What follows belongs to an exercise in optimizing a design on an open flow for small area; a production flow would make more cautious choices.
In this exercise RTL edits were held to simulation tests only and were not proved equivalent to the original.
Not every run is shown, and edits may drop behaviour that the tests do not exercise.
No activity file was given, so power comes from the tool's default toggle rates.

Fig. 1: run 1, clock network drawn from the DEF
The bar under the picture is 200 um long.
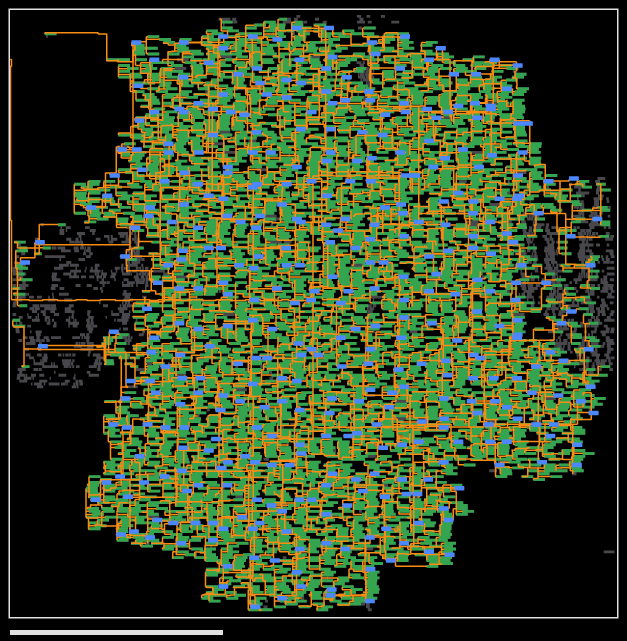
Fig. 2: run 1, signal wires by layer
Two of the layers only.
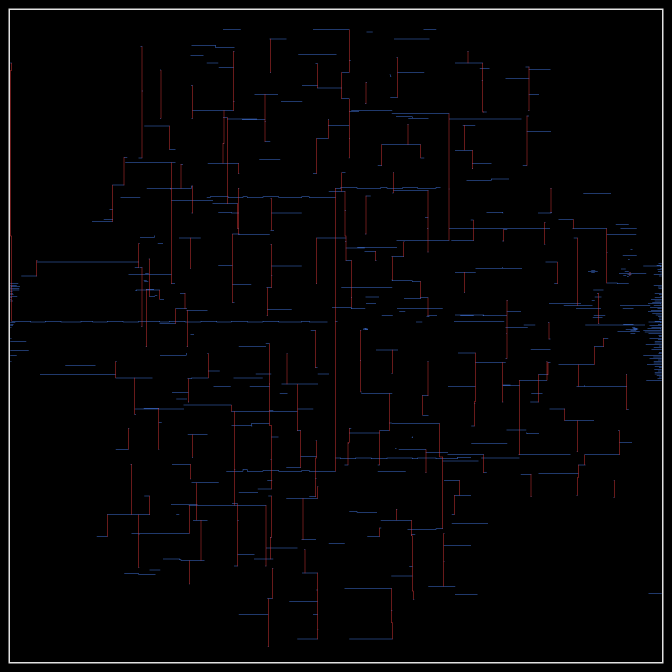
Fig. 3: run 1, IR drop map
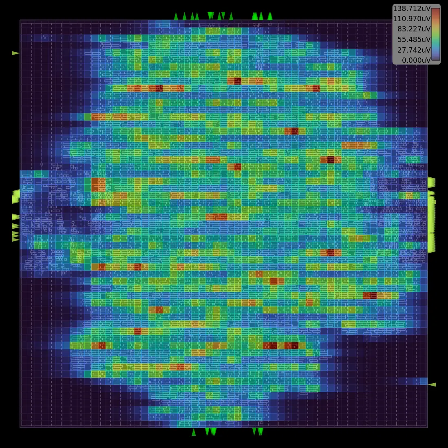
**run.sh**
```bash
#!/bin/bash
# synth_recipe.tcl (not shown) runs the flow's synth.tcl, then flattens the netlist and writes it again
# the make line also repeats each setting of config.mk as NAME=value (left out here)
make -C /OpenROAD-flow-scripts/flow DESIGN_CONFIG=/design/flow/config.mk WORK_HOME=/design/flow/orfs CLKGATE_MAP_FILE= SYNTH_SCRIPT=/design/flow/synth_recipe.tcl finish
```
**config.mk**
```make
export PLATFORM = sky130hd
export DESIGN_NAME = algo_top
export DESIGN_NICKNAME = algo_top
export VERILOG_FILES = /design/flow/design.v
export SDC_FILE = /design/flow/constraint.sdc
export NUM_CORES = 4
export LEC_CHECK = 0
export CAP_MARGIN = 20
export CORE_MARGIN = 2
export CORE_UTILIZATION = 40
export SLEW_MARGIN = 20
```
**constraint.sdc**
```tcl
create_clock -name core_clock -period 10.0 [get_ports {sclk}]
set_input_delay 2.0000 -clock core_clock [delete_from_list [all_inputs] [get_ports {sclk}]]
set_output_delay 2.0000 -clock core_clock [all_outputs]
set_load 0.01 [all_outputs]
```
**design.v**
```verilog
`timescale      1ns/1ns
module buf0 (
	input	[0:0]	D,
	input		CLK,
	input		CE,
	output	[0:0]	Q
);
reg	[639:0]	sr;
always @(posedge CLK) begin
	if (CE)
		sr <= {sr[638:0], D};
end
assign Q = sr[639];
endmodule
`timescale 1 ps / 1 ps
module line_buffer (
	clken,
	clock,
	shiftin,
	shiftout,
	taps0x,
	taps1x,
	taps2x);
	input	  clken;
	input	  clock;
	input	[0:0]  shiftin;
	output	[0:0]  shiftout;
	output	[0:0]  taps0x;
	output	[0:0]  taps1x;
	output	[0:0]  taps2x;
buf0 l0 (
.D(shiftin),       
.CLK(clock),   
.CE(clken),     
.Q(taps0x)       
);
buf0 l1 (
.D(taps0x),       
.CLK(clock),   
.CE(clken),     
.Q(taps1x)       
);
buf0 l2 (
.D(taps1x),       
.CLK(clock),   
.CE(clken),     
.Q(taps2x)       
);
assign shiftout = taps2x;
endmodule
`timescale      1ns/1ns
module  RGB2Ycbcr(
        input                   s_rst_n                 ,       
        input                   sclk                    ,       
        input           [7:0]   rgb_r                   ,
        input           [7:0]   rgb_g                   ,
        input           [7:0]   rgb_b                   ,
        input                   vsync_i                 ,
        input                   hsync_i                 ,
        input           [7:0]   data_1_up               ,
        input           [7:0]   data_1_down             ,
        input           [7:0]   data_2_up               ,
        input           [7:0]   data_2_down             ,
        output  reg             vsync_o                 ,       
        output  reg             hsync_o                 ,       
        output  wire    [7:0]   data_o                  
);
localparam              cb_up   =       8'd255   ;
localparam              cb_down =       8'd180   ;
localparam              cr_up   =       8'd128   ;
localparam              cr_down =       8'd80    ;
reg             [15:0]          Y_sum           ;
reg             [15:0]          Cb_sum          ;
reg             [15:0]          Cr_sum          ;
reg             [7:0]           Y_data          ;
reg             [7:0]           Cb_data         ;
reg             [7:0]           Cr_data         ;
reg                             vsync_i_r0      ;
reg                             hsync_i_r0      ;
reg             [7:0]           state           ;
always  @(posedge sclk or negedge s_rst_n) begin
        if(s_rst_n == 1'b0)
                Y_sum <= 16'd0;
        else
                Y_sum <= 8'd77 * rgb_r + 8'd150 * rgb_g + 8'd29 * rgb_b; 
end
always  @(posedge sclk or negedge s_rst_n) begin
        if(s_rst_n == 1'b0)
                Cb_sum <= 16'd0;
        else
                Cb_sum <= -8'd43 * rgb_r - 8'd85 * rgb_g + 8'd128 * rgb_b; 
end
always  @(posedge sclk or negedge s_rst_n) begin
        if(s_rst_n == 1'b0)
                Cr_sum <= 16'd0;
        else
                Cr_sum <= 8'd128 * rgb_r - 8'd107 * rgb_g - 8'd21 * rgb_b; 
end
always  @(posedge sclk or negedge s_rst_n) begin
        if(s_rst_n == 1'b0)
                Y_data <= 8'd0;
        else
                Y_data <=  Y_sum[15:8];
end
always  @(posedge sclk or negedge s_rst_n) begin
        if(s_rst_n == 1'b0)
                Cb_data <= 8'd0;
        else
                Cb_data <=  Cb_sum[15:8] + 8'd128;
end
always  @(posedge sclk or negedge s_rst_n) begin
        if(s_rst_n == 1'b0)
                Cr_data <= 8'd0;
        else
                Cr_data <=  Cr_sum[15:8] +8'd128;
end
always  @(posedge sclk ) begin
        hsync_i_r0 <= hsync_i;
        hsync_o <= hsync_i_r0;
end
always  @(posedge sclk ) begin
        vsync_i_r0 <= vsync_i;
        vsync_o <= vsync_i_r0;
end
 assign  data_o = (Cb_data > cb_down && Cb_data < cb_up 
 		&& Cr_data > cr_down && Cr_data < cr_up) ? 8'hff : 8'h00 ;  
endmodule
`timescale      1ns/1ns
module Cor_alg (
	input						sclk		, 
	input						s_rst_n		,
	input						vsync_i		,
	input						hsync_i		,
	input						data_en_i	,
	input			[15:0]		Cor_data_i	,
	output	reg					vsync_o		,
	output	reg					hsync_o		,
	output	reg					data_en_o	,
	output	wire	[15:0]		Cor_data_o
);
reg							line1_1			;
reg							line1_2			;
reg							line1_3			;
reg							line2_1			; 
reg							line2_2			;
reg							line2_3			;
reg							line3_1			; 
reg							line3_2			;
reg							line3_3			;
reg							data_flag		;
reg							data_en_r0		;
reg							data_en_r1		;
reg							data_en_r2		;
reg                     	vsync_i_r0      ;
reg                     	vsync_i_r1      ;
reg                     	vsync_i_r2      ;
reg                     	hsync_i_r0      ;
reg                     	hsync_i_r1      ;
reg                     	hsync_i_r2      ;
wire						line1			;
wire						line2			;
wire						line3			;
line_buffer	cor_buffer_inst (
	.clock 			( sclk 			),
	.clken			( data_en_i		),
	.shiftin 		( Cor_data_i[0]	),
	.shiftout 		( 		 		),
	.taps0x 		( line1 		),
	.taps1x 		( line2 		),
	.taps2x 		( line3 		)
	);
always @ (posedge sclk ) begin
		line1_1	<= line1;
		line1_2 <= line1_1;
		line1_3 <= line1_2;
end
always @ (posedge sclk ) begin
		line2_1	<= line2;
		line2_2 <= line2_1;
		line2_3 <= line2_2;
end
always @ (posedge sclk ) begin
		line3_1	<= line3;
		line3_2 <= line3_1;
		line3_3 <= line3_2;
end
always @ (posedge sclk or negedge s_rst_n) begin
	if(s_rst_n == 1'b0)
		data_flag <= 1'b0;	
	else if((line1_1 ==1'b1 || line1_2 ==1'b1 || line1_3 ==1'b1  ||
			 line2_1 ==1'b1 || line2_2 ==1'b1 || line2_3 ==1'b1  ||
			 line3_1 ==1'b1 || line3_2 ==1'b1 || line3_3 ==1'b1 ) && data_en_r2) 
		data_flag <= 1'b1;
	else 
	    data_flag <= 1'b0;   
end
always @ (posedge sclk ) begin	
        data_en_r0 <= data_en_i;
		data_en_r1 <= data_en_r0;
		data_en_r2 <= data_en_r1;
		data_en_o <= data_en_r2;
end
always  @(posedge sclk ) begin
        hsync_i_r0 <= hsync_i;
        hsync_i_r1 <= hsync_i_r0;
        hsync_i_r2 <= hsync_i_r1;
        hsync_o <= hsync_i_r2;
end
always  @(posedge sclk ) begin
        vsync_i_r0 <= vsync_i;
        vsync_i_r1 <= vsync_i_r0;
        vsync_i_r2 <= vsync_i_r1;
        vsync_o <= vsync_i_r2;
end
assign Cor_data_o = data_flag == 1'b1 ? 16'hffff : 16'd0;
endmodule
`timescale      1ns/1ns
module Exp_alg (
	input						sclk		, 
	input						s_rst_n		,
	input						vsync_i		,
	input						hsync_i		,
	input						data_en_i	,
	input			[15:0]		Exp_data_i	,
	output	reg					vsync_o		,
	output	reg					hsync_o		,
	output	reg					data_en_o	,
	output	wire	[15:0]		Exp_data_o
);
reg							line1_1			;
reg							line1_2			;
reg							line1_3			;
reg							line2_1			; 
reg							line2_2			;
reg							line2_3			;
reg							line3_1			; 
reg							line3_2			;
reg							line3_3			;
reg							data_flag		;
reg							data_en_r0		;
reg							data_en_r1		;
reg							data_en_r2		;
reg                     	vsync_i_r0      ;
reg                     	vsync_i_r1      ;
reg                     	vsync_i_r2      ;
reg                     	hsync_i_r0      ;
reg                     	hsync_i_r1      ;
reg                     	hsync_i_r2      ;
wire						line1			;
wire						line2			;
wire						line3			;
line_buffer	exp_buffer_inst (
	.clock 			( sclk 			),
	.clken			( data_en_i		),
	.shiftin 		( Exp_data_i[0]	),
	.shiftout 		( 		 		),
	.taps0x 		( line1 		),
	.taps1x 		( line2 		),
	.taps2x 		( line3 		)
	);
always @ (posedge sclk ) begin
		line1_1	<= line1;
		line1_2 <= line1_1;
		line1_3 <= line1_2;
end
always @ (posedge sclk ) begin
		line2_1	<= line2;
		line2_2 <= line2_1;
		line2_3 <= line2_2;
end
always @ (posedge sclk ) begin
		line3_1	<= line3;
		line3_2 <= line3_1;
		line3_3 <= line3_2;
end
always @ (posedge sclk or negedge s_rst_n) begin
	if(s_rst_n == 1'b0)
		data_flag <= 1'b0;	
	else if((line1_1 ==1'b0 || line1_2 ==1'b0 || line1_3 ==1'b0  ||
			 line2_1 ==1'b0 || line2_2 ==1'b0 || line2_3 ==1'b0  ||
			 line3_1 ==1'b0 || line3_2 ==1'b0 || line3_3 ==1'b0 ) && data_en_r2) 
		data_flag <= 1'b0;
	else 
	    data_flag <= 1'b1;   
end
always @ (posedge sclk ) begin	
        data_en_r0 <= data_en_i;
		data_en_r1 <= data_en_r0;
		data_en_r2 <= data_en_r1;
		data_en_o <= data_en_r2;
end
always  @(posedge sclk ) begin
        hsync_i_r0 <= hsync_i;
        hsync_i_r1 <= hsync_i_r0;
        hsync_i_r2 <= hsync_i_r1;
        hsync_o <= hsync_i_r2;
end
always  @(posedge sclk ) begin
        vsync_i_r0 <= vsync_i;
        vsync_i_r1 <= vsync_i_r0;
        vsync_i_r2 <= vsync_i_r1;
        vsync_o <= vsync_i_r2;
end
assign Exp_data_o = data_flag == 1'b0 ? 16'h0 : 16'hffff;
endmodule
`timescale      1ns/1ns
module Boundary_extraction (
	input					sclk			, 
	input					s_rst_n			,
	input					vsync_i			,
	input					hsync_i			,
	input					data_en_i		,
	input					bound_data_i	,
	output wire [15:0] valid_num,
	output	wire	[31:0]	x_coor			,
	output	wire	[31:0]	y_coor			,
	output	wire			coor_valid_flag	
);
reg 						data_en_i_pos	;
reg 						data_en_i_r1	;
reg 						vsync_i_pos		;
reg 						vsync_i_neg		;
reg 						vsync_i_r1		;
reg 			[15:0]		valid_num_cnt	;
reg 						valid_flag		;
reg				[31:0]		x_coor_all		;
reg				[31:0]		y_coor_all		;
reg 			[9:0]		row_cnt			;
reg 			[9:0]		col_cnt			;
always @ (posedge sclk) begin	
	data_en_i_r1 <= data_en_i;
end
always @ (posedge sclk or negedge s_rst_n) begin
	if(s_rst_n == 1'b0)
		data_en_i_pos <= 1'b0;
	else if (~data_en_i_r1 && data_en_i)
	    data_en_i_pos <= 1'b1;    
	else	
        data_en_i_pos <= 1'b0;
end
always @ (posedge sclk) begin	
	vsync_i_r1 <= vsync_i;
end
always @ (posedge sclk or negedge s_rst_n) begin
	if(s_rst_n == 1'b0)
		vsync_i_pos <= 1'b0;
	else if (~vsync_i_r1 && vsync_i)
	    vsync_i_pos <= 1'b1;    
	else	
        vsync_i_pos <= 1'b0;
end
always @ (posedge sclk or negedge s_rst_n) begin
	if(s_rst_n == 1'b0)
		vsync_i_neg <= 1'b0;
	else if (vsync_i_r1 && ~vsync_i)
	    vsync_i_neg <= 1'b1;    
	else	
        vsync_i_neg <= 1'b0;
end
always @ (posedge sclk or negedge s_rst_n) begin
	if(s_rst_n == 1'b0)
		row_cnt <= 10'd0;
	else if (vsync_i_neg == 1'b1)        	
		row_cnt <= 10'd0; 	
	else if (data_en_i_pos == 1'b1 )
		row_cnt <= row_cnt + 1'b1;   
end
 always @ (posedge sclk or negedge s_rst_n) begin
 	if(s_rst_n == 1'b0)
 		col_cnt <= 10'd0;
 	else if (data_en_i == 1'b1)
 		col_cnt <= col_cnt + 1'b1;
 	else	
         col_cnt <= 10'd0;
 end
always @ (posedge sclk or negedge s_rst_n) begin
	if(s_rst_n == 1'b0)
		valid_num_cnt <= 16'd0;
	else if (vsync_i_neg == 1'b1)
		valid_num_cnt <= 16'd0;   
	else if (data_en_i == 1'b1 && bound_data_i == 1'b1)
		valid_num_cnt <= valid_num_cnt + 1'b1;   
end
always @ (posedge sclk or negedge s_rst_n) begin
	if(s_rst_n == 1'b0)
		valid_flag <= 1'b0;
	else if (vsync_i_neg == 1'b1)
		valid_flag <= 1'b0;	        
	else if (valid_num_cnt >= 16'd1500)
		valid_flag <= 1'b1;      
end
always @ (posedge sclk or negedge s_rst_n) begin
	if(s_rst_n == 1'b0)
		x_coor_all <= 32'd0;
	else if (data_en_i == 1'b1 && bound_data_i == 1'b1)
	    x_coor_all <=  x_coor_all +  col_cnt;  
	else if (vsync_i_neg == 1'b1)
	    x_coor_all <= 32'd0;    	   
end
always @ (posedge sclk or negedge s_rst_n) begin
	if(s_rst_n == 1'b0)
		y_coor_all <= 32'd0;
	else if (data_en_i == 1'b1 && bound_data_i == 1'b1)
	    y_coor_all <=  y_coor_all +  row_cnt;  
	else if (vsync_i_neg == 1'b1)
	    y_coor_all <= 32'd0;    	   
end
assign x_coor =  (vsync_i == 1'b1 ) ? x_coor_all : 32'd0;
assign y_coor =  (vsync_i == 1'b1 ) ? y_coor_all : 32'd0;
assign valid_num =  (vsync_i == 1'b1 ) ? valid_num_cnt : 16'd0;
assign coor_valid_flag = vsync_i && valid_flag;
endmodule
`timescale      1ns/1ns
module  algo_top(
        input                   sclk                    ,       
        input                   s_rst_n                 ,   
        input                   vsync_i                 ,       
        input                   hsync_i                 ,       
	    input	[15 : 0]		data_i		            ,	
        input                   [1 : 0]sel              ,
        input                   data_en                 ,       
        output  reg             vsync_o                 ,       
        output  reg             hsync_o                 ,       
        output  [15 : 0] rgb565 ,
	    output  wire    [15 : 0]   valid_num            ,
        output  wire    [31 : 0]   x_coor               ,
        output  wire    [31 : 0]   y_coor               ,
        output  wire            coor_valid_flag        
);
reg     [17:0] rgb_data_o;
assign rgb565 ={rgb_data_o[17 : 13], rgb_data_o[11 : 6], rgb_data_o[5 : 1]};
localparam              RGB             = 2'b00         ;
localparam              YCBCR           = 2'b01         ;
localparam              CORRO           = 2'b10         ;
localparam              EXP             = 2'b11         ;
reg             [1:0]           state                   ;
reg             [17:0]          rgb_data_i0             ;
wire            [7:0]           rgb_r                   ;
wire            [7:0]           rgb_g                   ;
wire            [7:0]           rgb_b                   ;
wire		[7:0]           Ycbcr_data_o            ;
wire            [15:0]          Cor_data_o              ;
wire            [15:0]          Exp_data_o              ;
wire                            cor_vsync_o             ;
wire                            cor_hsync_o             ;
wire                            exp_vsync_o             ;
wire                            exp_hsync_o             ;
wire                            ycbcr_vsync_o           ;
wire                            ycbcr_hsync_o           ;
wire            [7:0]           data_1_up               ;
wire            [7:0]           data_1_down             ;
wire            [7:0]           data_2_up               ;
wire            [7:0]           data_2_down             ;
wire                            cor_data_en_o           ;
wire                            exp_data_en_o           ;
always  @(posedge sclk or negedge s_rst_n) begin
        if(s_rst_n == 1'b0)
                state <= RGB;
        else state <= sel;
end
always  @(posedge sclk ) begin
          rgb_data_i0 <= {data_i[15 : 11], 1'b0, data_i[10 : 5], data_i[4 : 0], 1'b0};              
end
always  @(posedge sclk ) begin
        if(state == RGB) begin
                rgb_data_o <= rgb_data_i0;
                vsync_o <= vsync_i; 
                hsync_o <= hsync_i; 
                end
        else if(state == YCBCR) begin
                rgb_data_o <= {Ycbcr_data_o,Ycbcr_data_o,Ycbcr_data_o[1:0]};
                vsync_o <= ycbcr_vsync_o;
                hsync_o <= ycbcr_hsync_o;
                end
        else if(state == CORRO) begin
                rgb_data_o <= {Cor_data_o,Cor_data_o[1:0]}; 
                vsync_o <= cor_vsync_o;
                hsync_o <= cor_hsync_o;
                end
        else if(state == EXP) begin
                rgb_data_o <= {Exp_data_o,Exp_data_o[1:0]}; 
                vsync_o <= exp_vsync_o;
                hsync_o <= exp_hsync_o;
                end                
end
assign  rgb_r = {data_i[15 : 11], 3'b0};
assign  rgb_g = {data_i[10 : 5] , 2'b0};
assign  rgb_b = {data_i[4 : 0]  , 3'b0};
RGB2Ycbcr       RGB2Ycbcr_inst(
        .s_rst_n                (s_rst_n                ),
        .sclk                   (sclk                   ),
        .rgb_r                  (rgb_r                  ),
        .rgb_g                  (rgb_g                  ),
        .rgb_b                  (rgb_b                  ),
        .vsync_i                (vsync_i                ),
        .hsync_i                (hsync_i                ),
        .data_1_up              (8'b0              ),
        .data_1_down            (8'b0            ),
        .data_2_up              (8'b0              ),
        .data_2_down            (8'b0            ),
        .vsync_o                (ycbcr_vsync_o          ),
        .hsync_o                (ycbcr_hsync_o          ),
        .data_o                 (Ycbcr_data_o           )
);
Cor_alg 			Cor_alg_inst(
        .sclk                   (sclk                   ), 
        .s_rst_n                (s_rst_n                ),
        .vsync_i                (ycbcr_vsync_o          ),
        .hsync_i                (ycbcr_hsync_o          ),
        .data_en_i              (data_en                ),
        .Cor_data_i             ({Ycbcr_data_o,Ycbcr_data_o}  ),
        .vsync_o                (cor_vsync_o            ),
        .hsync_o                (cor_hsync_o            ),
        .data_en_o              (cor_data_en_o          ),
        .Cor_data_o             (Cor_data_o             )
);
Exp_alg                         Exp_alg_inst(
        .sclk                   (sclk                   ), 
        .s_rst_n                (s_rst_n                ),
        .vsync_i                (cor_vsync_o            ),
        .hsync_i                (cor_hsync_o            ),
        .data_en_i              (cor_data_en_o          ),
        .Exp_data_i             (Cor_data_o             ),
        .vsync_o                (exp_vsync_o            ),
        .hsync_o                (exp_hsync_o            ),
        .data_en_o              (exp_data_en_o          ),
        .Exp_data_o             (Exp_data_o             )
);
Boundary_extraction             Boundary_extraction_inst(
        .sclk                   (sclk                   ), 
        .s_rst_n                (s_rst_n                ),
        .vsync_i                (cor_vsync_o            ),
        .hsync_i                (cor_hsync_o            ),
        .data_en_i              (cor_data_en_o          ),
        .bound_data_i           (Cor_data_o[0:0]        ),
        .valid_num              (valid_num              ),
        .x_coor                 (x_coor                 ),
        .y_coor                 (y_coor                 ),
        .coor_valid_flag        (coor_valid_flag        )
);
endmodule
```
==> flow_summary.yaml, run 1 <==
setup_path:
  r2r_cells: 4
  cp_max_fo: 5
  startpoint_type: "primary input"
  crit_family: "adder cells"
  cp_slowest_cell: "a2111oi_0"
  startpoint: "data_i[8]"
  crit_cells: 17
  crit_arrival_ns: 7.62
  cp_cell_sequence: "clkdlybuf4s50_1 -> ha_1 -> ha_1 -> fa_1 -> inv_1 -> fa_1 -> nor2b_1 -> o21ai_0 -> a21boi_0 -> o41a_1 -> nor4_1 -> a2111oi_0 -> fa_1 -> ha_1 -> a21o_1 -> a31o_2 -> xnor2_1"
  endpoint_kind: "register"
  crit-reg2reg-capture: "Exp_alg_inst.exp_buffer_inst.l0.sr[91]"
  r2r-start: "Cor_alg_inst.data_en_o"
  required_ns: 10.76
  criticalPathCategory: "primary input to register"
  reg2reg_slack_ns: 6.04
  crit_buf_inv: 2
pwr:
  p_seq_mw: 20.0
  p_comb_share_pct: 4.3
  ir_drop_mv: 0.173
  pg_comb_mw: 1.55
  power.group.top: "registers"
  power.internal_mw: 28.4
sta:
  fmax_mhz: 146
  finalSetupViolCount: 0
  fin_crit_sh_pct: 68.6
  hold-worst-slack_ns: 0.289
  finalHoldViolCount: 0
  worst_pin_slew_ns: 1.19
clock_tree:
  cts_sinks: 4058
  cts_root_buf: "clkbuf_16"
  cts_hold_buf: 0
  cts.reportedPaths.clkPinSlew_ns: 0.06
  postCtsSetupBuffers: 0
  cts_resized: 0
  clk_path_buf_depth: 4
  cts_buffers: 389
cells_and_area:
  layout.nets: 5833
  layout_commonest_cell: "edfxtp_1"
  final_cell_mix: "3,858 x edfxtp_1, 395 x clkbuf_16, 139 x dfrtp_1"
  multi_input_cells: 922
  nClkBuffers: 466
  inverters_excl_clock: 107
  final_area_um2: 148000
  antenna_cells: 1
  area_dominant_class: "sequential cells"
  stdcell_count: 10134
  multiInputGateArea_um2: 7290
  multi_input_area_share_pct: 4.94
  seq_cells: 4058
  clock_area_share_pct: 8.43
  postLayoutCoreUtil_pct: 46.4
  drive_gt1_share_pct: 10.4
global_routing:
  grt-ovfl-total: 0
  grt.met2_usage_pct: 13.4
  grtUsageMet1_pct: 16.4
  grt_antenna_before_repair: 5
  grtUsageMet3_pct: 1.96
  grt_max_degree: 228
  grt_pass1_wl_mm: 265
  grt_pass1_vias: 45136
synthesis:
  yosysSeqAreaShare_pct: 94.0
  yosysUniqueCellTypes: 71
  yosysTopAreaCell: "edfxtp_1"
  ys_ff_latch: 4058
  synth_edf_count: 3858
  syn_avg_cell_area_um2: 25.1
  yosysMostFrequentCell: "edfxtp_1"
  postSynth.asyncResetShare_pct: 3.43
  synth-xor-area-share_pct: 0.567
  synthMuxAreaShare_pct: 0.254
  syn_area_um2: 128000
  yosys-top-cells-count: "3,858 x edfxtp_1, 139 x dfrtp_1, 133 x ha_1"
  synth_fa_ha_area_share_pct: 1.86
  synth_compound_area_share_pct: 1.17
  ys.flop_type: "edfxtp_1"
  synth_top_area_share_pct: 90.3
  ys_warn_count: 6
  synthSimpleGateAreaFrac_pct: 1.75
  synth_top_family_by_area: "adder cells"
floorplanning:
  dieArea_um2: 325000
  rows: 207
  pin_count: 122
  design.core.area_um2: 319000
  n_tap_cell: 4180
  die_x_um: 570
route:
  highest_layer: "met4"
  drc: 0
  wl_met1_mm: 87.3
  drt_first_pass_iters: 5
  detail_route.iter0.violations: 4151
  antenna_left: 0
  met3_length_mm: 6.47
  detail_route.vias_per_cell: 4.54
placed_design:
  dp.cells: 9427
  hpwl_mm: 80.4
  place_area_um2: 135000
  gp_congestion: 0.737
  post-place-ws_ns: 2.18
min_path:
  hp-start: "Exp_alg_inst.hsync_i_r0"
  min_to: "Exp_alg_inst.hsync_i_r1"
outcome:
  status: "no timing/DRC/antenna violations"
run:
  cap_violations: 0
-- Fig. 1 (at the start) --
[blue] clock drivers | count: 389
[green] flip-flops | count: 4,058
[orange] clock wires | length: 44.6 mm
routed clock nets: 390
Clk power: 14.2 mW
skew final: 0.0596 ns
clock share of power: 39.6%
later-pin clock latency in the skew report: 0.89 ns

-- Fig. 2 (at the start) --
[red] metal 4 | wire length: 4,960 um
[blue] metal 3 | wire length: 6,470 um
Vias: 45,988
final WL: 167 mm
Avg WL per Cell: 16.5 um
All-Layer GR Usage: 10.1%

-- Fig. 3 (at the start) --
P per Cell Area: 242 nW/um2
switching pwr: 7.37 mW
Overall Power: 35.8 mW

Fig. 4: run 1, cell outlines without signal wires
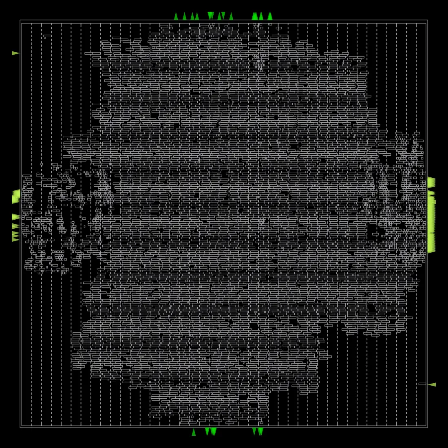

--- run 2 (changed files replaced; the others as in run 1) ---
==> design.v <==
`timescale      1ns/1ns
module buf0 #(
	parameter W     = 2,
	parameter DEPTH = 640
) (
	input	[W-1:0]	D,
	input		CLK,
	input		CE,
	output	[W-1:0]	Q
);
reg	[W*DEPTH-1:0]	sr;
always @(posedge CLK) begin
	if (CE)
		sr <= {sr[W*DEPTH-W-1:0], D};
end
assign Q = sr[W*DEPTH-1 -: W];
endmodule
`timescale      1ns/1ns
module line_buffer (
	input	clken,
	input	clock,
	input	shiftin,
	output	vor
);
wire	[1:0]	head;
wire	[1:0]	nxt;
assign nxt[1] = ~shiftin & (head[1] ^ head[0]);
assign nxt[0] =  shiftin | (head[1] & ~head[0]);
buf0 #(.W(2), .DEPTH(640)) ring (
	.D	(nxt	),
	.CLK	(clock	),
	.CE	(clken	),
	.Q	(head	)
);
assign vor = head[1] | head[0];
endmodule
`timescale      1ns/1ns
module RGB2Ycbcr (
	input	[15:0]	pix,
	output		mask
);
wire	[4:0]	R = pix[15:11];
wire	[5:0]	G = pix[10:5];
wire	[4:0]	B = pix[4:0];
wire	signed	[14:0]	r15 = {10'd0, R};
wire	signed	[14:0]	g15 = {9'd0, G};
wire	signed	[14:0]	b15 = {10'd0, B};
wire	signed	[14:0]	cb  = (b15 <<< 8) - r15 * 15'sd86 - g15 * 15'sd85;
wire	signed	[14:0]	cr  = g15 * 15'sd107 + b15 * 15'sd42 - (r15 <<< 8);
assign mask = (cb >= 15'sd3392) && (cr >= 15'sd1) && (cr <= 15'sd3008);
endmodule
`timescale      1ns/1ns
module Cor_alg (
	input		sclk,
	input		s_rst_n,
	input		en0,
	input		en3,
	input		x,
	output	reg	flag
);
wire	v;
reg	v1, v2, v3;
line_buffer cor_buffer_inst (
	.clken		(en0	),
	.clock		(sclk	),
	.shiftin	(x	),
	.vor		(v	)
);
always @(posedge sclk) begin
	v1 <= v;
	v2 <= v1;
	v3 <= v2;
end
always @(posedge sclk or negedge s_rst_n) begin
	if (s_rst_n == 1'b0)
		flag <= 1'b0;
	else
		flag <= en3 & (v1 | v2 | v3);
end
endmodule
`timescale      1ns/1ns
module Exp_alg (
	input		sclk,
	input		s_rst_n,
	input		en0,
	input		en3,
	input		x,
	output	reg	flag
);
wire	z;
reg	z1, z2, z3;
line_buffer exp_buffer_inst (
	.clken		(en0	),
	.clock		(sclk	),
	.shiftin	(~x	),
	.vor		(z	)
);
always @(posedge sclk) begin
	z1 <= z;
	z2 <= z1;
	z3 <= z2;
end
always @(posedge sclk or negedge s_rst_n) begin
	if (s_rst_n == 1'b0)
		flag <= 1'b0;
	else
		flag <= ~(en3 & (z1 | z2 | z3));
end
endmodule
`timescale      1ns/1ns
module Boundary_extraction (
	input			sclk,
	input			s_rst_n,
	input			vsync_i,
	input			vsync_i_r1,
	input			data_en_i,
	input			data_en_i_r1,
	input			bound_data_i,
	output	wire	[15:0]	valid_num,
	output	wire	[31:0]	x_coor,
	output	wire	[31:0]	y_coor,
	output	wire		coor_valid_flag
);
reg			data_en_i_pos;
reg			vsync_i_neg;
reg	[15:0]		valid_num_cnt;
reg			valid_flag;
reg	[26:0]		x_coor_all;
reg	[26:0]		y_coor_all;
reg	[8:0]		row_cnt;
reg	[9:0]		col_cnt;
wire	hit = data_en_i & bound_data_i;
always @(posedge sclk or negedge s_rst_n) begin
	if (s_rst_n == 1'b0) begin
		data_en_i_pos <= 1'b0;
		vsync_i_neg   <= 1'b0;
	end else begin
		data_en_i_pos <= ~data_en_i_r1 & data_en_i;
		vsync_i_neg   <= vsync_i_r1 & ~vsync_i;
	end
end
always @(posedge sclk or negedge s_rst_n) begin
	if (s_rst_n == 1'b0)
		row_cnt <= 9'd0;
	else if (vsync_i_neg)
		row_cnt <= 9'd0;
	else if (data_en_i_pos)
		row_cnt <= row_cnt + 1'b1;
end
always @(posedge sclk or negedge s_rst_n) begin
	if (s_rst_n == 1'b0)
		col_cnt <= 10'd0;
	else if (data_en_i)
		col_cnt <= col_cnt + 1'b1;
	else
		col_cnt <= 10'd0;
end
always @(posedge sclk or negedge s_rst_n) begin
	if (s_rst_n == 1'b0)
		valid_num_cnt <= 16'd0;
	else if (vsync_i_neg)
		valid_num_cnt <= 16'd0;
	else if (hit)
		valid_num_cnt <= valid_num_cnt + 1'b1;
end
always @(posedge sclk or negedge s_rst_n) begin
	if (s_rst_n == 1'b0)
		valid_flag <= 1'b0;
	else if (vsync_i_neg)
		valid_flag <= 1'b0;
	else if (valid_num_cnt >= 16'd1500)
		valid_flag <= 1'b1;
end
always @(posedge sclk or negedge s_rst_n) begin
	if (s_rst_n == 1'b0)
		x_coor_all <= 27'd0;
	else if (hit)
		x_coor_all <= x_coor_all + col_cnt;
	else if (vsync_i_neg)
		x_coor_all <= 27'd0;
end
always @(posedge sclk or negedge s_rst_n) begin
	if (s_rst_n == 1'b0)
		y_coor_all <= 27'd0;
	else if (hit)
		y_coor_all <= y_coor_all + row_cnt;
	else if (vsync_i_neg)
		y_coor_all <= 27'd0;
end
assign x_coor    = vsync_i ? {5'd0, x_coor_all} : 32'd0;
assign y_coor    = vsync_i ? {5'd0, y_coor_all} : 32'd0;
assign valid_num = vsync_i ? valid_num_cnt : 16'd0;
assign coor_valid_flag = vsync_i & valid_flag;
endmodule
`timescale      1ns/1ns
module  algo_top(
        input                   sclk                    ,
        input                   s_rst_n                 ,
        input                   vsync_i                 ,
        input                   hsync_i                 ,
        input   [15 : 0]        data_i                  ,
        input   [1 : 0]         sel                     ,
        input                   data_en                 ,
        output  reg             vsync_o                 ,
        output  reg             hsync_o                 ,
        output  wire [15 : 0]   rgb565                  ,
        output  wire    [15 : 0]   valid_num            ,
        output  wire    [31 : 0]   x_coor               ,
        output  wire    [31 : 0]   y_coor               ,
        output  wire            coor_valid_flag
);
reg     [1:0]   state;
reg     [15:0]  out_r;           
assign  rgb565 = out_r;
reg     [15:0]  pix_r;           
reg             mask_r;          
reg     [10:1]  vd;              
reg     [10:1]  hd;              
reg     [7:1]   ed;              
wire            mask;
wire            cor_flag;
wire            exp_flag;
always @(posedge sclk or negedge s_rst_n) begin
        if (s_rst_n == 1'b0)
                state <= 2'b00;
        else
                state <= sel;
end
always @(posedge sclk) begin
        pix_r  <= data_i;
        mask_r <= mask;
        vd     <= {vd[9:1], vsync_i};
        hd     <= {hd[9:1], hsync_i};
        ed     <= {ed[6:1], data_en};
end
RGB2Ycbcr RGB2Ycbcr_inst (
        .pix    (pix_r  ),
        .mask   (mask   )
);
Cor_alg Cor_alg_inst (
        .sclk   (sclk           ),
        .s_rst_n(s_rst_n        ),
        .en0    (data_en        ),
        .en3    (ed[3]          ),
        .x      (mask_r         ),
        .flag   (cor_flag       )
);
Exp_alg Exp_alg_inst (
        .sclk   (sclk           ),
        .s_rst_n(s_rst_n        ),
        .en0    (ed[4]          ),
        .en3    (ed[7]          ),
        .x      (cor_flag       ),
        .flag   (exp_flag       )
);
Boundary_extraction Boundary_extraction_inst (
        .sclk           (sclk           ),
        .s_rst_n        (s_rst_n        ),
        .vsync_i        (vd[6]          ),
        .vsync_i_r1     (vd[7]          ),
        .data_en_i      (ed[4]          ),
        .data_en_i_r1   (ed[5]          ),
        .bound_data_i   (cor_flag       ),
        .valid_num      (valid_num      ),
        .x_coor         (x_coor         ),
        .y_coor         (y_coor         ),
        .coor_valid_flag(coor_valid_flag)
);
wire    bit_sel = (state == 2'b01) ? mask_r :
                  (state == 2'b10) ? cor_flag : exp_flag;
always @(posedge sclk) begin
        case (state)
        2'b00: begin out_r <= pix_r;         vsync_o <= vsync_i; hsync_o <= hsync_i; end
        2'b01: begin out_r <= {16{bit_sel}}; vsync_o <= vd[2];   hsync_o <= hd[2];   end
        2'b10: begin out_r <= {16{bit_sel}}; vsync_o <= vd[6];   hsync_o <= hd[6];   end
        default: begin out_r <= {16{bit_sel}}; vsync_o <= vd[10]; hsync_o <= hd[10]; end
        endcase
end
endmodule
==> config.mk <==
export PLATFORM = sky130hd
export DESIGN_NAME = algo_top
export DESIGN_NICKNAME = algo_top
export VERILOG_FILES = /design/flow/design.v
export SDC_FILE = /design/flow/constraint.sdc
export NUM_CORES = 4
export LEC_CHECK = 0
export CAP_MARGIN = 20
export CORE_MARGIN = 2
export CORE_UTILIZATION = 40
export CTS_BUF_LIST = sky130_fd_sc_hd__clkbuf_4 sky130_fd_sc_hd__clkbuf_8
export CTS_CLUSTER_SIZE = 20
export SLEW_MARGIN = 20
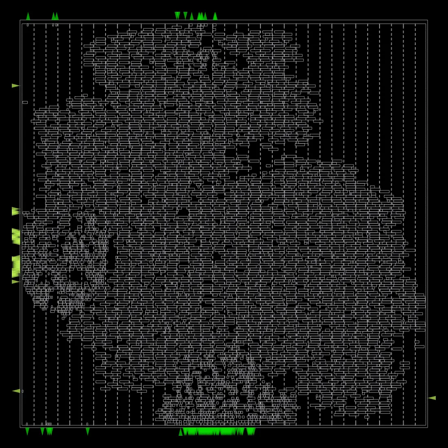
Fig. 5. Cell outlines without signal wires (run 2).
FF+latch count: 2,724
core area: 218,000 um2
fillcell total: 17,745
row cnt: 171

==> run 2 against run 1 <==
  * Total power is 34% lower
  * Non-clock buffer count is 27 lower
  * Sequential power is 33% lower
  * Largest power group unchanged
  * Hold slack better by 0.035 ns
  * Area after synthesis is 32% lower
  * Clock-buffer cell count is 112 higher
  * Cell count is 27% lower
==> flow_summary.yaml, run 2 <==
synthesis:
  yosysSeqAreaShare_pct: 92.0
  synth_top_family_by_area: "adder cells"
  synth_top_area_share_pct: 87.7
  postSynth.asyncResetShare_pct: 3.52
  synth-xor-area-share_pct: 0.809
  ys_ff_latch: 2724
  yosys-top-cells-count: "2,560 x edfxtp_1, 141 x ha_1, 104 x inv_1"
  yosysTopAreaCell: "edfxtp_1"
  synth_compound_area_share_pct: 1.46
  yosysUniqueCellTypes: 61
  synth_edf_count: 2560
setup_path:
  endpoint_kind: "register"
  crit_cells: 19
  cp_cell_sequence: "ha_1 -> ha_1 -> inv_1 -> fa_1 -> inv_1 -> fa_1 -> a21o_1 -> a21oi_1 -> xnor2_1 -> fa_1 -> ha_1 -> a2111o_1 -> o22ai_2 -> nand2b_1 -> a21o_1 -> a2111oi_2 -> a21oi_1 -> o2111a_1 -> nor4_2"
  required_ns: 10.89
  cp_slowest_cell: "fa_1"
  r2r-start: "pix_r[10]"
  crit_family: "adder cells"
  r2r_cells: 19
  crit_arrival_ns: 6.31
  startpoint: "pix_r[10]"
  cp_max_fo: 5
  criticalPathCategory: "register to register"
route:
  vias: 33232
  detail_route.vias_per_cell: 4.49
  post_drt_wl_per_cell_um: 15.9
  wl_met1_mm: 60.2
  wirelength_mm: 118
  antenna_left: 0
  drt_first_pass_iters: 6
  highest_layer: "met4"
floorplanning:
  die_x_um: 472
  n_tap_cell: 2854
pwr:
  fin_total_pwr_mw: 23.8
  pg_comb_mw: 1.41
  p_seq_mw: 13.4
  power.internal_mw: 18.6
  p_comb_share_pct: 5.9
  p_clk_share_pct: 37.7
  p_sw_mw: 5.16
  clock_power_mw: 8.96
cells_and_area:
  inverters_excl_clock: 104
  layout.nets: 4417
  antenna_cells: 3
  drive_gt1_share_pct: 15.4
  stdcell_count: 7408
  nClkBuffers: 578
placed_design:
  gp_congestion: 0.765
  place_area_um2: 92600
global_routing:
  grt_pass1_wl_mm: 188
  grtUsageMet1_pct: 16.3
  grtUsageMet3_pct: 2.66
  grt.met2_usage_pct: 13.7
  grtUsageTotal_pct: 10.5
outcome:
  status: "no timing/DRC/antenna violations"
clock_tree:
  clk_path_buf_depth: 4
  cts.reportedPaths.clkPinSlew_ns: 0.06
  worst_skew_pair.late_latency_ns: 1.05
  cts_resized: 0
  cts_root_buf: "clkbuf_8"
sta:
  finalSetupViolCount: 0
  hold-worst-slack_ns: 0.324
  skew_ns: 0.0888
  finalHoldViolCount: 0
  fin_crit_sh_pct: 54.2
  worst_pin_slew_ns: 1.14
run:
  cap_violations: 0
min_path:
  min_to: "hd[5]"
  hp-start: "hd[4]"
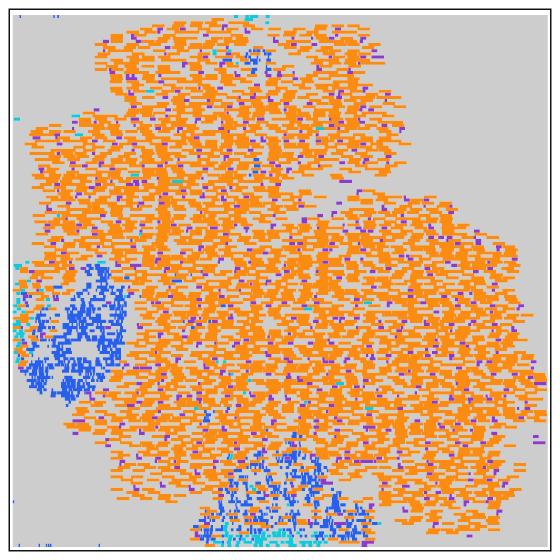
Fig. 6. Cell classes on the final placement (run 2).
Fill, decap, tap and diode cells in grey.
[cyan] remaining buffers and delay cells | cells: 136
[orange] sequential cells | cells: 2,724
[purple] clock drivers and dummy loads | cells: 757
[blue] combinational and other logic | cells: 934
Seq area share: 80.0%
post-layout util: 46.3%
post-route cell area: 101,000 um2

Fig. 7: run 2, where the registers sit
The bar under the picture is 100 um long. Other sequential cells in the stronger grey, the rest of the logic in the fainter grey.
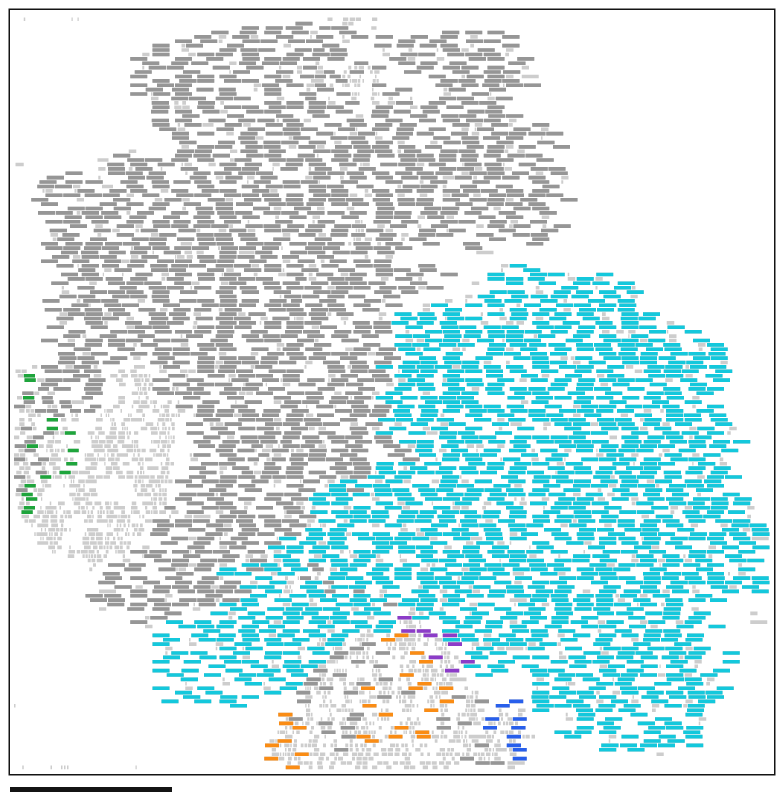

## Run 3: what changed since run 2
--- a/config.mk
+++ b/config.mk
@@ -10,4 +10,2 @@
 export CORE_UTILIZATION = 40
-export CTS_BUF_LIST = sky130_fd_sc_hd__clkbuf_4 sky130_fd_sc_hd__clkbuf_8
-export CTS_CLUSTER_SIZE = 20
 export SLEW_MARGIN = 20
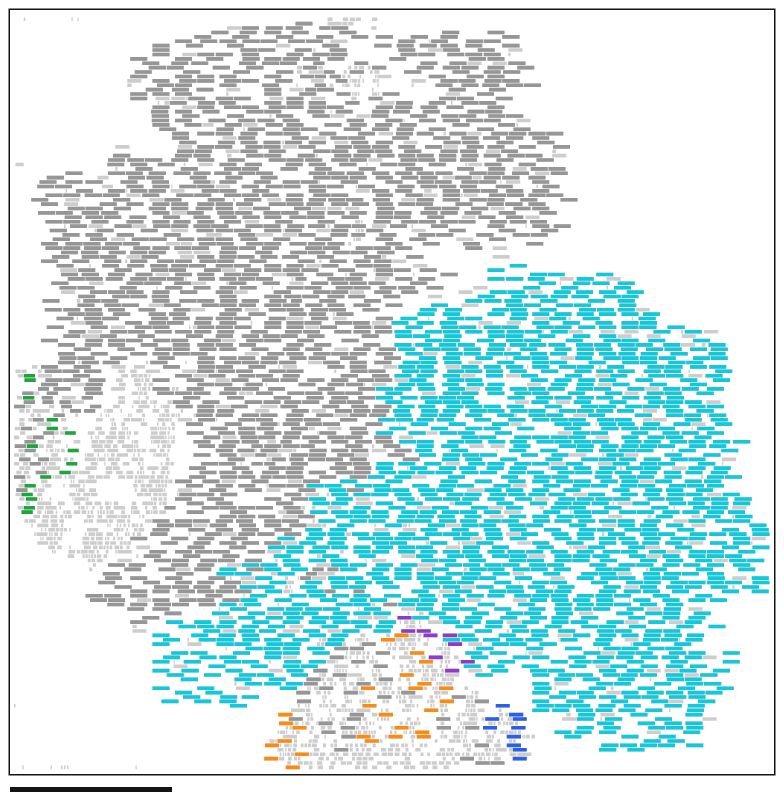
Fig. 8. Where the registers sit (run 3).
The bar under the picture is 100 um long. Other sequential cells in the stronger grey, the rest of the logic in the fainter grey.
[cyan] Exp_alg_inst.exp_buffer_inst.ring.sr | sequential cells: 1,280
[orange] Boundary_extraction_inst.y_coor_all | sequential cells: 27 | where: bottom centre
[purple] Boundary_extraction_inst.row_cnt | sequential cells: 9 | where: bottom centre
[green] pix_r | sequential cells: 16 | where: middle left
[blue] Boundary_extraction_inst.col_cnt | sequential cells: 10
not coloured: 1,382
Storage cell area: 80,600 um2
post-layout util: 46.6%
Seq area share: 79.5%
sequential power: 13.4 mW

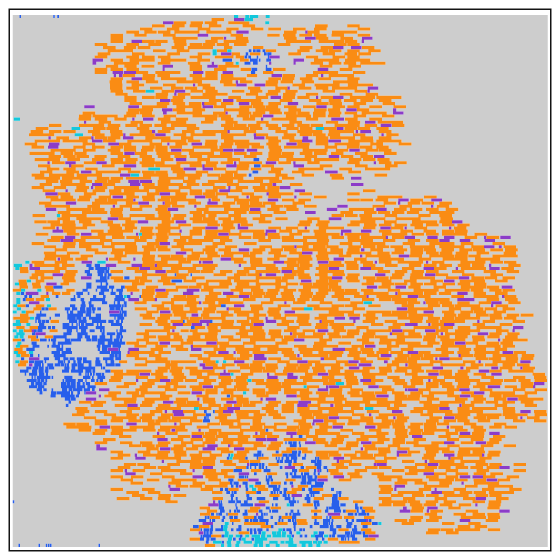
Fig. 9. Cell classes on the final placement (run 3).
Fill, decap, tap and diode cells in grey.
[blue] combinational and other logic | cells: 934
[orange] sequential cells | cells: 2,724
[purple] clock drivers and dummy loads | cells: 497
[cyan] remaining buffers and delay cells | cells: 136
post-route cell area: 101,000 um2

==> run 3 against run 2 <==
  * Combinational power about the same
  * Highest routed layer unchanged
  * Largest power group unchanged
  * Total power up 4.7%
  * Critical path type unchanged
  * Routed wire length fell by 1.8%
  * Hold slack hardly changed
  * Still clean on timing, DRC and antenna
==> flow_summary.yaml, run 3 <==
pwr:
  ir_drop_mv: 0.147
  power.internal_mw: 19.7
  fin_total_pwr_mw: 24.9
  p_sw_mw: 5.22
  pg_comb_mw: 1.42
  power.group.top: "registers"
  clock_power_mw: 10.1
  p_comb_share_pct: 5.7
  power_density_nw_per_um2: 245
  p_clk_share_pct: 40.5
placed_design:
  hpwl_mm: 54.5
  gp_congestion: 0.765
  post-place-ws_ns: 4.64
synthesis:
  syn_area_um2: 87700
  synth_top_family_by_area: "adder cells"
  synth_compound_area_share_pct: 1.46
  ys_warn_count: 5
  synthSimpleGateAreaFrac_pct: 2.10
  yosys-top-cells-count: "2,560 x edfxtp_1, 141 x ha_1, 104 x inv_1"
  syn_avg_cell_area_um2: 23.8
  synth_top_area_share_pct: 87.7
  yosysMostFrequentCell: "edfxtp_1"
  ys_ff_latch: 2724
  yosysUniqueCellTypes: 61
  postSynth.asyncResetShare_pct: 3.52
  yosysTopAreaCell: "edfxtp_1"
  synthMuxAreaShare_pct: 0.327
setup_path:
  required_ns: 10.76
  crit_arrival_ns: 6.19
  r2r_cells: 19
  startpoint_type: "register"
  endpoint_kind: "register"
  reg2reg_slack_ns: 4.58
  crit-reg2reg-capture: "mask_r"
  cp_slowest_cell: "fa_1"
  crit_buf_inv: 2
  cp_max_fo: 5
  r2r-start: "pix_r[8]"
  criticalPathCategory: "register to register"
  crit_cells: 19
  cp_cell_sequence: "ha_1 -> ha_1 -> inv_1 -> fa_1 -> inv_1 -> fa_1 -> a21o_1 -> a21oi_1 -> xnor2_1 -> fa_1 -> ha_1 -> a2111o_1 -> o22ai_2 -> nand2b_1 -> a21o_1 -> a2111oi_2 -> a21oi_1 -> o2111a_1 -> nor4_2"
clock_tree:
  cts_resized: 0
  cts.reportedPaths.clkPinSlew_ns: 0.06
  worst_skew_pair.late_latency_ns: 0.91
  cts_sinks: 2724
  cts_buffers: 290
  postCtsSetupBuffers: 0
  cts_hold_buf: 0
  clk_path_buf_depth: 4
  cts_root_buf: "clkbuf_16"
run:
  cap_violations: 0
global_routing:
  grt_max_degree: 222
  grtUsageTotal_pct: 10.3
  grtUsageMet3_pct: 2.46
  grtUsageMet1_pct: 16.2
  grt_antenna_before_repair: 1
  grt.met2_usage_pct: 13.5
floorplanning:
  pin_count: 122
  die_x_um: 472
  rows: 171
  design.core.area_um2: 218000
min_path:
  hp-start: "ed[3]"
  min_to: "ed[4]"
route:
  antenna_left: 0
  highest_layer: "met4"
  detail_route.iter0.violations: 2783
  wl_met1_mm: 59.7
  vias: 32523
cells_and_area:
  nClkBuffers: 350
  clock_area_share_pct: 8.76
  fillers: 17608
  seq_cells: 2724
  layout_commonest_cell: "edfxtp_1"
  drive_gt1_share_pct: 10.4
  area_dominant_class: "sequential cells"
  stdcell_count: 7147
  final_cell_mix: "2,560 x edfxtp_1, 295 x clkbuf_16, 141 x ha_1"
  inverters_excl_clock: 104
sta:
  fin_crit_sh_pct: 54.2
  fmax_mhz: 184
  finalHoldViolCount: 0
  skew_ns: 0.0797
  finalSetupViolCount: 0
  worst_pin_slew_ns: 1.11
outcome:
  status: "no timing/DRC/antenna violations"
Fig. 10: run 3, cell outlines without signal wires
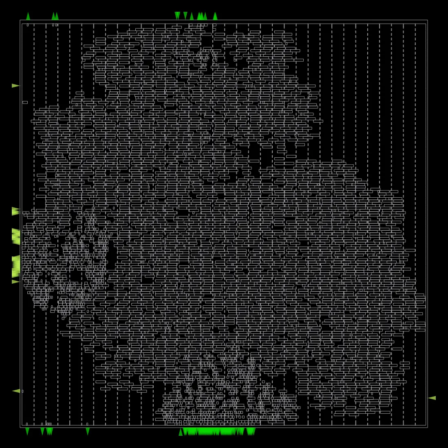

## Run 4: what changed since run 3
--- a/config.mk
+++ b/config.mk
@@ -9,3 +9,5 @@
 export CORE_MARGIN = 2
-export CORE_UTILIZATION = 40
+export CORE_UTILIZATION = 60
+export CTS_BUF_LIST = sky130_fd_sc_hd__clkbuf_8
+export CTS_CLUSTER_SIZE = 30
 export SLEW_MARGIN = 20
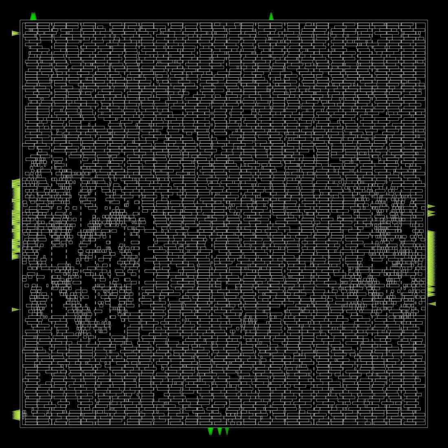
Fig. 11. Cell outlines without signal wires (run 4).
tap cells: 1,917
fillcell total: 9,014
row cnt: 140
Seq area share: 81.5%
post-layout util: 68.1%

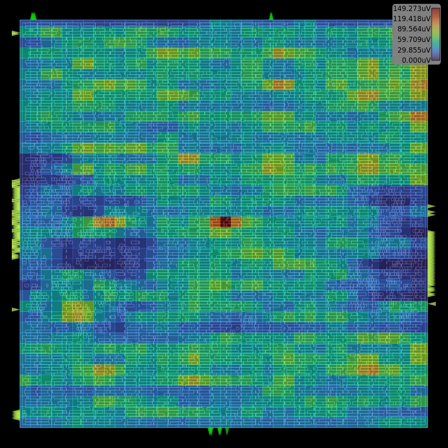
Fig. 12. IR drop map (run 4).
Overall Power: 23.1 mW
Cell Int Power: 18.0 mW

==> run 4 against run 3 <==
  * Still clean on timing, DRC and antenna
  * First-iteration DRC count decreased by 8.6%
  * Clock-buffer cell count grew 91
  * Hold slack gained 0.00096 ns
  * Sequential cell count is the same
  * Setup slack worse by 0.060 ns
  * Cell count shrank 9.7%
  * Largest power group unchanged
  * Highest routed layer is now met5
==> flow_summary.yaml, run 4 <==
synthesis:
  synth_compound_area_share_pct: 1.46
  yosysUniqueCellTypes: 61
  synth_top_family_by_area: "adder cells"
  yosys-top-cells-count: "2,560 x edfxtp_1, 141 x ha_1, 104 x inv_1"
  yosysSeqAreaShare_pct: 92.0
  ys.flop_type: "edfxtp_1"
  synth-xor-area-share_pct: 0.809
  ys_ff_latch: 2724
  synth_fa_ha_area_share_pct: 2.69
  ys_warn_count: 5
setup_path:
  cp_max_fo: 5
  criticalPathCategory: "register to register"
  startpoint_type: "register"
  reg2reg_slack_ns: 4.52
  crit-reg2reg-capture: "mask_r"
  cp_slowest_cell: "fa_1"
  endpoint_kind: "register"
  required_ns: 10.85
  crit_cells: 19
  r2r_cells: 19
sta:
  worst_pin_slew_ns: 1.15
  finalHoldViolCount: 0
  finalSetupViolCount: 0
  fin_crit_sh_pct: 54.8
  skew_ns: 0.0699
global_routing:
  grt_pass1_vias: 33500
  grt.met2_usage_pct: 19.6
  grt_antenna_before_repair: 5
  grtUsageTotal_pct: 15.7
cells_and_area:
  antenna_cells: 2
  multi_input_cells: 830
  final_area_um2: 99000
  clock_area_share_pct: 7.58
  area_dominant_class: "sequential cells"
  nClkBuffers: 441
  multi_input_area_share_pct: 6.61
  seq_cells: 2724
route:
  detail_route.iter0.violations: 2544
  antenna_left: 0
  post_drt_wl_per_cell_um: 18.0
  detail_route.vias_per_cell: 5.16
  drt_first_pass_iters: 5
  drc: 0
placed_design:
  dp.cells: 5709
  post-place-ws_ns: 4.54
  gp_congestion: 0.805
clock_tree:
  cts_sinks: 2724
  cts.reportedPaths.clkPinSlew_ns: 0.07
  cts_buffers: 418
pwr:
  p_clk_share_pct: 35.8
  power_density_nw_per_um2: 233
  clock_power_mw: 8.27
  p_seq_mw: 13.4
  p_sw_mw: 5.09
floorplanning:
  die_x_um: 386
outcome:
  status: "no timing/DRC/antenna violations"
min_path:
  min_to: "hd[9]"
Fig. 13: run 4, signal wires by layer
Two of the layers only.
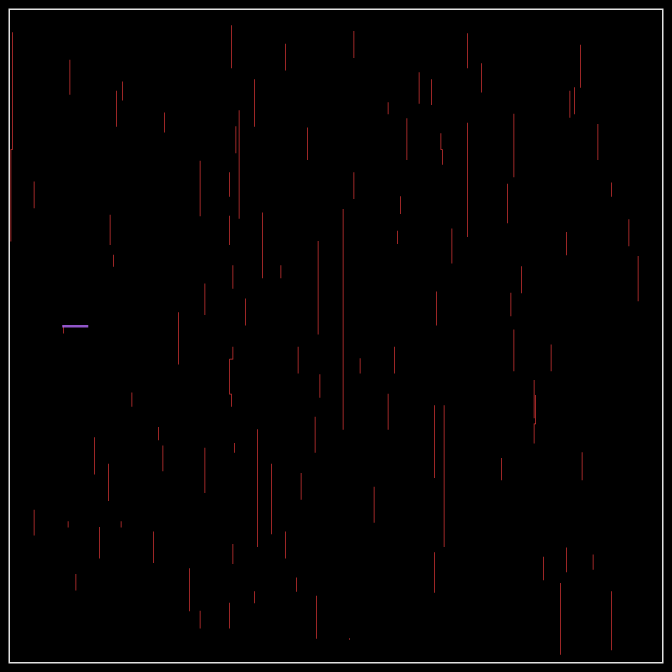

--- run 5 (changed files replaced; the others as in run 4) ---
removed: run.sh
==> design.v <==
`timescale      1ns/1ns
module buf0 #(
	parameter W     = 2,
	parameter DEPTH = 640
) (
	input		CLK,
	input		en,
	input		en_n,
	input	[W-1:0]	D,
	output	[W-1:0]	Q0,
	output	[W-1:0]	Q1
);
reg	[W*DEPTH-1:0]	sr;
wire	[W*DEPTH-1:0]	prev = {sr[W*DEPTH-W-1:0], D};
always @(posedge CLK) begin
	sr <= ~((prev | {W*DEPTH{en_n}}) & (sr | {W*DEPTH{en}}));
end
assign Q0 = sr[W*DEPTH-1 -: W];
assign Q1 = sr[W*DEPTH-W-1 -: W];
endmodule
`timescale      1ns/1ns
module line_buffer (
	input	clock,
	input	clken,
	input	clken_n,
	input	p,
	input	shiftin,
	output	vor,
	output	vor_next
);
wire	[1:0]	q0, q1;
wire	[1:0]	head = q0 ^ {p, p};
reg	[1:0]	aged;
wire	[1:0]	nxt = shiftin ? 2'b01 : aged;
always @(*) begin
	case (head)
	2'b01:   aged = 2'b10;
	2'b10:   aged = 2'b11;
	default: aged = 2'b00;
	endcase
end
buf0 #(.W(2), .DEPTH(640)) ring (
	.CLK	(clock		),
	.en	(clken		),
	.en_n	(clken_n	),
	.D	(nxt ^ {p, p}	),
	.Q0	(q0		),
	.Q1	(q1		)
);
assign vor      = |(q0 ^ {p, p});
assign vor_next = |(q1 ^ {p, p});
endmodule
`timescale      1ns/1ns
module RGB2Ycbcr (
	input	[15:0]	pix,
	output		mask
);
wire	[4:0]	R = pix[15:11];
wire	[5:0]	G = pix[10:5];
wire	[4:0]	B = pix[4:0];
wire	[8:0]	a = {3'b0, B, 1'b0} + {4'b0, B} - {4'b0, R} - {3'b0, G} - 9'd40;
wire	[8:0]	t = {1'b0, G, 2'b0} + {3'b0, G} + {3'b0, B, 1'b0} - {1'b0, R, 3'b0} - {2'b0, R, 2'b0} - 9'd1;
assign mask = ~a[8] && (t <= 9'd140);
endmodule
`timescale      1ns/1ns
module Cor_alg (
	input		sclk,
	input		p,
	input		en1,
	input		en1_n,
	input		en3,
	input		x1,
	output	reg	flag
);
wire	vh, vn;
wire	v = en1 ? vn : vh;
reg	v1, v2, v3;
line_buffer cor_buffer_inst (
	.clock		(sclk	),
	.clken		(en1	),
	.clken_n	(en1_n	),
	.p		(p	),
	.shiftin	(x1	),
	.vor		(vh	),
	.vor_next	(vn	)
);
always @(posedge sclk) begin
	v1 <= v;
	v2 <= v1;
	v3 <= v2;
end
always @(posedge sclk) begin
	flag <= en3 & (v1 | v2 | v3);
end
endmodule
`timescale      1ns/1ns
module Exp_alg (
	input		sclk,
	input		p,
	input		en0,
	input		en0_n,
	input		en3,
	input		x,
	output	reg	flag
);
wire	z;
reg	z1, z2, z3;
line_buffer exp_buffer_inst (
	.clock		(sclk	),
	.clken		(en0	),
	.clken_n	(en0_n	),
	.p		(p	),
	.shiftin	(~x	),
	.vor		(z	),
	.vor_next	(	)
);
always @(posedge sclk) begin
	z1 <= z;
	z2 <= z1;
	z3 <= z2;
end
always @(posedge sclk) begin
	flag <= ~(en3 & (z1 | z2 | z3));
end
endmodule
`timescale      1ns/1ns
module Boundary_extraction (
	input			sclk,
	input			vsync_i,
	input			vsync_i_nx,
	input			data_en_i,
	input			data_en_i_r1,
	input			bound_data_i,
	output	wire	[15:0]	valid_num,
	output	wire	[31:0]	x_coor,
	output	wire	[31:0]	y_coor,
	output	wire		coor_valid_flag
);
reg			data_en_i_pos;
reg	[15:0]		valid_num_cnt;
reg			valid_flag;
reg	[26:0]		x_coor_all;
reg	[26:0]		y_coor_all;
reg	[8:0]		row_cnt;
reg	[9:0]		col_cnt;
wire	hit = data_en_i & bound_data_i;
wire	clr = vsync_i & ~vsync_i_nx;
always @(posedge sclk) begin
	data_en_i_pos <= ~data_en_i_r1 & data_en_i;
end
always @(posedge sclk) begin
	row_cnt       <= (row_cnt + data_en_i_pos) & {9{~clr}};
	col_cnt       <= (col_cnt + 1'b1) & {10{data_en_i}};
	valid_num_cnt <= (valid_num_cnt + hit) & {16{~clr}};
	valid_flag    <= (valid_flag | (valid_num_cnt >= 16'd1500)) & ~clr;
	x_coor_all    <= (x_coor_all + (col_cnt & {10{hit}})) & {27{~clr}};
	y_coor_all    <= (y_coor_all + (row_cnt & {9{hit}})) & {27{~clr}};
end
assign x_coor    = {5'd0, x_coor_all};
assign y_coor    = {5'd0, y_coor_all};
assign valid_num = valid_num_cnt;
assign coor_valid_flag = valid_flag;
endmodule
`timescale      1ns/1ns
module  algo_top(
        input                   sclk                    ,
        input                   s_rst_n                 ,
        input                   vsync_i                 ,
        input                   hsync_i                 ,
        input   [15 : 0]        data_i                  ,
        input   [1 : 0]         sel                     ,
        input                   data_en                 ,
        output  reg             vsync_o                 ,
        output  reg             hsync_o                 ,
        output  wire [15 : 0]   rgb565                  ,
        output  wire    [15 : 0]   valid_num            ,
        output  wire    [31 : 0]   x_coor               ,
        output  wire    [31 : 0]   y_coor               ,
        output  wire            coor_valid_flag
);
reg     [1:0]   state;
reg     [15:0]  out_r;           
assign  rgb565 = out_r;
reg     [15:0]  pix_r;           
reg             mask_r;          
reg             mask_r2;         
reg             ed1_n;           
reg             ed4_n;           
reg             pol;             
reg     [10:1]  vd;              
reg     [10:1]  hd;              
reg     [7:1]   ed;              
wire            mask;
wire            cor_flag;
wire            exp_flag;
always @(posedge sclk) begin
        state <= sel;
end
always @(posedge sclk) begin
        pix_r  <= data_i;
        mask_r <= mask;
        mask_r2 <= mask_r;
        ed1_n  <= ~data_en;
        ed4_n  <= ~ed[3];
        vd     <= {vd[9:1], vsync_i};
        hd     <= {hd[9:1], hsync_i};
        ed     <= {ed[6:1], data_en};
end
always @(posedge sclk or negedge s_rst_n) begin
        if (s_rst_n == 1'b0)
                pol <= 1'b0;
        else
                pol <= ~pol;
end
RGB2Ycbcr RGB2Ycbcr_inst (
        .pix    (pix_r  ),
        .mask   (mask   )
);
Cor_alg Cor_alg_inst (
        .sclk   (sclk           ),
        .p      (pol            ),
        .en1    (ed[1]          ),
        .en1_n  (ed1_n          ),
        .en3    (ed[3]          ),
        .x1     (mask_r2        ),
        .flag   (cor_flag       )
);
Exp_alg Exp_alg_inst (
        .sclk   (sclk           ),
        .p      (pol            ),
        .en0    (ed[4]          ),
        .en0_n  (ed4_n          ),
        .en3    (ed[7]          ),
        .x      (cor_flag       ),
        .flag   (exp_flag       )
);
Boundary_extraction Boundary_extraction_inst (
        .sclk           (sclk           ),
        .vsync_i        (vd[6]          ),
        .vsync_i_nx     (vd[5]          ),
        .data_en_i      (ed[4]          ),
        .data_en_i_r1   (ed[5]          ),
        .bound_data_i   (cor_flag       ),
        .valid_num      (valid_num      ),
        .x_coor         (x_coor         ),
        .y_coor         (y_coor         ),
        .coor_valid_flag(coor_valid_flag)
);
wire    bit_sel = (state == 2'b01) ? mask_r :
                  (state == 2'b10) ? cor_flag : exp_flag;
always @(posedge sclk) begin
        case (state)
        2'b00: begin out_r <= pix_r;         vsync_o <= vsync_i; hsync_o <= hsync_i; end
        2'b01: begin out_r <= {16{bit_sel}}; vsync_o <= vd[2];   hsync_o <= hd[2];   end
        2'b10: begin out_r <= {16{bit_sel}}; vsync_o <= vd[6];   hsync_o <= hd[6];   end
        default: begin out_r <= {16{bit_sel}}; vsync_o <= vd[10]; hsync_o <= hd[10]; end
        endcase
end
endmodule
==> flow/run.sh <==
#!/bin/bash
# Own flow: the standard layout (standard.sh, unchanged synthesis,
# floorplan, power grid, placement and routing) with two settings passed
# to ORFS through its own variables:
#  - port buffers made of the smallest buffer cell (every input and
#    output port still gets its own buffer).
# Each tool's full output is in the ORFS logs under orfs/logs/; make's own
# output goes to standard.log in this folder.
set -euo pipefail
export CTS_ARGS="-sink_clustering_enable -repair_clock_nets -dont_use_dummy_load -sink_clustering_size 18 -sink_clustering_max_diameter 60 -buf_list sky130_fd_sc_hd__clkbuf_8"
export BUFFER_PORTS_ARGS="-buffer_cell sky130_fd_sc_hd__buf_1"
bash standard.sh > standard.log 2>&1
==> standard.sh <==
#!/bin/bash
# synth_recipe.tcl (not shown) runs the flow's synth.tcl, then flattens the netlist and writes it again
# the make line also repeats each setting of config.mk as NAME=value (left out here)
make -C /OpenROAD-flow-scripts/flow DESIGN_CONFIG=/design/flow/config.mk WORK_HOME=/design/flow/orfs CLKGATE_MAP_FILE= SYNTH_SCRIPT=/design/flow/synth_recipe.tcl "${@:-finish}"
==> config.mk <==
export PLATFORM = sky130hd
export DESIGN_NAME = algo_top
export DESIGN_NICKNAME = algo_top
export VERILOG_FILES = /design/flow/design.v
export SDC_FILE = /design/flow/constraint.sdc
export NUM_CORES = 4
export LEC_CHECK = 0
export CAP_MARGIN = 0
export CORE_MARGIN = 2
export CORE_UTILIZATION = 75
export SLEW_MARGIN = 0
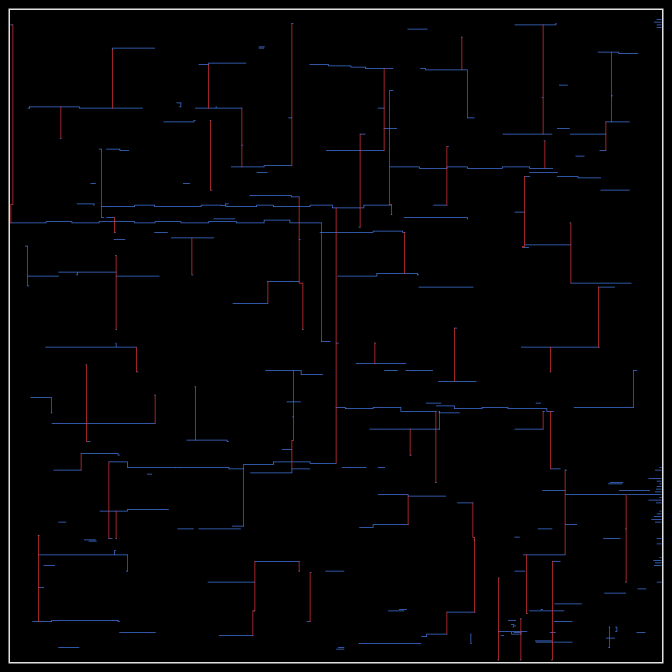
Fig. 14. Signal wires by layer (run 5).
Two of the layers only.
[blue] metal 3 | wire length: 2,800 um
[red] metal 4 | wire length: 1,970 um
Avg WL per Cell: 14.8 um
final WL: 112 mm
Vias: 46,474

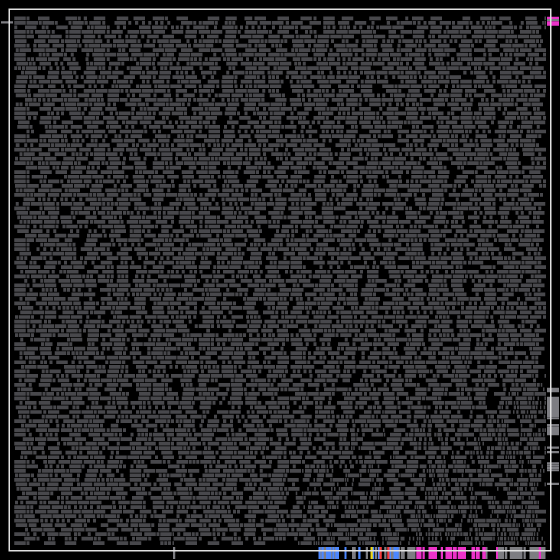
Fig. 15. Pin placement (run 5).
Pins as bars across the die edge, other pins in grey.
[blue] data_i | pins: 16 | direction: input | edge: bottom
[magenta] x_coor | pins: 32 | direction: output | edge: 29 bottom, 3 right
[yellow] s_rst_n | pins: 1 | direction: input | edge: bottom
[red] sel | pins: 2 | direction: input | edge: bottom
Die Y-Extent: 325 um
PortBufs: 111
die width: 325 um

==> run 5 against run 4 <==
  * Critical endpoint is now Exp_alg_inst.exp_buffer_inst.ring.sr[510]
  * Sequential cell count up 3
  * Largest cell class unchanged
  * Sequential share of layout area down 13 points
  * Area after synthesis down 12%
  * Critical path depth down 15
  * Clock-buffer cell count down 270
  * Highest routed layer is now met4
  * Hold slack better by 0.011 ns
==> flow_summary.yaml, run 5 <==
setup_path:
  startpoint: "ed[4]"
  startpoint_type: "register"
  r2r_cells: 4
  endpoint_kind: "register"
  crit_cells: 4
  cp_slowest_cell: "dfxtp_4"
  cp_cell_sequence: "buf_4 -> buf_12 -> buf_12 -> o22ai_1"
  reg2reg_slack_ns: 5.93
  crit_family: "buffers and inverters"
cells_and_area:
  multi_input_area_share_pct: 25.1
  multiInputGateArea_um2: 20000
  multi_input_cells: 3108
  layout_commonest_cell: "dfxtp_1"
  clock_area_share_pct: 2.95
  drive_gt1_share_pct: 3.59
  stdcell_count: 7576
  postLayoutCoreUtil_pct: 78.3
  final_area_um2: 79800
  seq_cells: 2727
  area_dominant_class: "sequential cells"
global_routing:
  grtUsageTotal_pct: 20.8
  grt.met2_usage_pct: 35.2
  grt_pass1_vias: 43897
  grt_max_degree: 296
  grt_antenna_before_repair: 2
  grt-ovfl-total: 0
pwr:
  p_clk_share_pct: 23.0
  ir_drop_mv: 0.199
  power.internal_mw: 14.9
  p_seq_mw: 13.4
  clock_power_mw: 4.48
  power_density_nw_per_um2: 244
  p_comb_share_pct: 8.0
sta:
  worst_pin_slew_ns: 1.26
  skew_ns: 0.0439
  fin_crit_sh_pct: 40.7
  fmax_mhz: 245
  finalHoldViolCount: 0
  hold-worst-slack_ns: 0.336
route:
  met3_length_mm: 2.80
  drc: 0
  wl_met1_mm: 56.2
  detail_route.vias_per_cell: 6.13
  antenna_left: 0
clock_tree:
  cts.reportedPaths.clkPinSlew_ns: 0.10
  worst_skew_pair.late_latency_ns: 0.86
  cts_resized: 0
  cts_buffers: 171
synthesis:
  syn_area_um2: 77100
  synth_fa_ha_area_share_pct: 1.46
  synth_edf_count: 0
  synth_top_area_share_pct: 70.8
  synth_compound_area_share_pct: 21.9
  yosysTopAreaCell: "dfxtp_1"
  postSynth.asyncResetShare_pct: 0.0367
  yosysUniqueCellTypes: 56
  synth-xor-area-share_pct: 0.841
  yosysSeqAreaShare_pct: 70.8
  ys_warn_count: 6
  synthMuxAreaShare_pct: 0.112
placed_design:
  hpwl_mm: 62.0
  place_area_um2: 77400
  dp.cells: 7402
floorplanning:
  rows: 117
  dieArea_um2: 105000
  n_tap_cell: 1368
  pin_count: 122
  design.core.area_um2: 102000
run:
  cap_violations: 0
min_path:
  min_to: "hd[2]"
outcome:
  status: "no timing/DRC/antenna violations"
Fig. 16: run 5, cell classes on the final placement
Fill, decap, tap and diode cells in grey.
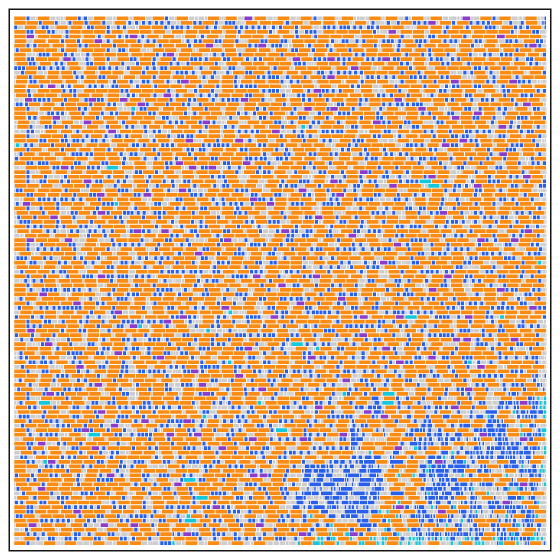

## Run 6: what changed since run 5
--- a/config.mk
+++ b/config.mk
@@ -7,5 +7,8 @@
 export LEC_CHECK = 0
-export CAP_MARGIN = 0
+export CAP_MARGIN = 20
 export CORE_MARGIN = 2
-export CORE_UTILIZATION = 75
-export SLEW_MARGIN = 0
+export CORE_UTILIZATION = 70
+export CTS_BUF_LIST = sky130_fd_sc_hd__clkbuf_8
+export CTS_CLUSTER_DIAMETER = 60
+export CTS_CLUSTER_SIZE = 20
+export SLEW_MARGIN = 20
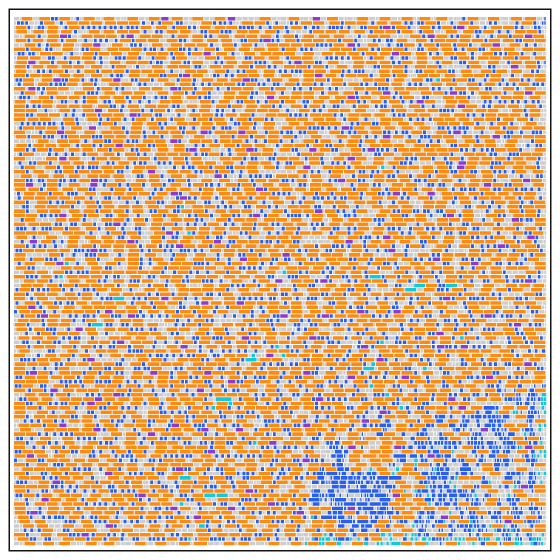
Fig. 17. Cell classes on the final placement (run 6).
Fill, decap, tap and diode cells in grey.
[orange] sequential cells | cells: 2,727
[cyan] remaining buffers and delay cells | cells: 147
[purple] clock drivers | cells: 171
[blue] combinational and other logic | cells: 3,165
Seq area share: 68.4%
post-layout util: 73.2%

==> run 6 against run 5 <==
  * Synthesized cell count stayed put
  * Sequential share of layout area fell by 0.078 points
  * Die area is 7.1% higher
  * First-iteration DRC count increased by 3.8%
  * Critical endpoint is now Exp_alg_inst.exp_buffer_inst.ring.sr[766]
  * Largest cell class unchanged
  * Largest power group unchanged
  * Highest routed layer unchanged
==> flow_summary.yaml, run 6 <==
route:
  drc: 0
  wl_met1_mm: 57.3
  vias: 46224
  detail_route.vias_per_cell: 6.06
  post_drt_wl_per_cell_um: 14.5
  wirelength_mm: 111
global_routing:
  grtUsageMet3_pct: 3.11
  grtUsageTotal_pct: 19.4
  grt.met2_usage_pct: 31.8
  grt_max_degree: 268
  grt_pass1_wl_mm: 195
  grtUsageMet1_pct: 26.9
  grt_pass1_vias: 43435
  grt-ovfl-total: 0
  grt_antenna_before_repair: 1
setup_path:
  cp_cell_sequence: "buf_4 -> buf_12 -> buf_4 -> o22ai_1"
  crit_cells: 4
  crit_arrival_ns: 4.61
  crit_family: "buffers and inverters"
  crit-reg2reg-capture: "Exp_alg_inst.exp_buffer_inst.ring.sr[766]"
  criticalPathCategory: "register to register"
  r2r-start: "ed[4]"
  startpoint_type: "register"
  r2r_cells: 4
  startpoint: "ed[4]"
  endpoint_kind: "register"
  required_ns: 10.67
clock_tree:
  cts_hold_buf: 0
  cts.reportedPaths.clkPinSlew_ns: 0.10
  cts_buffers: 171
  postCtsSetupBuffers: 0
  cts_resized: 0
sta:
  skew_ns: 0.0592
  finalHoldViolCount: 0
  fmax_mhz: 254
  finalSetupViolCount: 0
cells_and_area:
  multiInputGateArea_um2: 20000
  seq_area_um2: 54600
  fillers: 7682
  drive_gt1_share_pct: 3.69
  multi_input_cells: 3108
  seq_cells: 2727
  final_area_um2: 79800
  final_cell_mix: "2,722 x dfxtp_1, 2,560 x o22ai_1, 171 x clkbuf_8"
  stdcell_count: 7625
placed_design:
  post-place-ws_ns: 6.14
  dp.cells: 7452
  place_area_um2: 77500
  gp_congestion: 0.791
synthesis:
  yosysTopAreaCell: "dfxtp_1"
  synth_top_family_by_area: "compound AO/OA/AOI/OAI gates"
  yosysUniqueCellTypes: 56
  ys_ff_latch: 2727
  synth_top_area_share_pct: 70.8
  synth_compound_area_share_pct: 21.9
  postSynth.asyncResetShare_pct: 0.0367
  yosysSeqAreaShare_pct: 70.8
  yosys-top-cells-count: "2,726 x dfxtp_1, 2,560 x o22ai_1, 549 x clkbuf_1"
  synthSimpleGateAreaFrac_pct: 1.67
floorplanning:
  rows: 121
  n_tap_cell: 1414
  dieArea_um2: 113000
  pin_count: 122
pwr:
  p_clk_share_pct: 23.0
  p_seq_mw: 13.4
  power.group.top: "registers"
  pg_comb_mw: 1.56
  p_sw_mw: 4.53
min_path:
  min_to: "hd[2]"
outcome:
  status: "no timing/DRC/antenna violations"
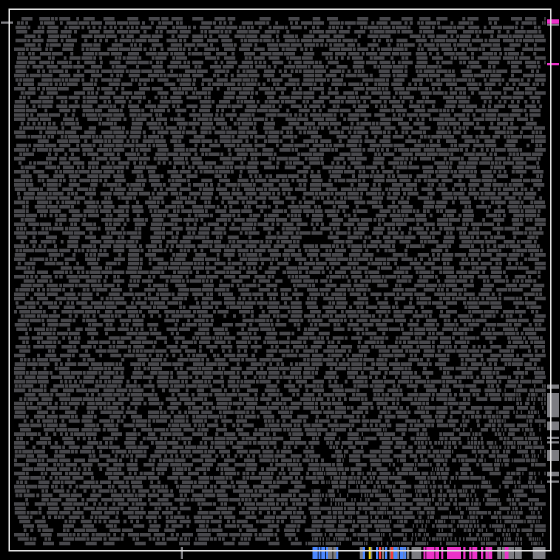
Fig. 18. Pin placement (run 6).
Pins as bars across the die edge, other pins in grey.
[magenta] x_coor | pins: 32 | direction: output | edge: 29 bottom, 3 right
[yellow] s_rst_n | pins: 1 | direction: input | edge: bottom
[blue] data_i | pins: 16 | direction: input | edge: bottom
[red] sel | pins: 2 | direction: input | edge: bottom
all pins by edge: 90 bottom, 31 right, 1 left
Die Y-Extent: 336 um
die width: 336 um

Fig. 19: run 6, where the registers sit
The bar under the picture is 100 um long. Other sequential cells in the stronger grey, the rest of the logic in the fainter grey.
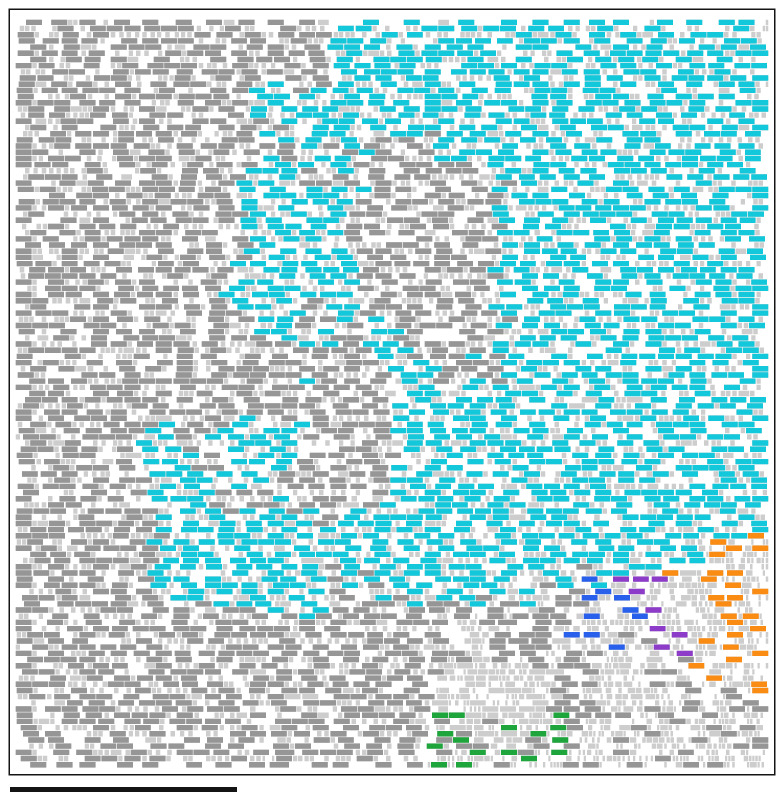

==> run 7: a larger rewrite; changed files in full <==
==> design.v <==
`timescale      1ns/1ns
module buf0 #(
	parameter W     = 2,
	parameter DEPTH = 640
) (
	input		CLK,
	input		en,
	input		en_n,
	input	[W-1:0]	D,
	output	[W-1:0]	Q0,
	output	[W-1:0]	Q1
);
reg	[W*DEPTH-1:0]	sr;
wire	[W*DEPTH-1:0]	prev = {sr[W*DEPTH-W-1:0], D};
always @(posedge CLK) begin
	sr <= ~((prev | {W*DEPTH{en_n}}) & (sr | {W*DEPTH{en}}));
end
assign Q0 = sr[W*DEPTH-1 -: W];
assign Q1 = sr[W*DEPTH-W-1 -: W];
endmodule
`timescale      1ns/1ns
module line_buffer (
	input	clock,
	input	clken,
	input	clken_n,
	input	p,
	input	shiftin,
	output	vor,
	output	vor_next
);
wire	[1:0]	q0, q1;
wire	[1:0]	head = q0 ^ {p, p};
reg	[1:0]	aged;
wire	[1:0]	nxt = shiftin ? 2'b01 : aged;
always @(*) begin
	case (head)
	2'b01:   aged = 2'b10;
	2'b10:   aged = 2'b11;
	default: aged = 2'b00;
	endcase
end
buf0 #(.W(2), .DEPTH(640)) ring (
	.CLK	(clock		),
	.en	(clken		),
	.en_n	(clken_n	),
	.D	(nxt ^ {p, p}	),
	.Q0	(q0		),
	.Q1	(q1		)
);
assign vor      = |(q0 ^ {p, p});
assign vor_next = |(q1 ^ {p, p});
endmodule
`timescale      1ns/1ns
module RGB2Ycbcr (
	input	[15:0]	pix,
	output		mask
);
  wire new_n18, new_n19, new_n20, new_n21, new_n22, new_n23, new_n24,
    new_n25, new_n26, new_n27, new_n28, new_n29, new_n30, new_n31, new_n32,
    new_n33, new_n34, new_n35, new_n36, new_n37, new_n38, new_n39, new_n40,
    new_n41, new_n42, new_n43, new_n44, new_n45, new_n46, new_n47, new_n48,
    new_n49, new_n50, new_n51, new_n52, new_n53, new_n54, new_n55, new_n56,
    new_n57, new_n58, new_n59, new_n60, new_n61, new_n62, new_n63, new_n64,
    new_n65, new_n66, new_n67, new_n68, new_n69, new_n70, new_n71, new_n72,
    new_n73, new_n74, new_n75, new_n76, new_n77, new_n78, new_n79, new_n80,
    new_n81, new_n82, new_n83, new_n84, new_n85, new_n86, new_n87, new_n88,
    new_n89, new_n90, new_n91, new_n92, new_n93, new_n94, new_n95, new_n96,
    new_n97, new_n98, new_n99, new_n100, new_n101, new_n102, new_n103,
    new_n104, new_n105, new_n106, new_n107, new_n108, new_n109, new_n110,
    new_n111, new_n112, new_n113, new_n114, new_n115, new_n116, new_n117,
    new_n118, new_n119, new_n120, new_n121, new_n122, new_n123, new_n124,
    new_n125, new_n126, new_n127, new_n128, new_n129, new_n130, new_n131,
    new_n132, new_n133, new_n134, new_n135, new_n136, new_n137, new_n138,
    new_n139, new_n140, new_n141, new_n142, new_n143, new_n144, new_n145,
    new_n146, new_n147, new_n148, new_n149, new_n150, new_n151, new_n152,
    new_n153, new_n154, new_n155, new_n156, new_n157, new_n158, new_n159,
    new_n160, new_n161, new_n162, new_n163, new_n164, new_n165, new_n166,
    new_n167, new_n168, new_n169, new_n170, new_n171, new_n172, new_n173,
    new_n174, new_n175, new_n176, new_n177, new_n178, new_n179, new_n180,
    new_n181, new_n182, new_n183, new_n184, new_n185, new_n186, new_n187,
    new_n188, new_n189, new_n190, new_n191, new_n192, new_n193, new_n194,
    new_n195, new_n196, new_n197, new_n198, new_n199, new_n200, new_n201,
    new_n202, new_n203, new_n204, new_n205, new_n206, new_n207, new_n208,
    new_n209, new_n210, new_n211, new_n212, new_n213, new_n214, new_n215,
    new_n216, new_n217, new_n218, new_n219, new_n220, new_n221, new_n222,
    new_n223, new_n224, new_n225, new_n226, new_n227;
  assign new_n18 = ~pix[3] & ~pix[13];
  assign new_n19 = pix[3] & pix[13];
  assign new_n20 = ~new_n18 & ~new_n19;
  assign new_n21 = ~pix[11] & pix[12];
  assign new_n22 = ~pix[1] & ~pix[12];
  assign new_n23 = pix[1] & pix[12];
  assign new_n24 = ~new_n22 & ~new_n23;
  assign new_n25 = pix[11] & new_n24;
  assign new_n26 = ~new_n21 & ~new_n25;
  assign new_n27 = ~pix[2] & ~pix[6];
  assign new_n28 = pix[11] & new_n22;
  assign new_n29 = ~new_n27 & ~new_n28;
  assign new_n30 = new_n26 & new_n29;
  assign new_n31 = pix[2] & pix[6];
  assign new_n32 = ~new_n21 & new_n31;
  assign new_n33 = ~new_n22 & new_n32;
  assign new_n34 = pix[12] & ~new_n31;
  assign new_n35 = ~pix[11] & new_n34;
  assign new_n36 = new_n27 & new_n28;
  assign new_n37 = ~new_n35 & ~new_n36;
  assign new_n38 = ~new_n33 & new_n37;
  assign new_n39 = ~new_n30 & new_n38;
  assign new_n40 = new_n20 & new_n39;
  assign new_n41 = ~new_n20 & ~new_n39;
  assign new_n42 = ~new_n40 & ~new_n41;
  assign new_n43 = ~pix[7] & ~pix[9];
  assign new_n44 = pix[7] & pix[9];
  assign new_n45 = ~new_n43 & ~new_n44;
  assign new_n46 = ~new_n42 & new_n45;
  assign new_n47 = new_n42 & ~new_n45;
  assign new_n48 = ~new_n46 & ~new_n47;
  assign new_n49 = ~new_n27 & ~new_n31;
  assign new_n50 = ~new_n26 & new_n49;
  assign new_n51 = new_n26 & ~new_n49;
  assign new_n52 = ~new_n50 & ~new_n51;
  assign new_n53 = ~pix[8] & new_n52;
  assign new_n54 = ~new_n48 & ~new_n53;
  assign new_n55 = ~pix[0] & ~pix[6];
  assign new_n56 = pix[1] & ~pix[11];
  assign new_n57 = ~pix[1] & pix[11];
  assign new_n58 = ~new_n56 & ~new_n57;
  assign new_n59 = ~new_n55 & ~new_n58;
  assign new_n60 = pix[7] & new_n59;
  assign new_n61 = ~pix[5] & ~new_n60;
  assign new_n62 = pix[0] & pix[6];
  assign new_n63 = ~pix[7] & ~new_n62;
  assign new_n64 = new_n58 & new_n63;
  assign new_n65 = ~new_n61 & ~new_n64;
  assign new_n66 = ~new_n54 & ~new_n65;
  assign new_n67 = ~pix[5] & ~pix[7];
  assign new_n68 = new_n55 & new_n58;
  assign new_n69 = new_n67 & new_n68;
  assign new_n70 = ~new_n48 & ~new_n69;
  assign new_n71 = pix[8] & ~new_n52;
  assign new_n72 = ~new_n62 & ~new_n71;
  assign new_n73 = pix[5] & new_n60;
  assign new_n74 = ~new_n71 & ~new_n73;
  assign new_n75 = ~new_n53 & ~new_n74;
  assign new_n76 = ~new_n72 & new_n75;
  assign new_n77 = ~new_n70 & ~new_n76;
  assign new_n78 = ~new_n66 & ~new_n77;
  assign new_n79 = pix[4] & ~pix[8];
  assign new_n80 = pix[12] & pix[13];
  assign new_n81 = ~pix[12] & ~pix[13];
  assign new_n82 = ~new_n80 & ~new_n81;
  assign new_n83 = ~new_n20 & new_n82;
  assign new_n84 = pix[14] & ~new_n83;
  assign new_n85 = ~pix[14] & new_n83;
  assign new_n86 = ~new_n84 & ~new_n85;
  assign new_n87 = ~new_n79 & new_n86;
  assign new_n88 = new_n79 & ~new_n86;
  assign new_n89 = ~new_n87 & ~new_n88;
  assign new_n90 = ~pix[10] & new_n89;
  assign new_n91 = ~new_n21 & ~new_n40;
  assign new_n92 = ~new_n34 & ~new_n91;
  assign new_n93 = ~pix[12] & new_n27;
  assign new_n94 = pix[12] & new_n20;
  assign new_n95 = ~new_n93 & ~new_n94;
  assign new_n96 = ~new_n39 & new_n95;
  assign new_n97 = ~new_n92 & ~new_n96;
  assign new_n98 = ~new_n43 & ~new_n46;
  assign new_n99 = ~new_n97 & new_n98;
  assign new_n100 = new_n90 & ~new_n99;
  assign new_n101 = new_n97 & ~new_n98;
  assign new_n102 = ~pix[14] & ~pix[15];
  assign new_n103 = ~new_n80 & ~new_n102;
  assign new_n104 = pix[8] & ~new_n86;
  assign new_n105 = ~pix[13] & ~pix[14];
  assign new_n106 = pix[4] & new_n105;
  assign new_n107 = ~new_n83 & new_n106;
  assign new_n108 = ~new_n104 & ~new_n107;
  assign new_n109 = pix[9] & ~new_n108;
  assign new_n110 = ~pix[9] & new_n108;
  assign new_n111 = ~new_n109 & ~new_n110;
  assign new_n112 = new_n103 & new_n111;
  assign new_n113 = ~new_n103 & ~new_n111;
  assign new_n114 = ~new_n112 & ~new_n113;
  assign new_n115 = ~new_n101 & ~new_n114;
  assign new_n116 = pix[10] & ~new_n89;
  assign new_n117 = ~new_n115 & ~new_n116;
  assign new_n118 = ~new_n100 & ~new_n117;
  assign new_n119 = ~new_n59 & new_n67;
  assign new_n120 = ~new_n65 & new_n68;
  assign new_n121 = ~new_n119 & ~new_n120;
  assign new_n122 = ~new_n74 & new_n121;
  assign new_n123 = new_n54 & new_n122;
  assign new_n124 = ~new_n118 & ~new_n123;
  assign new_n125 = ~new_n78 & new_n124;
  assign new_n126 = ~new_n99 & new_n114;
  assign new_n127 = new_n90 & ~new_n115;
  assign new_n128 = ~new_n126 & ~new_n127;
  assign new_n129 = ~new_n125 & new_n128;
  assign new_n130 = ~pix[14] & ~new_n108;
  assign new_n131 = ~pix[15] & new_n130;
  assign new_n132 = ~pix[10] & new_n108;
  assign new_n133 = ~new_n80 & ~new_n132;
  assign new_n134 = pix[14] & ~new_n133;
  assign new_n135 = ~pix[9] & ~pix[10];
  assign new_n136 = ~new_n130 & ~new_n135;
  assign new_n137 = ~new_n134 & new_n136;
  assign new_n138 = ~new_n131 & ~new_n137;
  assign new_n139 = ~new_n129 & new_n138;
  assign new_n140 = ~pix[15] & ~new_n128;
  assign new_n141 = new_n53 & ~new_n82;
  assign new_n142 = ~new_n121 & new_n141;
  assign new_n143 = new_n48 & new_n142;
  assign new_n144 = ~new_n138 & ~new_n143;
  assign new_n145 = ~new_n124 & new_n144;
  assign new_n146 = ~new_n140 & new_n145;
  assign new_n147 = ~pix[0] & ~new_n22;
  assign new_n148 = ~pix[13] & ~new_n147;
  assign new_n149 = ~pix[1] & ~new_n148;
  assign new_n150 = ~pix[2] & pix[14];
  assign new_n151 = ~new_n23 & ~new_n147;
  assign new_n152 = ~pix[2] & ~pix[13];
  assign new_n153 = new_n151 & new_n152;
  assign new_n154 = ~pix[3] & ~pix[14];
  assign new_n155 = pix[3] & pix[14];
  assign new_n156 = ~new_n154 & ~new_n155;
  assign new_n157 = pix[2] & pix[13];
  assign new_n158 = ~new_n151 & new_n157;
  assign new_n159 = ~new_n156 & ~new_n158;
  assign new_n160 = ~new_n153 & new_n159;
  assign new_n161 = ~pix[1] & ~new_n160;
  assign new_n162 = pix[1] & new_n160;
  assign new_n163 = ~new_n152 & ~new_n157;
  assign new_n164 = new_n156 & ~new_n163;
  assign new_n165 = ~new_n162 & ~new_n164;
  assign new_n166 = ~new_n161 & new_n165;
  assign new_n167 = pix[3] & new_n166;
  assign new_n168 = ~new_n150 & ~new_n167;
  assign new_n169 = ~new_n149 & ~new_n168;
  assign new_n170 = pix[2] & ~pix[14];
  assign new_n171 = ~new_n150 & ~new_n170;
  assign new_n172 = new_n149 & new_n171;
  assign new_n173 = ~pix[15] & ~new_n172;
  assign new_n174 = ~new_n169 & new_n173;
  assign new_n175 = pix[9] & ~new_n174;
  assign new_n176 = pix[4] & ~pix[10];
  assign new_n177 = ~pix[3] & ~new_n162;
  assign new_n178 = new_n170 & ~new_n177;
  assign new_n179 = new_n149 & new_n150;
  assign new_n180 = pix[3] & pix[4];
  assign new_n181 = ~pix[15] & new_n180;
  assign new_n182 = ~new_n179 & new_n181;
  assign new_n183 = ~new_n178 & ~new_n182;
  assign new_n184 = new_n176 & ~new_n183;
  assign new_n185 = ~pix[3] & pix[9];
  assign new_n186 = new_n184 & ~new_n185;
  assign new_n187 = ~new_n151 & new_n163;
  assign new_n188 = new_n151 & ~new_n163;
  assign new_n189 = ~new_n187 & ~new_n188;
  assign new_n190 = ~pix[5] & ~pix[11];
  assign new_n191 = ~pix[0] & new_n190;
  assign new_n192 = pix[6] & ~new_n191;
  assign new_n193 = pix[5] & pix[11];
  assign new_n194 = pix[0] & new_n193;
  assign new_n195 = ~new_n192 & ~new_n194;
  assign new_n196 = new_n24 & ~new_n195;
  assign new_n197 = pix[6] & new_n193;
  assign new_n198 = ~pix[6] & new_n190;
  assign new_n199 = ~pix[0] & ~new_n24;
  assign new_n200 = ~new_n198 & new_n199;
  assign new_n201 = ~new_n197 & ~new_n200;
  assign new_n202 = ~new_n196 & new_n201;
  assign new_n203 = new_n189 & new_n202;
  assign new_n204 = pix[7] & ~new_n203;
  assign new_n205 = ~new_n189 & ~new_n202;
  assign new_n206 = ~new_n204 & ~new_n205;
  assign new_n207 = ~pix[8] & new_n166;
  assign new_n208 = new_n206 & new_n207;
  assign new_n209 = ~new_n186 & ~new_n208;
  assign new_n210 = ~new_n175 & ~new_n209;
  assign new_n211 = pix[4] & ~pix[9];
  assign new_n212 = new_n174 & new_n211;
  assign new_n213 = ~new_n184 & ~new_n212;
  assign new_n214 = pix[8] & ~new_n166;
  assign new_n215 = ~new_n206 & new_n214;
  assign new_n216 = ~new_n213 & ~new_n215;
  assign new_n217 = ~new_n210 & ~new_n216;
  assign new_n218 = ~new_n131 & ~new_n183;
  assign new_n219 = ~new_n176 & ~new_n218;
  assign new_n220 = pix[13] & pix[14];
  assign new_n221 = ~pix[15] & ~new_n220;
  assign new_n222 = ~new_n105 & ~new_n220;
  assign new_n223 = ~new_n135 & ~new_n222;
  assign new_n224 = ~new_n221 & ~new_n223;
  assign new_n225 = ~new_n219 & ~new_n224;
  assign new_n226 = ~new_n217 & new_n225;
  assign new_n227 = ~new_n146 & new_n226;
  assign mask = ~new_n139 & new_n227;
endmodule
`timescale      1ns/1ns
module Cor_alg (
	input		sclk,
	input		p,
	input		en1,
	input		en1_n,
	input		en3,
	input		x1,
	output	reg	flag
);
wire	vh, vn;
wire	v = en1 ? vn : vh;
reg	v1, v2, v3;
line_buffer cor_buffer_inst (
	.clock		(sclk	),
	.clken		(en1	),
	.clken_n	(en1_n	),
	.p		(p	),
	.shiftin	(x1	),
	.vor		(vh	),
	.vor_next	(vn	)
);
always @(posedge sclk) begin
	v1 <= v;
	v2 <= v1;
	v3 <= v2;
end
always @(posedge sclk) begin
	flag <= en3 & (v1 | v2 | v3);
end
endmodule
`timescale      1ns/1ns
module Exp_alg (
	input		sclk,
	input		p,
	input		en0,
	input		en0_n,
	input		en3,
	input		x,
	output	reg	flag
);
wire	z;
reg	z1, z2, z3;
line_buffer exp_buffer_inst (
	.clock		(sclk	),
	.clken		(en0	),
	.clken_n	(en0_n	),
	.p		(p	),
	.shiftin	(~x	),
	.vor		(z	),
	.vor_next	(	)
);
always @(posedge sclk) begin
	z1 <= z;
	z2 <= z1;
	z3 <= z2;
end
always @(posedge sclk) begin
	flag <= ~(en3 & (z1 | z2 | z3));
end
endmodule
`timescale      1ns/1ns
module Boundary_extraction (
	input			sclk,
	input			vsync_i,
	input			vsync_i_nx,
	input			data_en_i,
	input			data_en_i_r1,
	input			bound_data_i,
	output	wire	[15:0]	valid_num,
	output	wire	[31:0]	x_coor,
	output	wire	[31:0]	y_coor,
	output	wire		coor_valid_flag
);
reg			data_en_i_pos;
reg	[15:0]		valid_num_cnt;
reg			valid_flag;
reg	[26:0]		x_coor_all;
reg	[26:0]		y_coor_all;
reg	[8:0]		row_cnt;
reg	[9:0]		col_cnt;
wire	hit = data_en_i & bound_data_i;
wire	clr = vsync_i & ~vsync_i_nx;
always @(posedge sclk) begin
	data_en_i_pos <= ~data_en_i_r1 & data_en_i;
end
always @(posedge sclk) begin
	row_cnt       <= (row_cnt + data_en_i_pos) & {9{~clr}};
	col_cnt       <= (col_cnt + 1'b1) & {10{data_en_i}};
	valid_num_cnt <= (valid_num_cnt + hit) & {16{~clr}};
	valid_flag    <= (valid_flag | (valid_num_cnt >= 16'd1500)) & ~clr;
	x_coor_all    <= (x_coor_all + (col_cnt & {10{hit}})) & {27{~clr}};
	y_coor_all    <= (y_coor_all + (row_cnt & {9{hit}})) & {27{~clr}};
end
assign x_coor    = {5'd0, x_coor_all};
assign y_coor    = {5'd0, y_coor_all};
assign valid_num = valid_num_cnt;
assign coor_valid_flag = valid_flag;
endmodule
`timescale      1ns/1ns
module  algo_top(
        input                   sclk                    ,
        input                   s_rst_n                 ,
        input                   vsync_i                 ,
        input                   hsync_i                 ,
        input   [15 : 0]        data_i                  ,
        input   [1 : 0]         sel                     ,
        input                   data_en                 ,
        output  reg             vsync_o                 ,
        output  reg             hsync_o                 ,
        output  wire [15 : 0]   rgb565                  ,
        output  wire    [15 : 0]   valid_num            ,
        output  wire    [31 : 0]   x_coor               ,
        output  wire    [31 : 0]   y_coor               ,
        output  wire            coor_valid_flag
);
reg     [1:0]   state;
reg     [15:0]  out_r;           
assign  rgb565 = out_r;
reg     [15:0]  pix_r;           
reg             mask_r;          
reg             mask_r2;         
reg             ed1_n;           
reg             ed4_n;           
reg             pol;             
reg     [10:1]  vd;              
reg     [10:1]  hd;              
reg     [7:1]   ed;              
wire            mask;
wire            cor_flag;
wire            exp_flag;
always @(posedge sclk) begin
        state <= sel;
end
always @(posedge sclk) begin
        pix_r  <= data_i;
        mask_r <= mask;
        mask_r2 <= mask_r;
        ed1_n  <= ~data_en;
        ed4_n  <= ~ed[3];
        vd     <= {vd[9:1], vsync_i};
        hd     <= {hd[9:1], hsync_i};
        ed     <= {ed[6:1], data_en};
end
always @(posedge sclk or negedge s_rst_n) begin
        if (s_rst_n == 1'b0)
                pol <= 1'b0;
        else
                pol <= ~pol;
end
RGB2Ycbcr RGB2Ycbcr_inst (
        .pix    (pix_r  ),
        .mask   (mask   )
);
Cor_alg Cor_alg_inst (
        .sclk   (sclk           ),
        .p      (pol            ),
        .en1    (ed[1]          ),
        .en1_n  (ed1_n          ),
        .en3    (ed[3]          ),
        .x1     (mask_r2        ),
        .flag   (cor_flag       )
);
Exp_alg Exp_alg_inst (
        .sclk   (sclk           ),
        .p      (pol            ),
        .en0    (ed[4]          ),
        .en0_n  (ed4_n          ),
        .en3    (ed[7]          ),
        .x      (cor_flag       ),
        .flag   (exp_flag       )
);
Boundary_extraction Boundary_extraction_inst (
        .sclk           (sclk           ),
        .vsync_i        (vd[6]          ),
        .vsync_i_nx     (vd[5]          ),
        .data_en_i      (ed[4]          ),
        .data_en_i_r1   (ed[5]          ),
        .bound_data_i   (cor_flag       ),
        .valid_num      (valid_num      ),
        .x_coor         (x_coor         ),
        .y_coor         (y_coor         ),
        .coor_valid_flag(coor_valid_flag)
);
wire    bit_sel = (state == 2'b01) ? mask_r :
                  (state == 2'b10) ? cor_flag : exp_flag;
always @(posedge sclk) begin
        case (state)
        2'b00: begin out_r <= pix_r;         vsync_o <= vsync_i; hsync_o <= hsync_i; end
        2'b01: begin out_r <= {16{bit_sel}}; vsync_o <= vd[2];   hsync_o <= hd[2];   end
        2'b10: begin out_r <= {16{bit_sel}}; vsync_o <= vd[6];   hsync_o <= hd[6];   end
        default: begin out_r <= {16{bit_sel}}; vsync_o <= vd[10]; hsync_o <= hd[10]; end
        endcase
end
endmodule
==> flow/run.sh <==
#!/bin/bash
# Own flow: the standard layout (standard.sh, unchanged synthesis,
# floorplan, power grid, placement and routing) with two settings passed
# to ORFS through its own variables:
#  - port buffers made of the smallest buffer cell (every input and
#    output port still gets its own buffer).
# Each tool's full output is in the ORFS logs under orfs/logs/; make's own
# output goes to standard.log in this folder.
set -euo pipefail
export CTS_ARGS="-sink_clustering_enable -repair_clock_nets -dont_use_dummy_load -sink_clustering_size 30 -sink_clustering_max_diameter 45 -buf_list sky130_fd_sc_hd__clkbuf_8 -sink_clustering_buffer sky130_fd_sc_hd__clkbuf_16"
export BUFFER_PORTS_ARGS="-buffer_cell sky130_fd_sc_hd__buf_1"
bash standard.sh > standard.log 2>&1
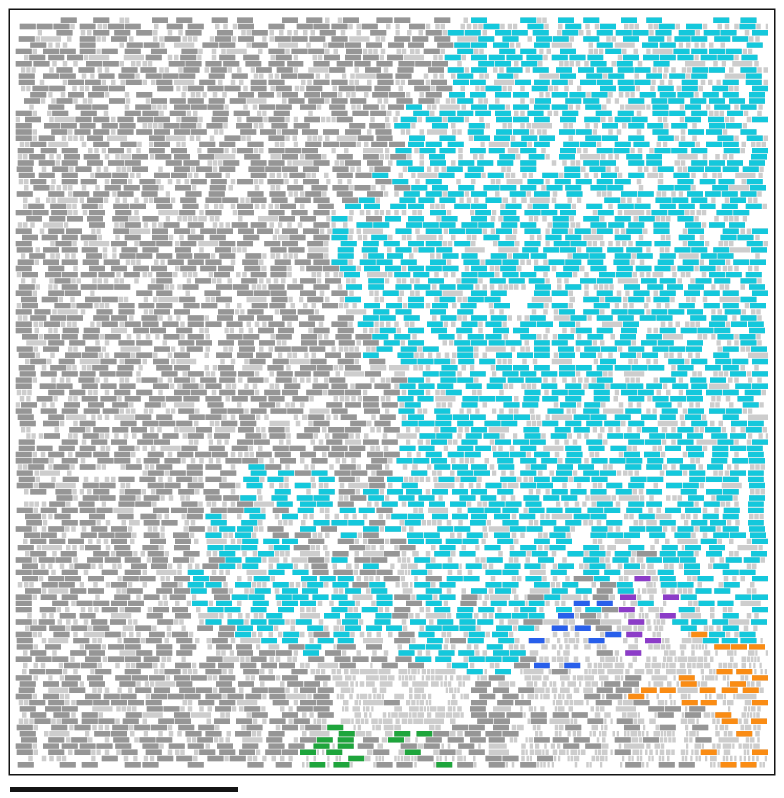
Fig. 20. Where the registers sit (run 7).
The bar under the picture is 100 um long. Other sequential cells in the stronger grey, the rest of the logic in the fainter grey.
[orange] Boundary_extraction_inst.y_coor_all | sequential cells: 27 | where: lower right
[purple] Boundary_extraction_inst.row_cnt | sequential cells: 9 | where: lower right
[cyan] Exp_alg_inst.exp_buffer_inst.ring.sr | sequential cells: 1,280
[green] pix_r | sequential cells: 16 | where: bottom centre
[blue] Boundary_extraction_inst.col_cnt | sequential cells: 10 | where: lower right
Seq area share: 67.3%
post-layout util: 74.7%
Storage cell area: 54,600 um2

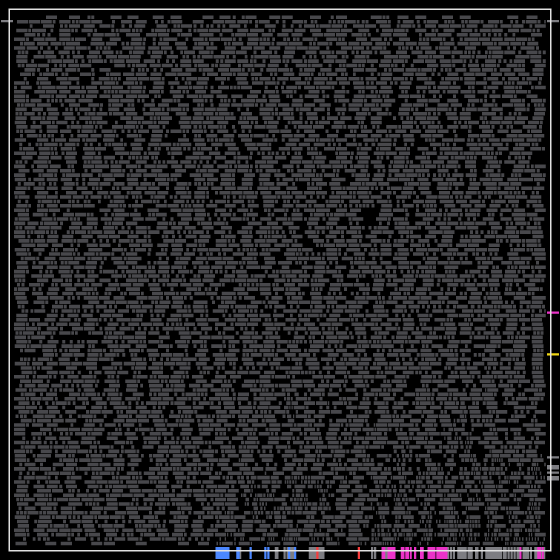
Fig. 21. Pin placement (run 7).
Pins as bars across the die edge, other pins in grey.
[blue] data_i | pins: 16 | direction: input | edge: bottom
[yellow] s_rst_n | pins: 1 | direction: input | edge: right
[red] sel | pins: 2 | direction: input | edge: bottom
[magenta] x_coor | pins: 32 | direction: output | edge: 31 bottom, 1 right
Die Y-Extent: 335 um
die width: 335 um

==> run 7 against run 6 <==
  * Still clean on timing, DRC and antenna
  * Sequential share of layout area shrank 1.1 points
  * Final area grew 1.6%
  * Routed wire length grew 2.5%
  * Total power grew 7.5%
  * Largest power group unchanged
==> flow_summary.yaml, run 7 <==
outcome:
  status: "no timing/DRC/antenna violations"
synthesis:
  ys_warn_count: 6
  synth-xor-area-share_pct: 0.848
  yosys-top-cells-count: "2,726 x dfxtp_1, 2,561 x o22ai_1, 558 x clkbuf_1"
  yosysSeqAreaShare_pct: 71.2
  ys_ff_latch: 2727
  synth_top_family_by_area: "compound AO/OA/AOI/OAI gates"
  yosysUniqueCellTypes: 64
  synth_compound_area_share_pct: 22.0
  postSynth.asyncResetShare_pct: 0.0367
  yosysMostFrequentCell: "dfxtp_1"
  ys.flop_type: "dfxtp_1"
  synth_fa_ha_area_share_pct: 0.798
  synthMuxAreaShare_pct: 0.113
  yosysTopAreaCell: "dfxtp_1"
  synth_top_area_share_pct: 71.2
  synth_edf_count: 0
  synthSimpleGateAreaFrac_pct: 1.81
  syn_avg_cell_area_um2: 11.9
setup_path:
  crit_arrival_ns: 1.51
  r2r_cells: 10
  cp_max_fo: 6
  crit_cells: 1
  cp_slowest_cell: "dfxtp_1"
  cp_cell_sequence: "buf_1"
  startpoint: "Boundary_extraction_inst.x_coor_all[10]"
  criticalPathCategory: "register to output pin"
  crit_buf_inv: 1
  endpoint_kind: "output pin"
  crit-reg2reg-capture: "Boundary_extraction_inst.x_coor_all[23]"
  reg2reg_slack_ns: 6.51
  r2r-start: "Cor_alg_inst.flag"
  required_ns: 8.00
pwr:
  p_seq_mw: 13.4
  p_comb_share_pct: 7.0
  power_density_nw_per_um2: 257
  p_clk_share_pct: 28.8
  ir_drop_mv: 0.170
  p_leak_nw: 30.4
  power.group.top: "registers"
  p_sw_mw: 4.70
  fin_total_pwr_mw: 20.9
  pg_comb_mw: 1.47
  power.internal_mw: 16.2
  clock_power_mw: 6.01
cells_and_area:
  stdcell_count: 7597
  layout_commonest_cell: "dfxtp_1"
  fillers: 7446
  multi_input_cells: 3106
  final_area_um2: 81200
  drive_gt1_share_pct: 3.67
  nClkBuffers: 173
  area_dominant_class: "sequential cells"
  final_cell_mix: "2,722 x dfxtp_1, 2,561 x o22ai_1, 156 x clkbuf_16"
  multi_input_area_share_pct: 24.3
  antenna_cells: 3
  clock_area_share_pct: 5.10
  multiInputGateArea_um2: 19700
  layout.nets: 6248
  seq_cells: 2727
  inverters_excl_clock: 32
route:
  wirelength_mm: 113
  vias: 46438
  wl_met1_mm: 57.5
  drt_first_pass_iters: 5
  post_drt_wl_per_cell_um: 14.9
  detail_route.vias_per_cell: 6.11
  highest_layer: "met4"
  detail_route.iter0.violations: 2629
  antenna_left: 0
placed_design:
  port_buffers: 111
  gp_congestion: 0.799
  place_area_um2: 77000
  dp.cells: 7420
  post-place-ws_ns: 6.45
min_path:
  min_to: "vd[5]"
  hp-start: "vd[4]"
global_routing:
  grt_pass1_wl_mm: 197
  grt_pass1_vias: 43468
  grtUsageMet1_pct: 27.1
  grt_antenna_before_repair: 2
  grt-ovfl-total: 0
  grtUsageMet3_pct: 3.04
  grt.met2_usage_pct: 32.7
  grt_max_degree: 287
  grtUsageTotal_pct: 19.8
floorplanning:
  design.core.area_um2: 109000
  rows: 121
  n_tap_cell: 1414
  pin_count: 122
  dieArea_um2: 112000
sta:
  skew_ns: 0.0667
  fmax_mhz: 285
  finalSetupViolCount: 0
  fin_crit_sh_pct: 35.1
run:
  cap_violations: 0
clock_tree:
  cts_sinks: 2727
  cts_root_buf: "clkbuf_8"
  worst_skew_pair.late_latency_ns: 0.94
  cts_resized: 0
  cts.reportedPaths.clkPinSlew_ns: 0.09
  postCtsSetupBuffers: 0
  clk_path_buf_depth: 3
  cts_buffers: 173
  cts_hold_buf: 0
Fig. 22: run 7, cell outlines without signal wires
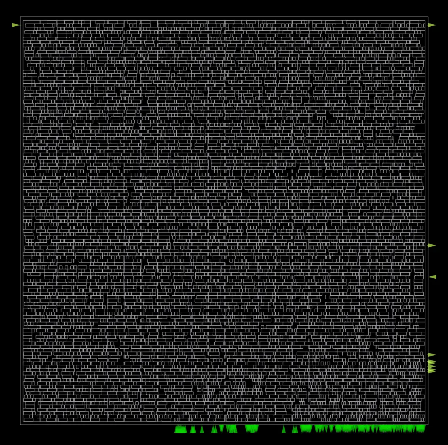

## Run 8: what changed since run 7
--- a/flow/run.sh
+++ b/flow/run.sh
@@ -9,3 +9,3 @@
 set -euo pipefail
-export CTS_ARGS="-sink_clustering_enable -repair_clock_nets -dont_use_dummy_load -sink_clustering_size 30 -sink_clustering_max_diameter 45 -buf_list sky130_fd_sc_hd__clkbuf_8 -sink_clustering_buffer sky130_fd_sc_hd__clkbuf_16"
+export CTS_ARGS="-sink_clustering_enable -repair_clock_nets -dont_use_dummy_load -sink_clustering_size 20 -sink_clustering_max_diameter 50 -buf_list sky130_fd_sc_hd__clkbuf_8"
 export BUFFER_PORTS_ARGS="-buffer_cell sky130_fd_sc_hd__buf_1"
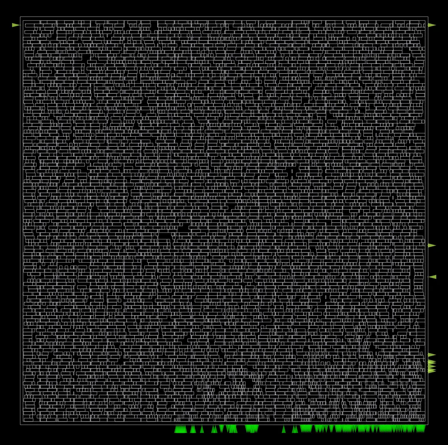
Fig. 23. Cell outlines without signal wires (run 8).
row cnt: 121
core area: 109,000 um2

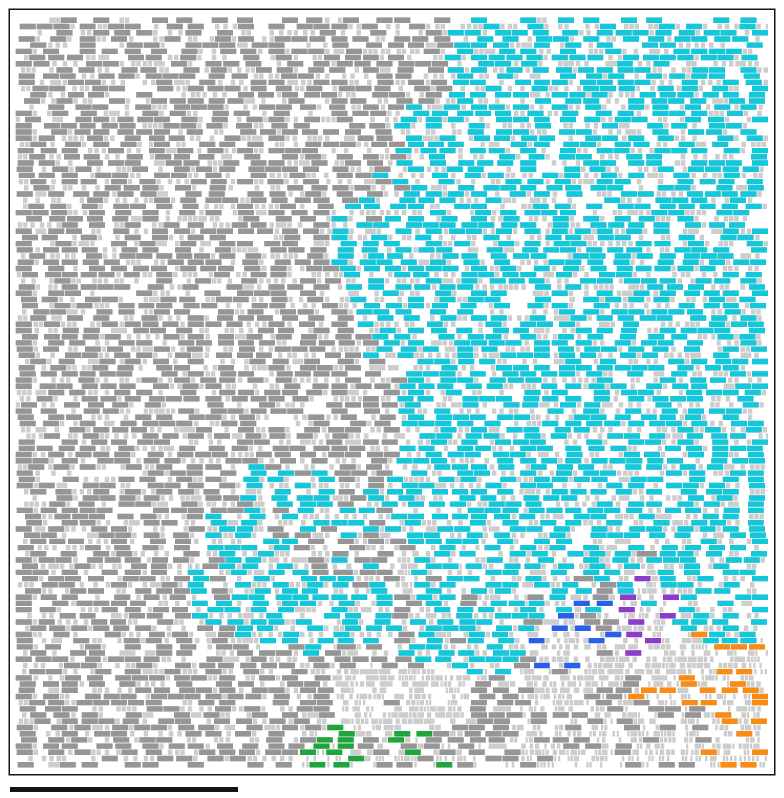
Fig. 24. Where the registers sit (run 8).
The bar under the picture is 100 um long. Other sequential cells in the stronger grey, the rest of the logic in the fainter grey.
[purple] Boundary_extraction_inst.row_cnt | sequential cells: 9 | where: lower right
[blue] Boundary_extraction_inst.col_cnt | sequential cells: 10 | where: lower right
[orange] Boundary_extraction_inst.y_coor_all | sequential cells: 27 | where: lower right
[green] pix_r | sequential cells: 16 | where: bottom centre
[cyan] Exp_alg_inst.exp_buffer_inst.ring.sr | sequential cells: 1,280
not coloured: 1,385
post-layout util: 73.0%
Seq area share: 68.8%

==> run 8 against run 7 <==
  * Still clean
  * Sequential power barely moved
  * Global-route usage fell by 0.36 points
  * Hold slack got worse by 0.021 ns
  * Critical path depth rose by 9
  * Clock-buffer cell count fell by 2
  * Register-to-register slack got worse by 0.04 ns
  * Combinational power barely moved
  * Maximum frequency fell by 0.52%
  * Setup slack got worse by 0.018 ns
  * Total power fell by 7.5%
  * Routed wire length fell by 1.8%
  * Cell count barely moved
  * Critical endpoint is now Boundary_extraction_inst.x_coor_all[23]
  * Highest routed layer unchanged
==> flow_summary.yaml, run 8 <==
outcome:
  status: "no timing/DRC/antenna violations"
cells_and_area:
  drive_gt1_share_pct: 3.63
  antenna_cells: 1
  nClkBuffers: 171
  seq_area_um2: 54600
  layout.nets: 6245
  inverters_excl_clock: 32
  final_cell_mix: "2,722 x dfxtp_1, 2,561 x o22ai_1, 171 x clkbuf_8"
  multi_input_cells: 3106
  multiInputGateArea_um2: 19700
  clock_area_share_pct: 2.97
  seq_cells: 2727
  fillers: 7683
min_path:
  hp-start: "hd[7]"
  min_to: "hd[8]"
setup_path:
  crit-reg2reg-capture: "Boundary_extraction_inst.x_coor_all[23]"
  cp_slowest_cell: "a31oi_1"
  crit_buf_inv: 0
  criticalPathCategory: "register to register"
  startpoint_type: "register"
  cp_max_fo: 23
  reg2reg_slack_ns: 6.47
  crit_arrival_ns: 4.22
  endpoint_kind: "register"
  required_ns: 10.69
  crit_family: "compound AO/OA/AOI/OAI gates"
  r2r-start: "Cor_alg_inst.flag"
  r2r_cells: 10
  startpoint: "Cor_alg_inst.flag"
  cp_cell_sequence: "and3_1 -> ha_1 -> a21o_1 -> a21oi_1 -> o21bai_1 -> a2111o_1 -> a31oi_1 -> nor3_1 -> xnor2_1 -> nor2_1"
pwr:
  p_comb_share_pct: 7.6
  p_seq_mw: 13.4
  p_sw_mw: 4.48
  power.internal_mw: 14.8
  power.group.top: "registers"
  p_clk_share_pct: 23.2
  p_leak_nw: 29.6
  power_density_nw_per_um2: 244
  clock_power_mw: 4.47
clock_tree:
  worst_skew_pair.late_latency_ns: 0.86
  clk_path_buf_depth: 3
  cts_hold_buf: 0
  cts_root_buf: "clkbuf_8"
  cts_sinks: 2727
  postCtsSetupBuffers: 0
  cts.reportedPaths.clkPinSlew_ns: 0.11
  cts_buffers: 171
global_routing:
  grtUsageTotal_pct: 19.4
  grt.met2_usage_pct: 31.5
  grt_max_degree: 287
  grt_antenna_before_repair: 1
  grtUsageMet3_pct: 3.03
  grt-ovfl-total: 0
  grt_pass1_wl_mm: 194
  grt_pass1_vias: 43041
route:
  wl_met1_mm: 57.4
  post_drt_wl_per_cell_um: 14.7
  highest_layer: "met4"
  drc: 0
  antenna_left: 0
  drt_first_pass_iters: 5
  wirelength_mm: 111
  detail_route.iter0.violations: 2513
  detail_route.vias_per_cell: 6.09
  met3_length_mm: 2.88
  vias: 46236
synthesis:
  yosysTopAreaCell: "dfxtp_1"
  yosysMostFrequentCell: "dfxtp_1"
  ys_warn_count: 6
  yosysSeqAreaShare_pct: 71.2
  synth_compound_area_share_pct: 22.0
  ys.flop_type: "dfxtp_1"
  synth-xor-area-share_pct: 0.848
  syn_area_um2: 76700
  synth_top_area_share_pct: 71.2
  synth_top_family_by_area: "compound AO/OA/AOI/OAI gates"
  syn_avg_cell_area_um2: 11.9
  synthMuxAreaShare_pct: 0.113
  ys_ff_latch: 2727
  yosysUniqueCellTypes: 64
  synth_fa_ha_area_share_pct: 0.798
placed_design:
  dp.cells: 7420
  gp_congestion: 0.799
  hpwl_mm: 60.3
  place_area_um2: 77000
  port_buffers: 111
  post-place-ws_ns: 6.45
floorplanning:
  pin_count: 122
  dieArea_um2: 112000
  n_tap_cell: 1414
  die_h_um: 335
run:
  cap_violations: 0
sta:
  hold-worst-slack_ns: 0.314
  skew_ns: 0.0588
  finalSetupViolCount: 0
  worst_pin_slew_ns: 1.26
  fin_crit_sh_pct: 35.3
Fig. 25: run 8, cell classes on the final placement
Fill, decap, tap and diode cells in grey.
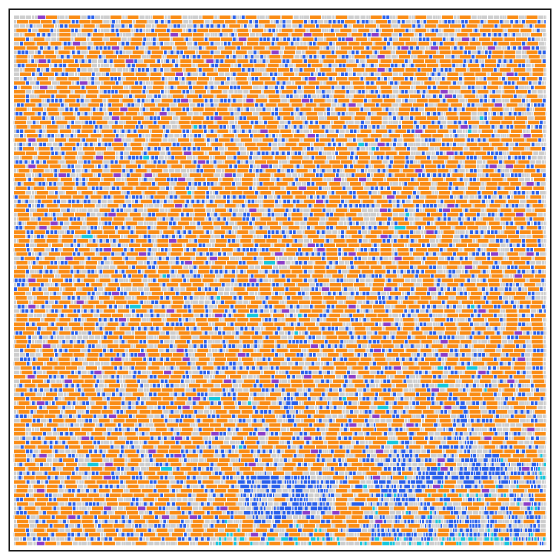

## Run 9: what changed since run 8
--- a/config.mk
+++ b/config.mk
@@ -10,5 +10,3 @@
 export CORE_UTILIZATION = 70
-export CTS_BUF_LIST = sky130_fd_sc_hd__clkbuf_8
-export CTS_CLUSTER_DIAMETER = 60
-export CTS_CLUSTER_SIZE = 20
+export PLACE_DENSITY = 0.8
 export SLEW_MARGIN = 20
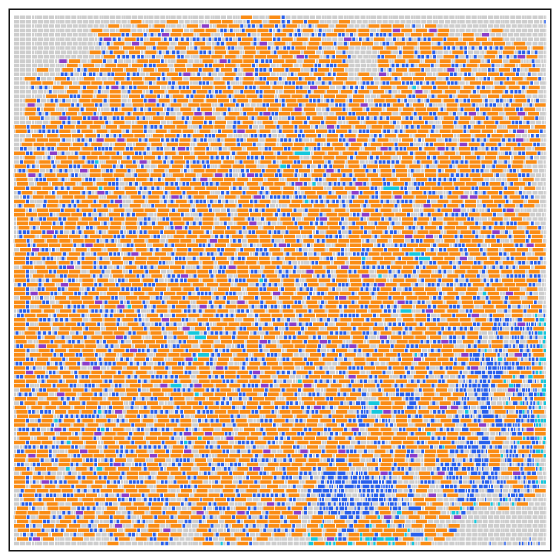
Fig. 26. Cell classes on the final placement (run 9).
Fill, decap, tap and diode cells in grey.
[cyan] remaining buffers and delay cells | cells: 148
[purple] clock drivers | cells: 166
[orange] sequential cells | cells: 2,727
[blue] combinational and other logic | cells: 3,138
Seq area share: 68.8%
post-route cell area: 79,300 um2

==> run 9 against run 8 <==
  * Still clean
  * Setup slack got worse by 0.63 ns
  * Routed wire length grew 0.57%
  * Area after synthesis did not move
  * Utilization hardly changed
  * Critical endpoint is now Boundary_extraction_inst.y_coor_all[17]
==> flow_summary.yaml, run 9 <==
clock_tree:
  worst_skew_pair.late_latency_ns: 0.84
  postCtsSetupBuffers: 0
  cts_resized: 0
  cts.reportedPaths.clkPinSlew_ns: 0.11
  cts_sinks: 2727
  cts_buffers: 166
  cts_hold_buf: 0
  cts_root_buf: "clkbuf_8"
pwr:
  p_seq_mw: 13.4
  fin_total_pwr_mw: 19.3
  p_leak_nw: 29.6
  pg_comb_mw: 1.47
  clock_power_mw: 4.42
  p_comb_share_pct: 7.6
  p_sw_mw: 4.49
  power.group.top: "registers"
  p_clk_share_pct: 22.9
  ir_drop_mv: 0.172
  power.internal_mw: 14.8
synthesis:
  synth_top_family_by_area: "compound AO/OA/AOI/OAI gates"
  synth_edf_count: 0
  synth_top_area_share_pct: 71.2
  ys_warn_count: 6
  yosysSeqAreaShare_pct: 71.2
  yosysMostFrequentCell: "dfxtp_1"
  yosysUniqueCellTypes: 64
  synthSimpleGateAreaFrac_pct: 1.81
  postSynth.asyncResetShare_pct: 0.0367
  synthMuxAreaShare_pct: 0.113
  syn_area_um2: 76700
  synth-xor-area-share_pct: 0.848
  ys.flop_type: "dfxtp_1"
  ys_ff_latch: 2727
  synth_fa_ha_area_share_pct: 0.798
min_path:
  hp-start: "ed[2]"
  min_to: "ed[3]"
route:
  wirelength_mm: 112
  vias: 46096
  post_drt_wl_per_cell_um: 14.7
  met3_length_mm: 3.07
  detail_route.iter0.violations: 2527
  wl_met1_mm: 56.7
  highest_layer: "met5"
  drc: 0
  detail_route.vias_per_cell: 6.07
cells_and_area:
  seq_area_um2: 54600
  syn2layout_area_growth_pct: 3.45
  nClkBuffers: 166
  seq_cells: 2727
  layout_commonest_cell: "dfxtp_1"
  layout.nets: 6247
  multiInputGateArea_um2: 19700
  antenna_cells: 5
  multi_input_cells: 3106
  final_cell_mix: "2,722 x dfxtp_1, 2,561 x o22ai_1, 166 x clkbuf_8"
  drive_gt1_share_pct: 3.66
  area_dominant_class: "sequential cells"
  stdcell_count: 7598
  clock_area_share_pct: 2.88
  inverters_excl_clock: 32
  multi_input_area_share_pct: 24.8
setup_path:
  endpoint_kind: "register"
  cp_cell_sequence: "buf_4 -> and3_1 -> ha_1 -> a21o_1 -> a21oi_1 -> o21bai_1 -> a2111o_1 -> a31o_2 -> a21oi_2 -> or3_1 -> a21oi_1"
  required_ns: 10.66
  crit_cells: 11
  r2r_cells: 11
  cp-endpoint: "Boundary_extraction_inst.y_coor_all[17]"
  startpoint_type: "register"
  startpoint: "ed[4]"
  cp_max_fo: 84
  reg2reg_slack_ns: 5.84
  crit-reg2reg-capture: "Boundary_extraction_inst.y_coor_all[17]"
  r2r-start: "ed[4]"
  cp_slowest_cell: "dfxtp_4"
  crit_buf_inv: 1
  crit_family: "compound AO/OA/AOI/OAI gates"
sta:
  skew_ns: 0.0505
  finalSetupViolCount: 0
  finalHoldViolCount: 0
  fin_crit_sh_pct: 41.6
  hold-worst-slack_ns: 0.312
  fmax_mhz: 241
  worst_pin_slew_ns: 1.17
run:
  cap_violations: 0
floorplanning:
  rows: 121
  pin_count: 122
  n_tap_cell: 1414
  design.core.area_um2: 109000
  die_x_um: 335
global_routing:
  grt_pass1_wl_mm: 196
  grt_pass1_vias: 43755
  grtUsageMet1_pct: 26.8
  grt_antenna_before_repair: 3
  grt.met2_usage_pct: 32.7
  grt_max_degree: 294
  grt-ovfl-total: 0
placed_design:
  dp.cells: 7425
  hpwl_mm: 62.2
  place_area_um2: 77000
  port_buffers: 111
  gp_congestion: 0.750
outcome:
  status: "no timing/DRC/antenna violations"
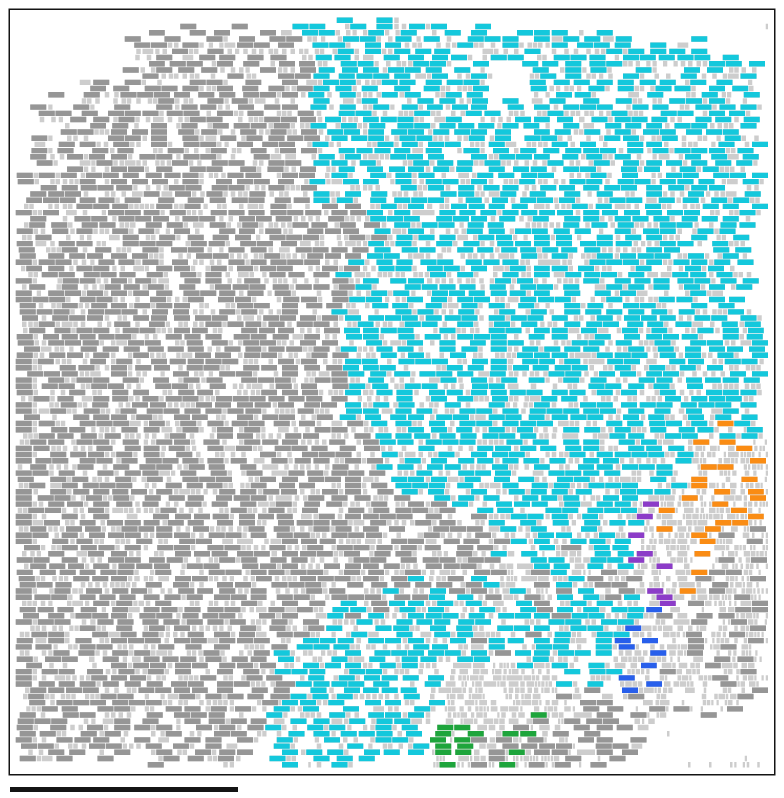
Fig. 27. Where the registers sit (run 9).
The bar under the picture is 100 um long. Other sequential cells in the stronger grey, the rest of the logic in the fainter grey.
[purple] Boundary_extraction_inst.row_cnt | sequential cells: 9 | where: lower right
[cyan] Exp_alg_inst.exp_buffer_inst.ring.sr | sequential cells: 1,280
[orange] Boundary_extraction_inst.y_coor_all | sequential cells: 27
[green] pix_r | sequential cells: 16 | where: bottom centre
[blue] Boundary_extraction_inst.col_cnt | sequential cells: 10 | where: lower right
not coloured: 1,385
post-layout util: 73.0%

Fig. 28: run 9, cell outlines without signal wires
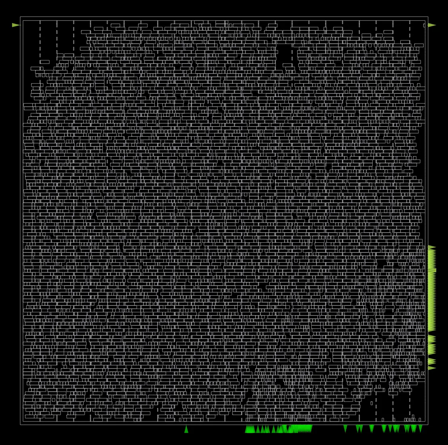

## Run 10: what changed since run 9
--- a/config.mk
+++ b/config.mk
@@ -7,6 +7,6 @@
 export LEC_CHECK = 0
-export CAP_MARGIN = 20
+export CAP_MARGIN = 0
 export CORE_MARGIN = 2
-export CORE_UTILIZATION = 70
-export PLACE_DENSITY = 0.8
-export SLEW_MARGIN = 20
+export CORE_UTILIZATION = 75
+export PLACE_DENSITY = 0.9
+export SLEW_MARGIN = 0
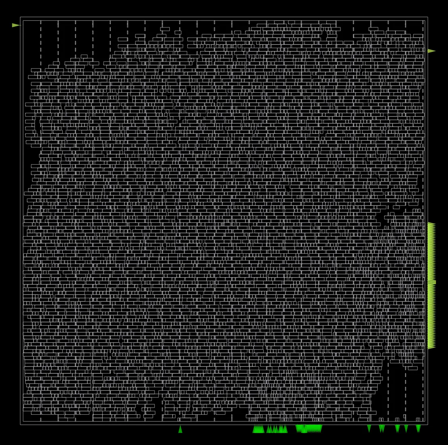
Fig. 29. Cell outlines without signal wires (run 10).
fin cells: 7,551
FF+latch count: 2,727
row cnt: 117
Seq area share: 68.9%

==> run 10 against run 9 <==
  * Still clean on timing, DRC and antenna
  * Clock-buffer cell count is the same
  * Final area shrank 0.16%
  * Register-to-register slack lost 0.25 ns
  * Cell count shrank 0.62%
  * Combinational power is essentially flat
  * Utilization grew 5.0 points
  * Synthesized cell count is the same
  * Sequential power is essentially flat
  * Via count grew 2.5%
  * Total power grew 0.71%
  * Routed wire length grew 9.2%
  * Maximum frequency shrank 5.7%
  * Critical path type unchanged
==> flow_summary.yaml, run 10 <==
global_routing:
  grt_pass1_wl_mm: 209
  grt_max_degree: 294
  grtUsageMet1_pct: 32.3
  grt_antenna_before_repair: 1
  grt.met2_usage_pct: 37.1
  grtUsageMet3_pct: 3.42
  grt-ovfl-total: 0
  grtUsageTotal_pct: 22.9
cells_and_area:
  area_dominant_class: "sequential cells"
  nClkBuffers: 166
  multiInputGateArea_um2: 19700
  multi_input_area_share_pct: 24.8
  final_area_um2: 79200
  clock_area_share_pct: 2.88
  layout_commonest_cell: "dfxtp_1"
  final_cell_mix: "2,722 x dfxtp_1, 2,561 x o22ai_1, 166 x clkbuf_8"
  seq_area_um2: 54600
  multi_input_cells: 3106
  postLayoutCoreUtil_pct: 78.0
  fillers: 5960
  inverters_excl_clock: 32
  drive_gt1_share_pct: 3.64
  syn2layout_area_growth_pct: 3.29
pwr:
  power.group.top: "registers"
  pg_comb_mw: 1.50
  power_density_nw_per_um2: 245
  p_seq_mw: 13.5
  p_clk_share_pct: 23.0
  clock_power_mw: 4.47
  p_comb_share_pct: 7.7
  power.internal_mw: 14.8
  p_leak_nw: 29.6
  fin_total_pwr_mw: 19.4
synthesis:
  synthMuxAreaShare_pct: 0.113
  syn_avg_cell_area_um2: 11.9
  synth_top_area_share_pct: 71.2
  yosysSeqAreaShare_pct: 71.2
  ys_warn_count: 6
  yosysUniqueCellTypes: 64
  postSynth.asyncResetShare_pct: 0.0367
  synth-xor-area-share_pct: 0.848
  yosys-top-cells-count: "2,726 x dfxtp_1, 2,561 x o22ai_1, 558 x clkbuf_1"
  synth_fa_ha_area_share_pct: 0.798
  synth_compound_area_share_pct: 22.0
  yosysTopAreaCell: "dfxtp_1"
  syn_area_um2: 76700
  ys.flop_type: "dfxtp_1"
  yosysMostFrequentCell: "dfxtp_1"
  synth_edf_count: 0
  synthSimpleGateAreaFrac_pct: 1.81
min_path:
  min_to: "vd[5]"
  hp-start: "vd[4]"
route:
  antenna_left: 0
  drc: 0
  met3_length_mm: 3.78
  detail_route.iter0.violations: 3200
  drt_first_pass_iters: 7
  wirelength_mm: 122
  highest_layer: "met4"
  wl_met1_mm: 58.0
  detail_route.vias_per_cell: 6.26
  vias: 47249
clock_tree:
  cts.reportedPaths.clkPinSlew_ns: 0.11
  cts_root_buf: "clkbuf_8"
  postCtsSetupBuffers: 0
  cts_sinks: 2727
  clk_path_buf_depth: 3
  cts_resized: 0
  cts_hold_buf: 0
  cts_buffers: 166
setup_path:
  required_ns: 10.71
  startpoint: "ed[4]"
  startpoint_type: "register"
  crit-reg2reg-capture: "Exp_alg_inst.exp_buffer_inst.ring.sr[772]"
  criticalPathCategory: "register to register"
  crit_cells: 4
  crit_family: "buffers and inverters"
  endpoint_kind: "register"
  cp_slowest_cell: "buf_4"
  cp-endpoint: "Exp_alg_inst.exp_buffer_inst.ring.sr[772]"
  r2r_cells: 4
  crit_buf_inv: 3
  cp_max_fo: 293
  r2r-start: "ed[4]"
placed_design:
  gp_congestion: 0.816
  post-place-ws_ns: 5.77
  hpwl_mm: 68.4
  place_area_um2: 76900
  dp.cells: 7381
  port_buffers: 111
outcome:
  status: "no timing/DRC/antenna violations"
sta:
  finalSetupViolCount: 0
  fin_crit_sh_pct: 44.1
  setup_tns_ns: 0
  skew_ns: 0.0737
  finalHoldViolCount: 0
floorplanning:
  dieArea_um2: 105000
  design.core.area_um2: 102000
  pin_count: 122
  n_tap_cell: 1368
run:
  cap_violations: 0
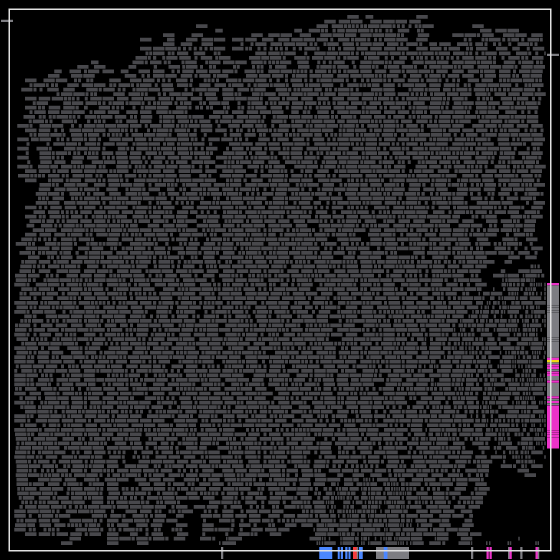
Fig. 30. Pin placement (run 10).
Pins as bars across the die edge, other pins in grey.
[magenta] x_coor | pins: 32 | direction: output | edge: 28 right, 4 bottom
[blue] data_i | pins: 16 | direction: input | edge: bottom
[yellow] s_rst_n | pins: 1 | direction: input | edge: right
[red] sel | pins: 2 | direction: input | edge: bottom
all pins by edge: 74 right, 47 bottom, 1 left
Die Y-Extent: 324 um
die width: 324 um

## afterwards: timing with drivers on the ports
The flow's constraints put no driver on any port. The routed layouts listed below were extracted and timed again, unchanged, in two steps. Step 1 (the two cells are an assumption about what drives the block):
set clk [get_ports {sclk}]
set_driving_cell -lib_cell sky130_fd_sc_hd__clkbuf_16 $clk
set_driving_cell -lib_cell sky130_fd_sc_hd__buf_2 [delete_from_list [all_inputs] $clk]
Step 2 also shifts input and output timing later by t, the mid clock arrival at the registers, as if the neighbouring blocks saw the same clock. Three values: ideal, step 1, step 2; two values: the first two.
run	t, ns	setup WS [ns]	worst setup path after step 2	worst data-port slew with drivers (ns)
run 1	0.954	3.139 / 3.202 / 2.248	input to register	0.08
run 2	1.081	4.584 / 4.584 / 4.584	register to register	0.06
run 3	0.954	4.578 / 4.578 / 4.578	register to register	0.06
run 4	1.044	4.517 / 4.517 / 4.517	register to register	0.07
run 5	0.908	5.926 / 5.926 / 5.926	register to register	0.06
run 6	0.892	6.068 / 6.068 / 6.068	register to register	0.06
run 7	0.962	6.488 / 6.423 / 6.507	register to register	0.07
run 8	0.895	6.470 / 6.470 / 6.470	register to register	0.07
run 9	0.897	5.843 / 5.843 / 5.843	register to register	0.11
run 10	0.908	5.593 / 5.593 / 5.593	register to register	0.08
After both steps setup and hold are still met in every run listed. For run 1, which loses most, drivers alone change the setup slack by +0.063 ns; drivers and shift together by -0.891 ns.
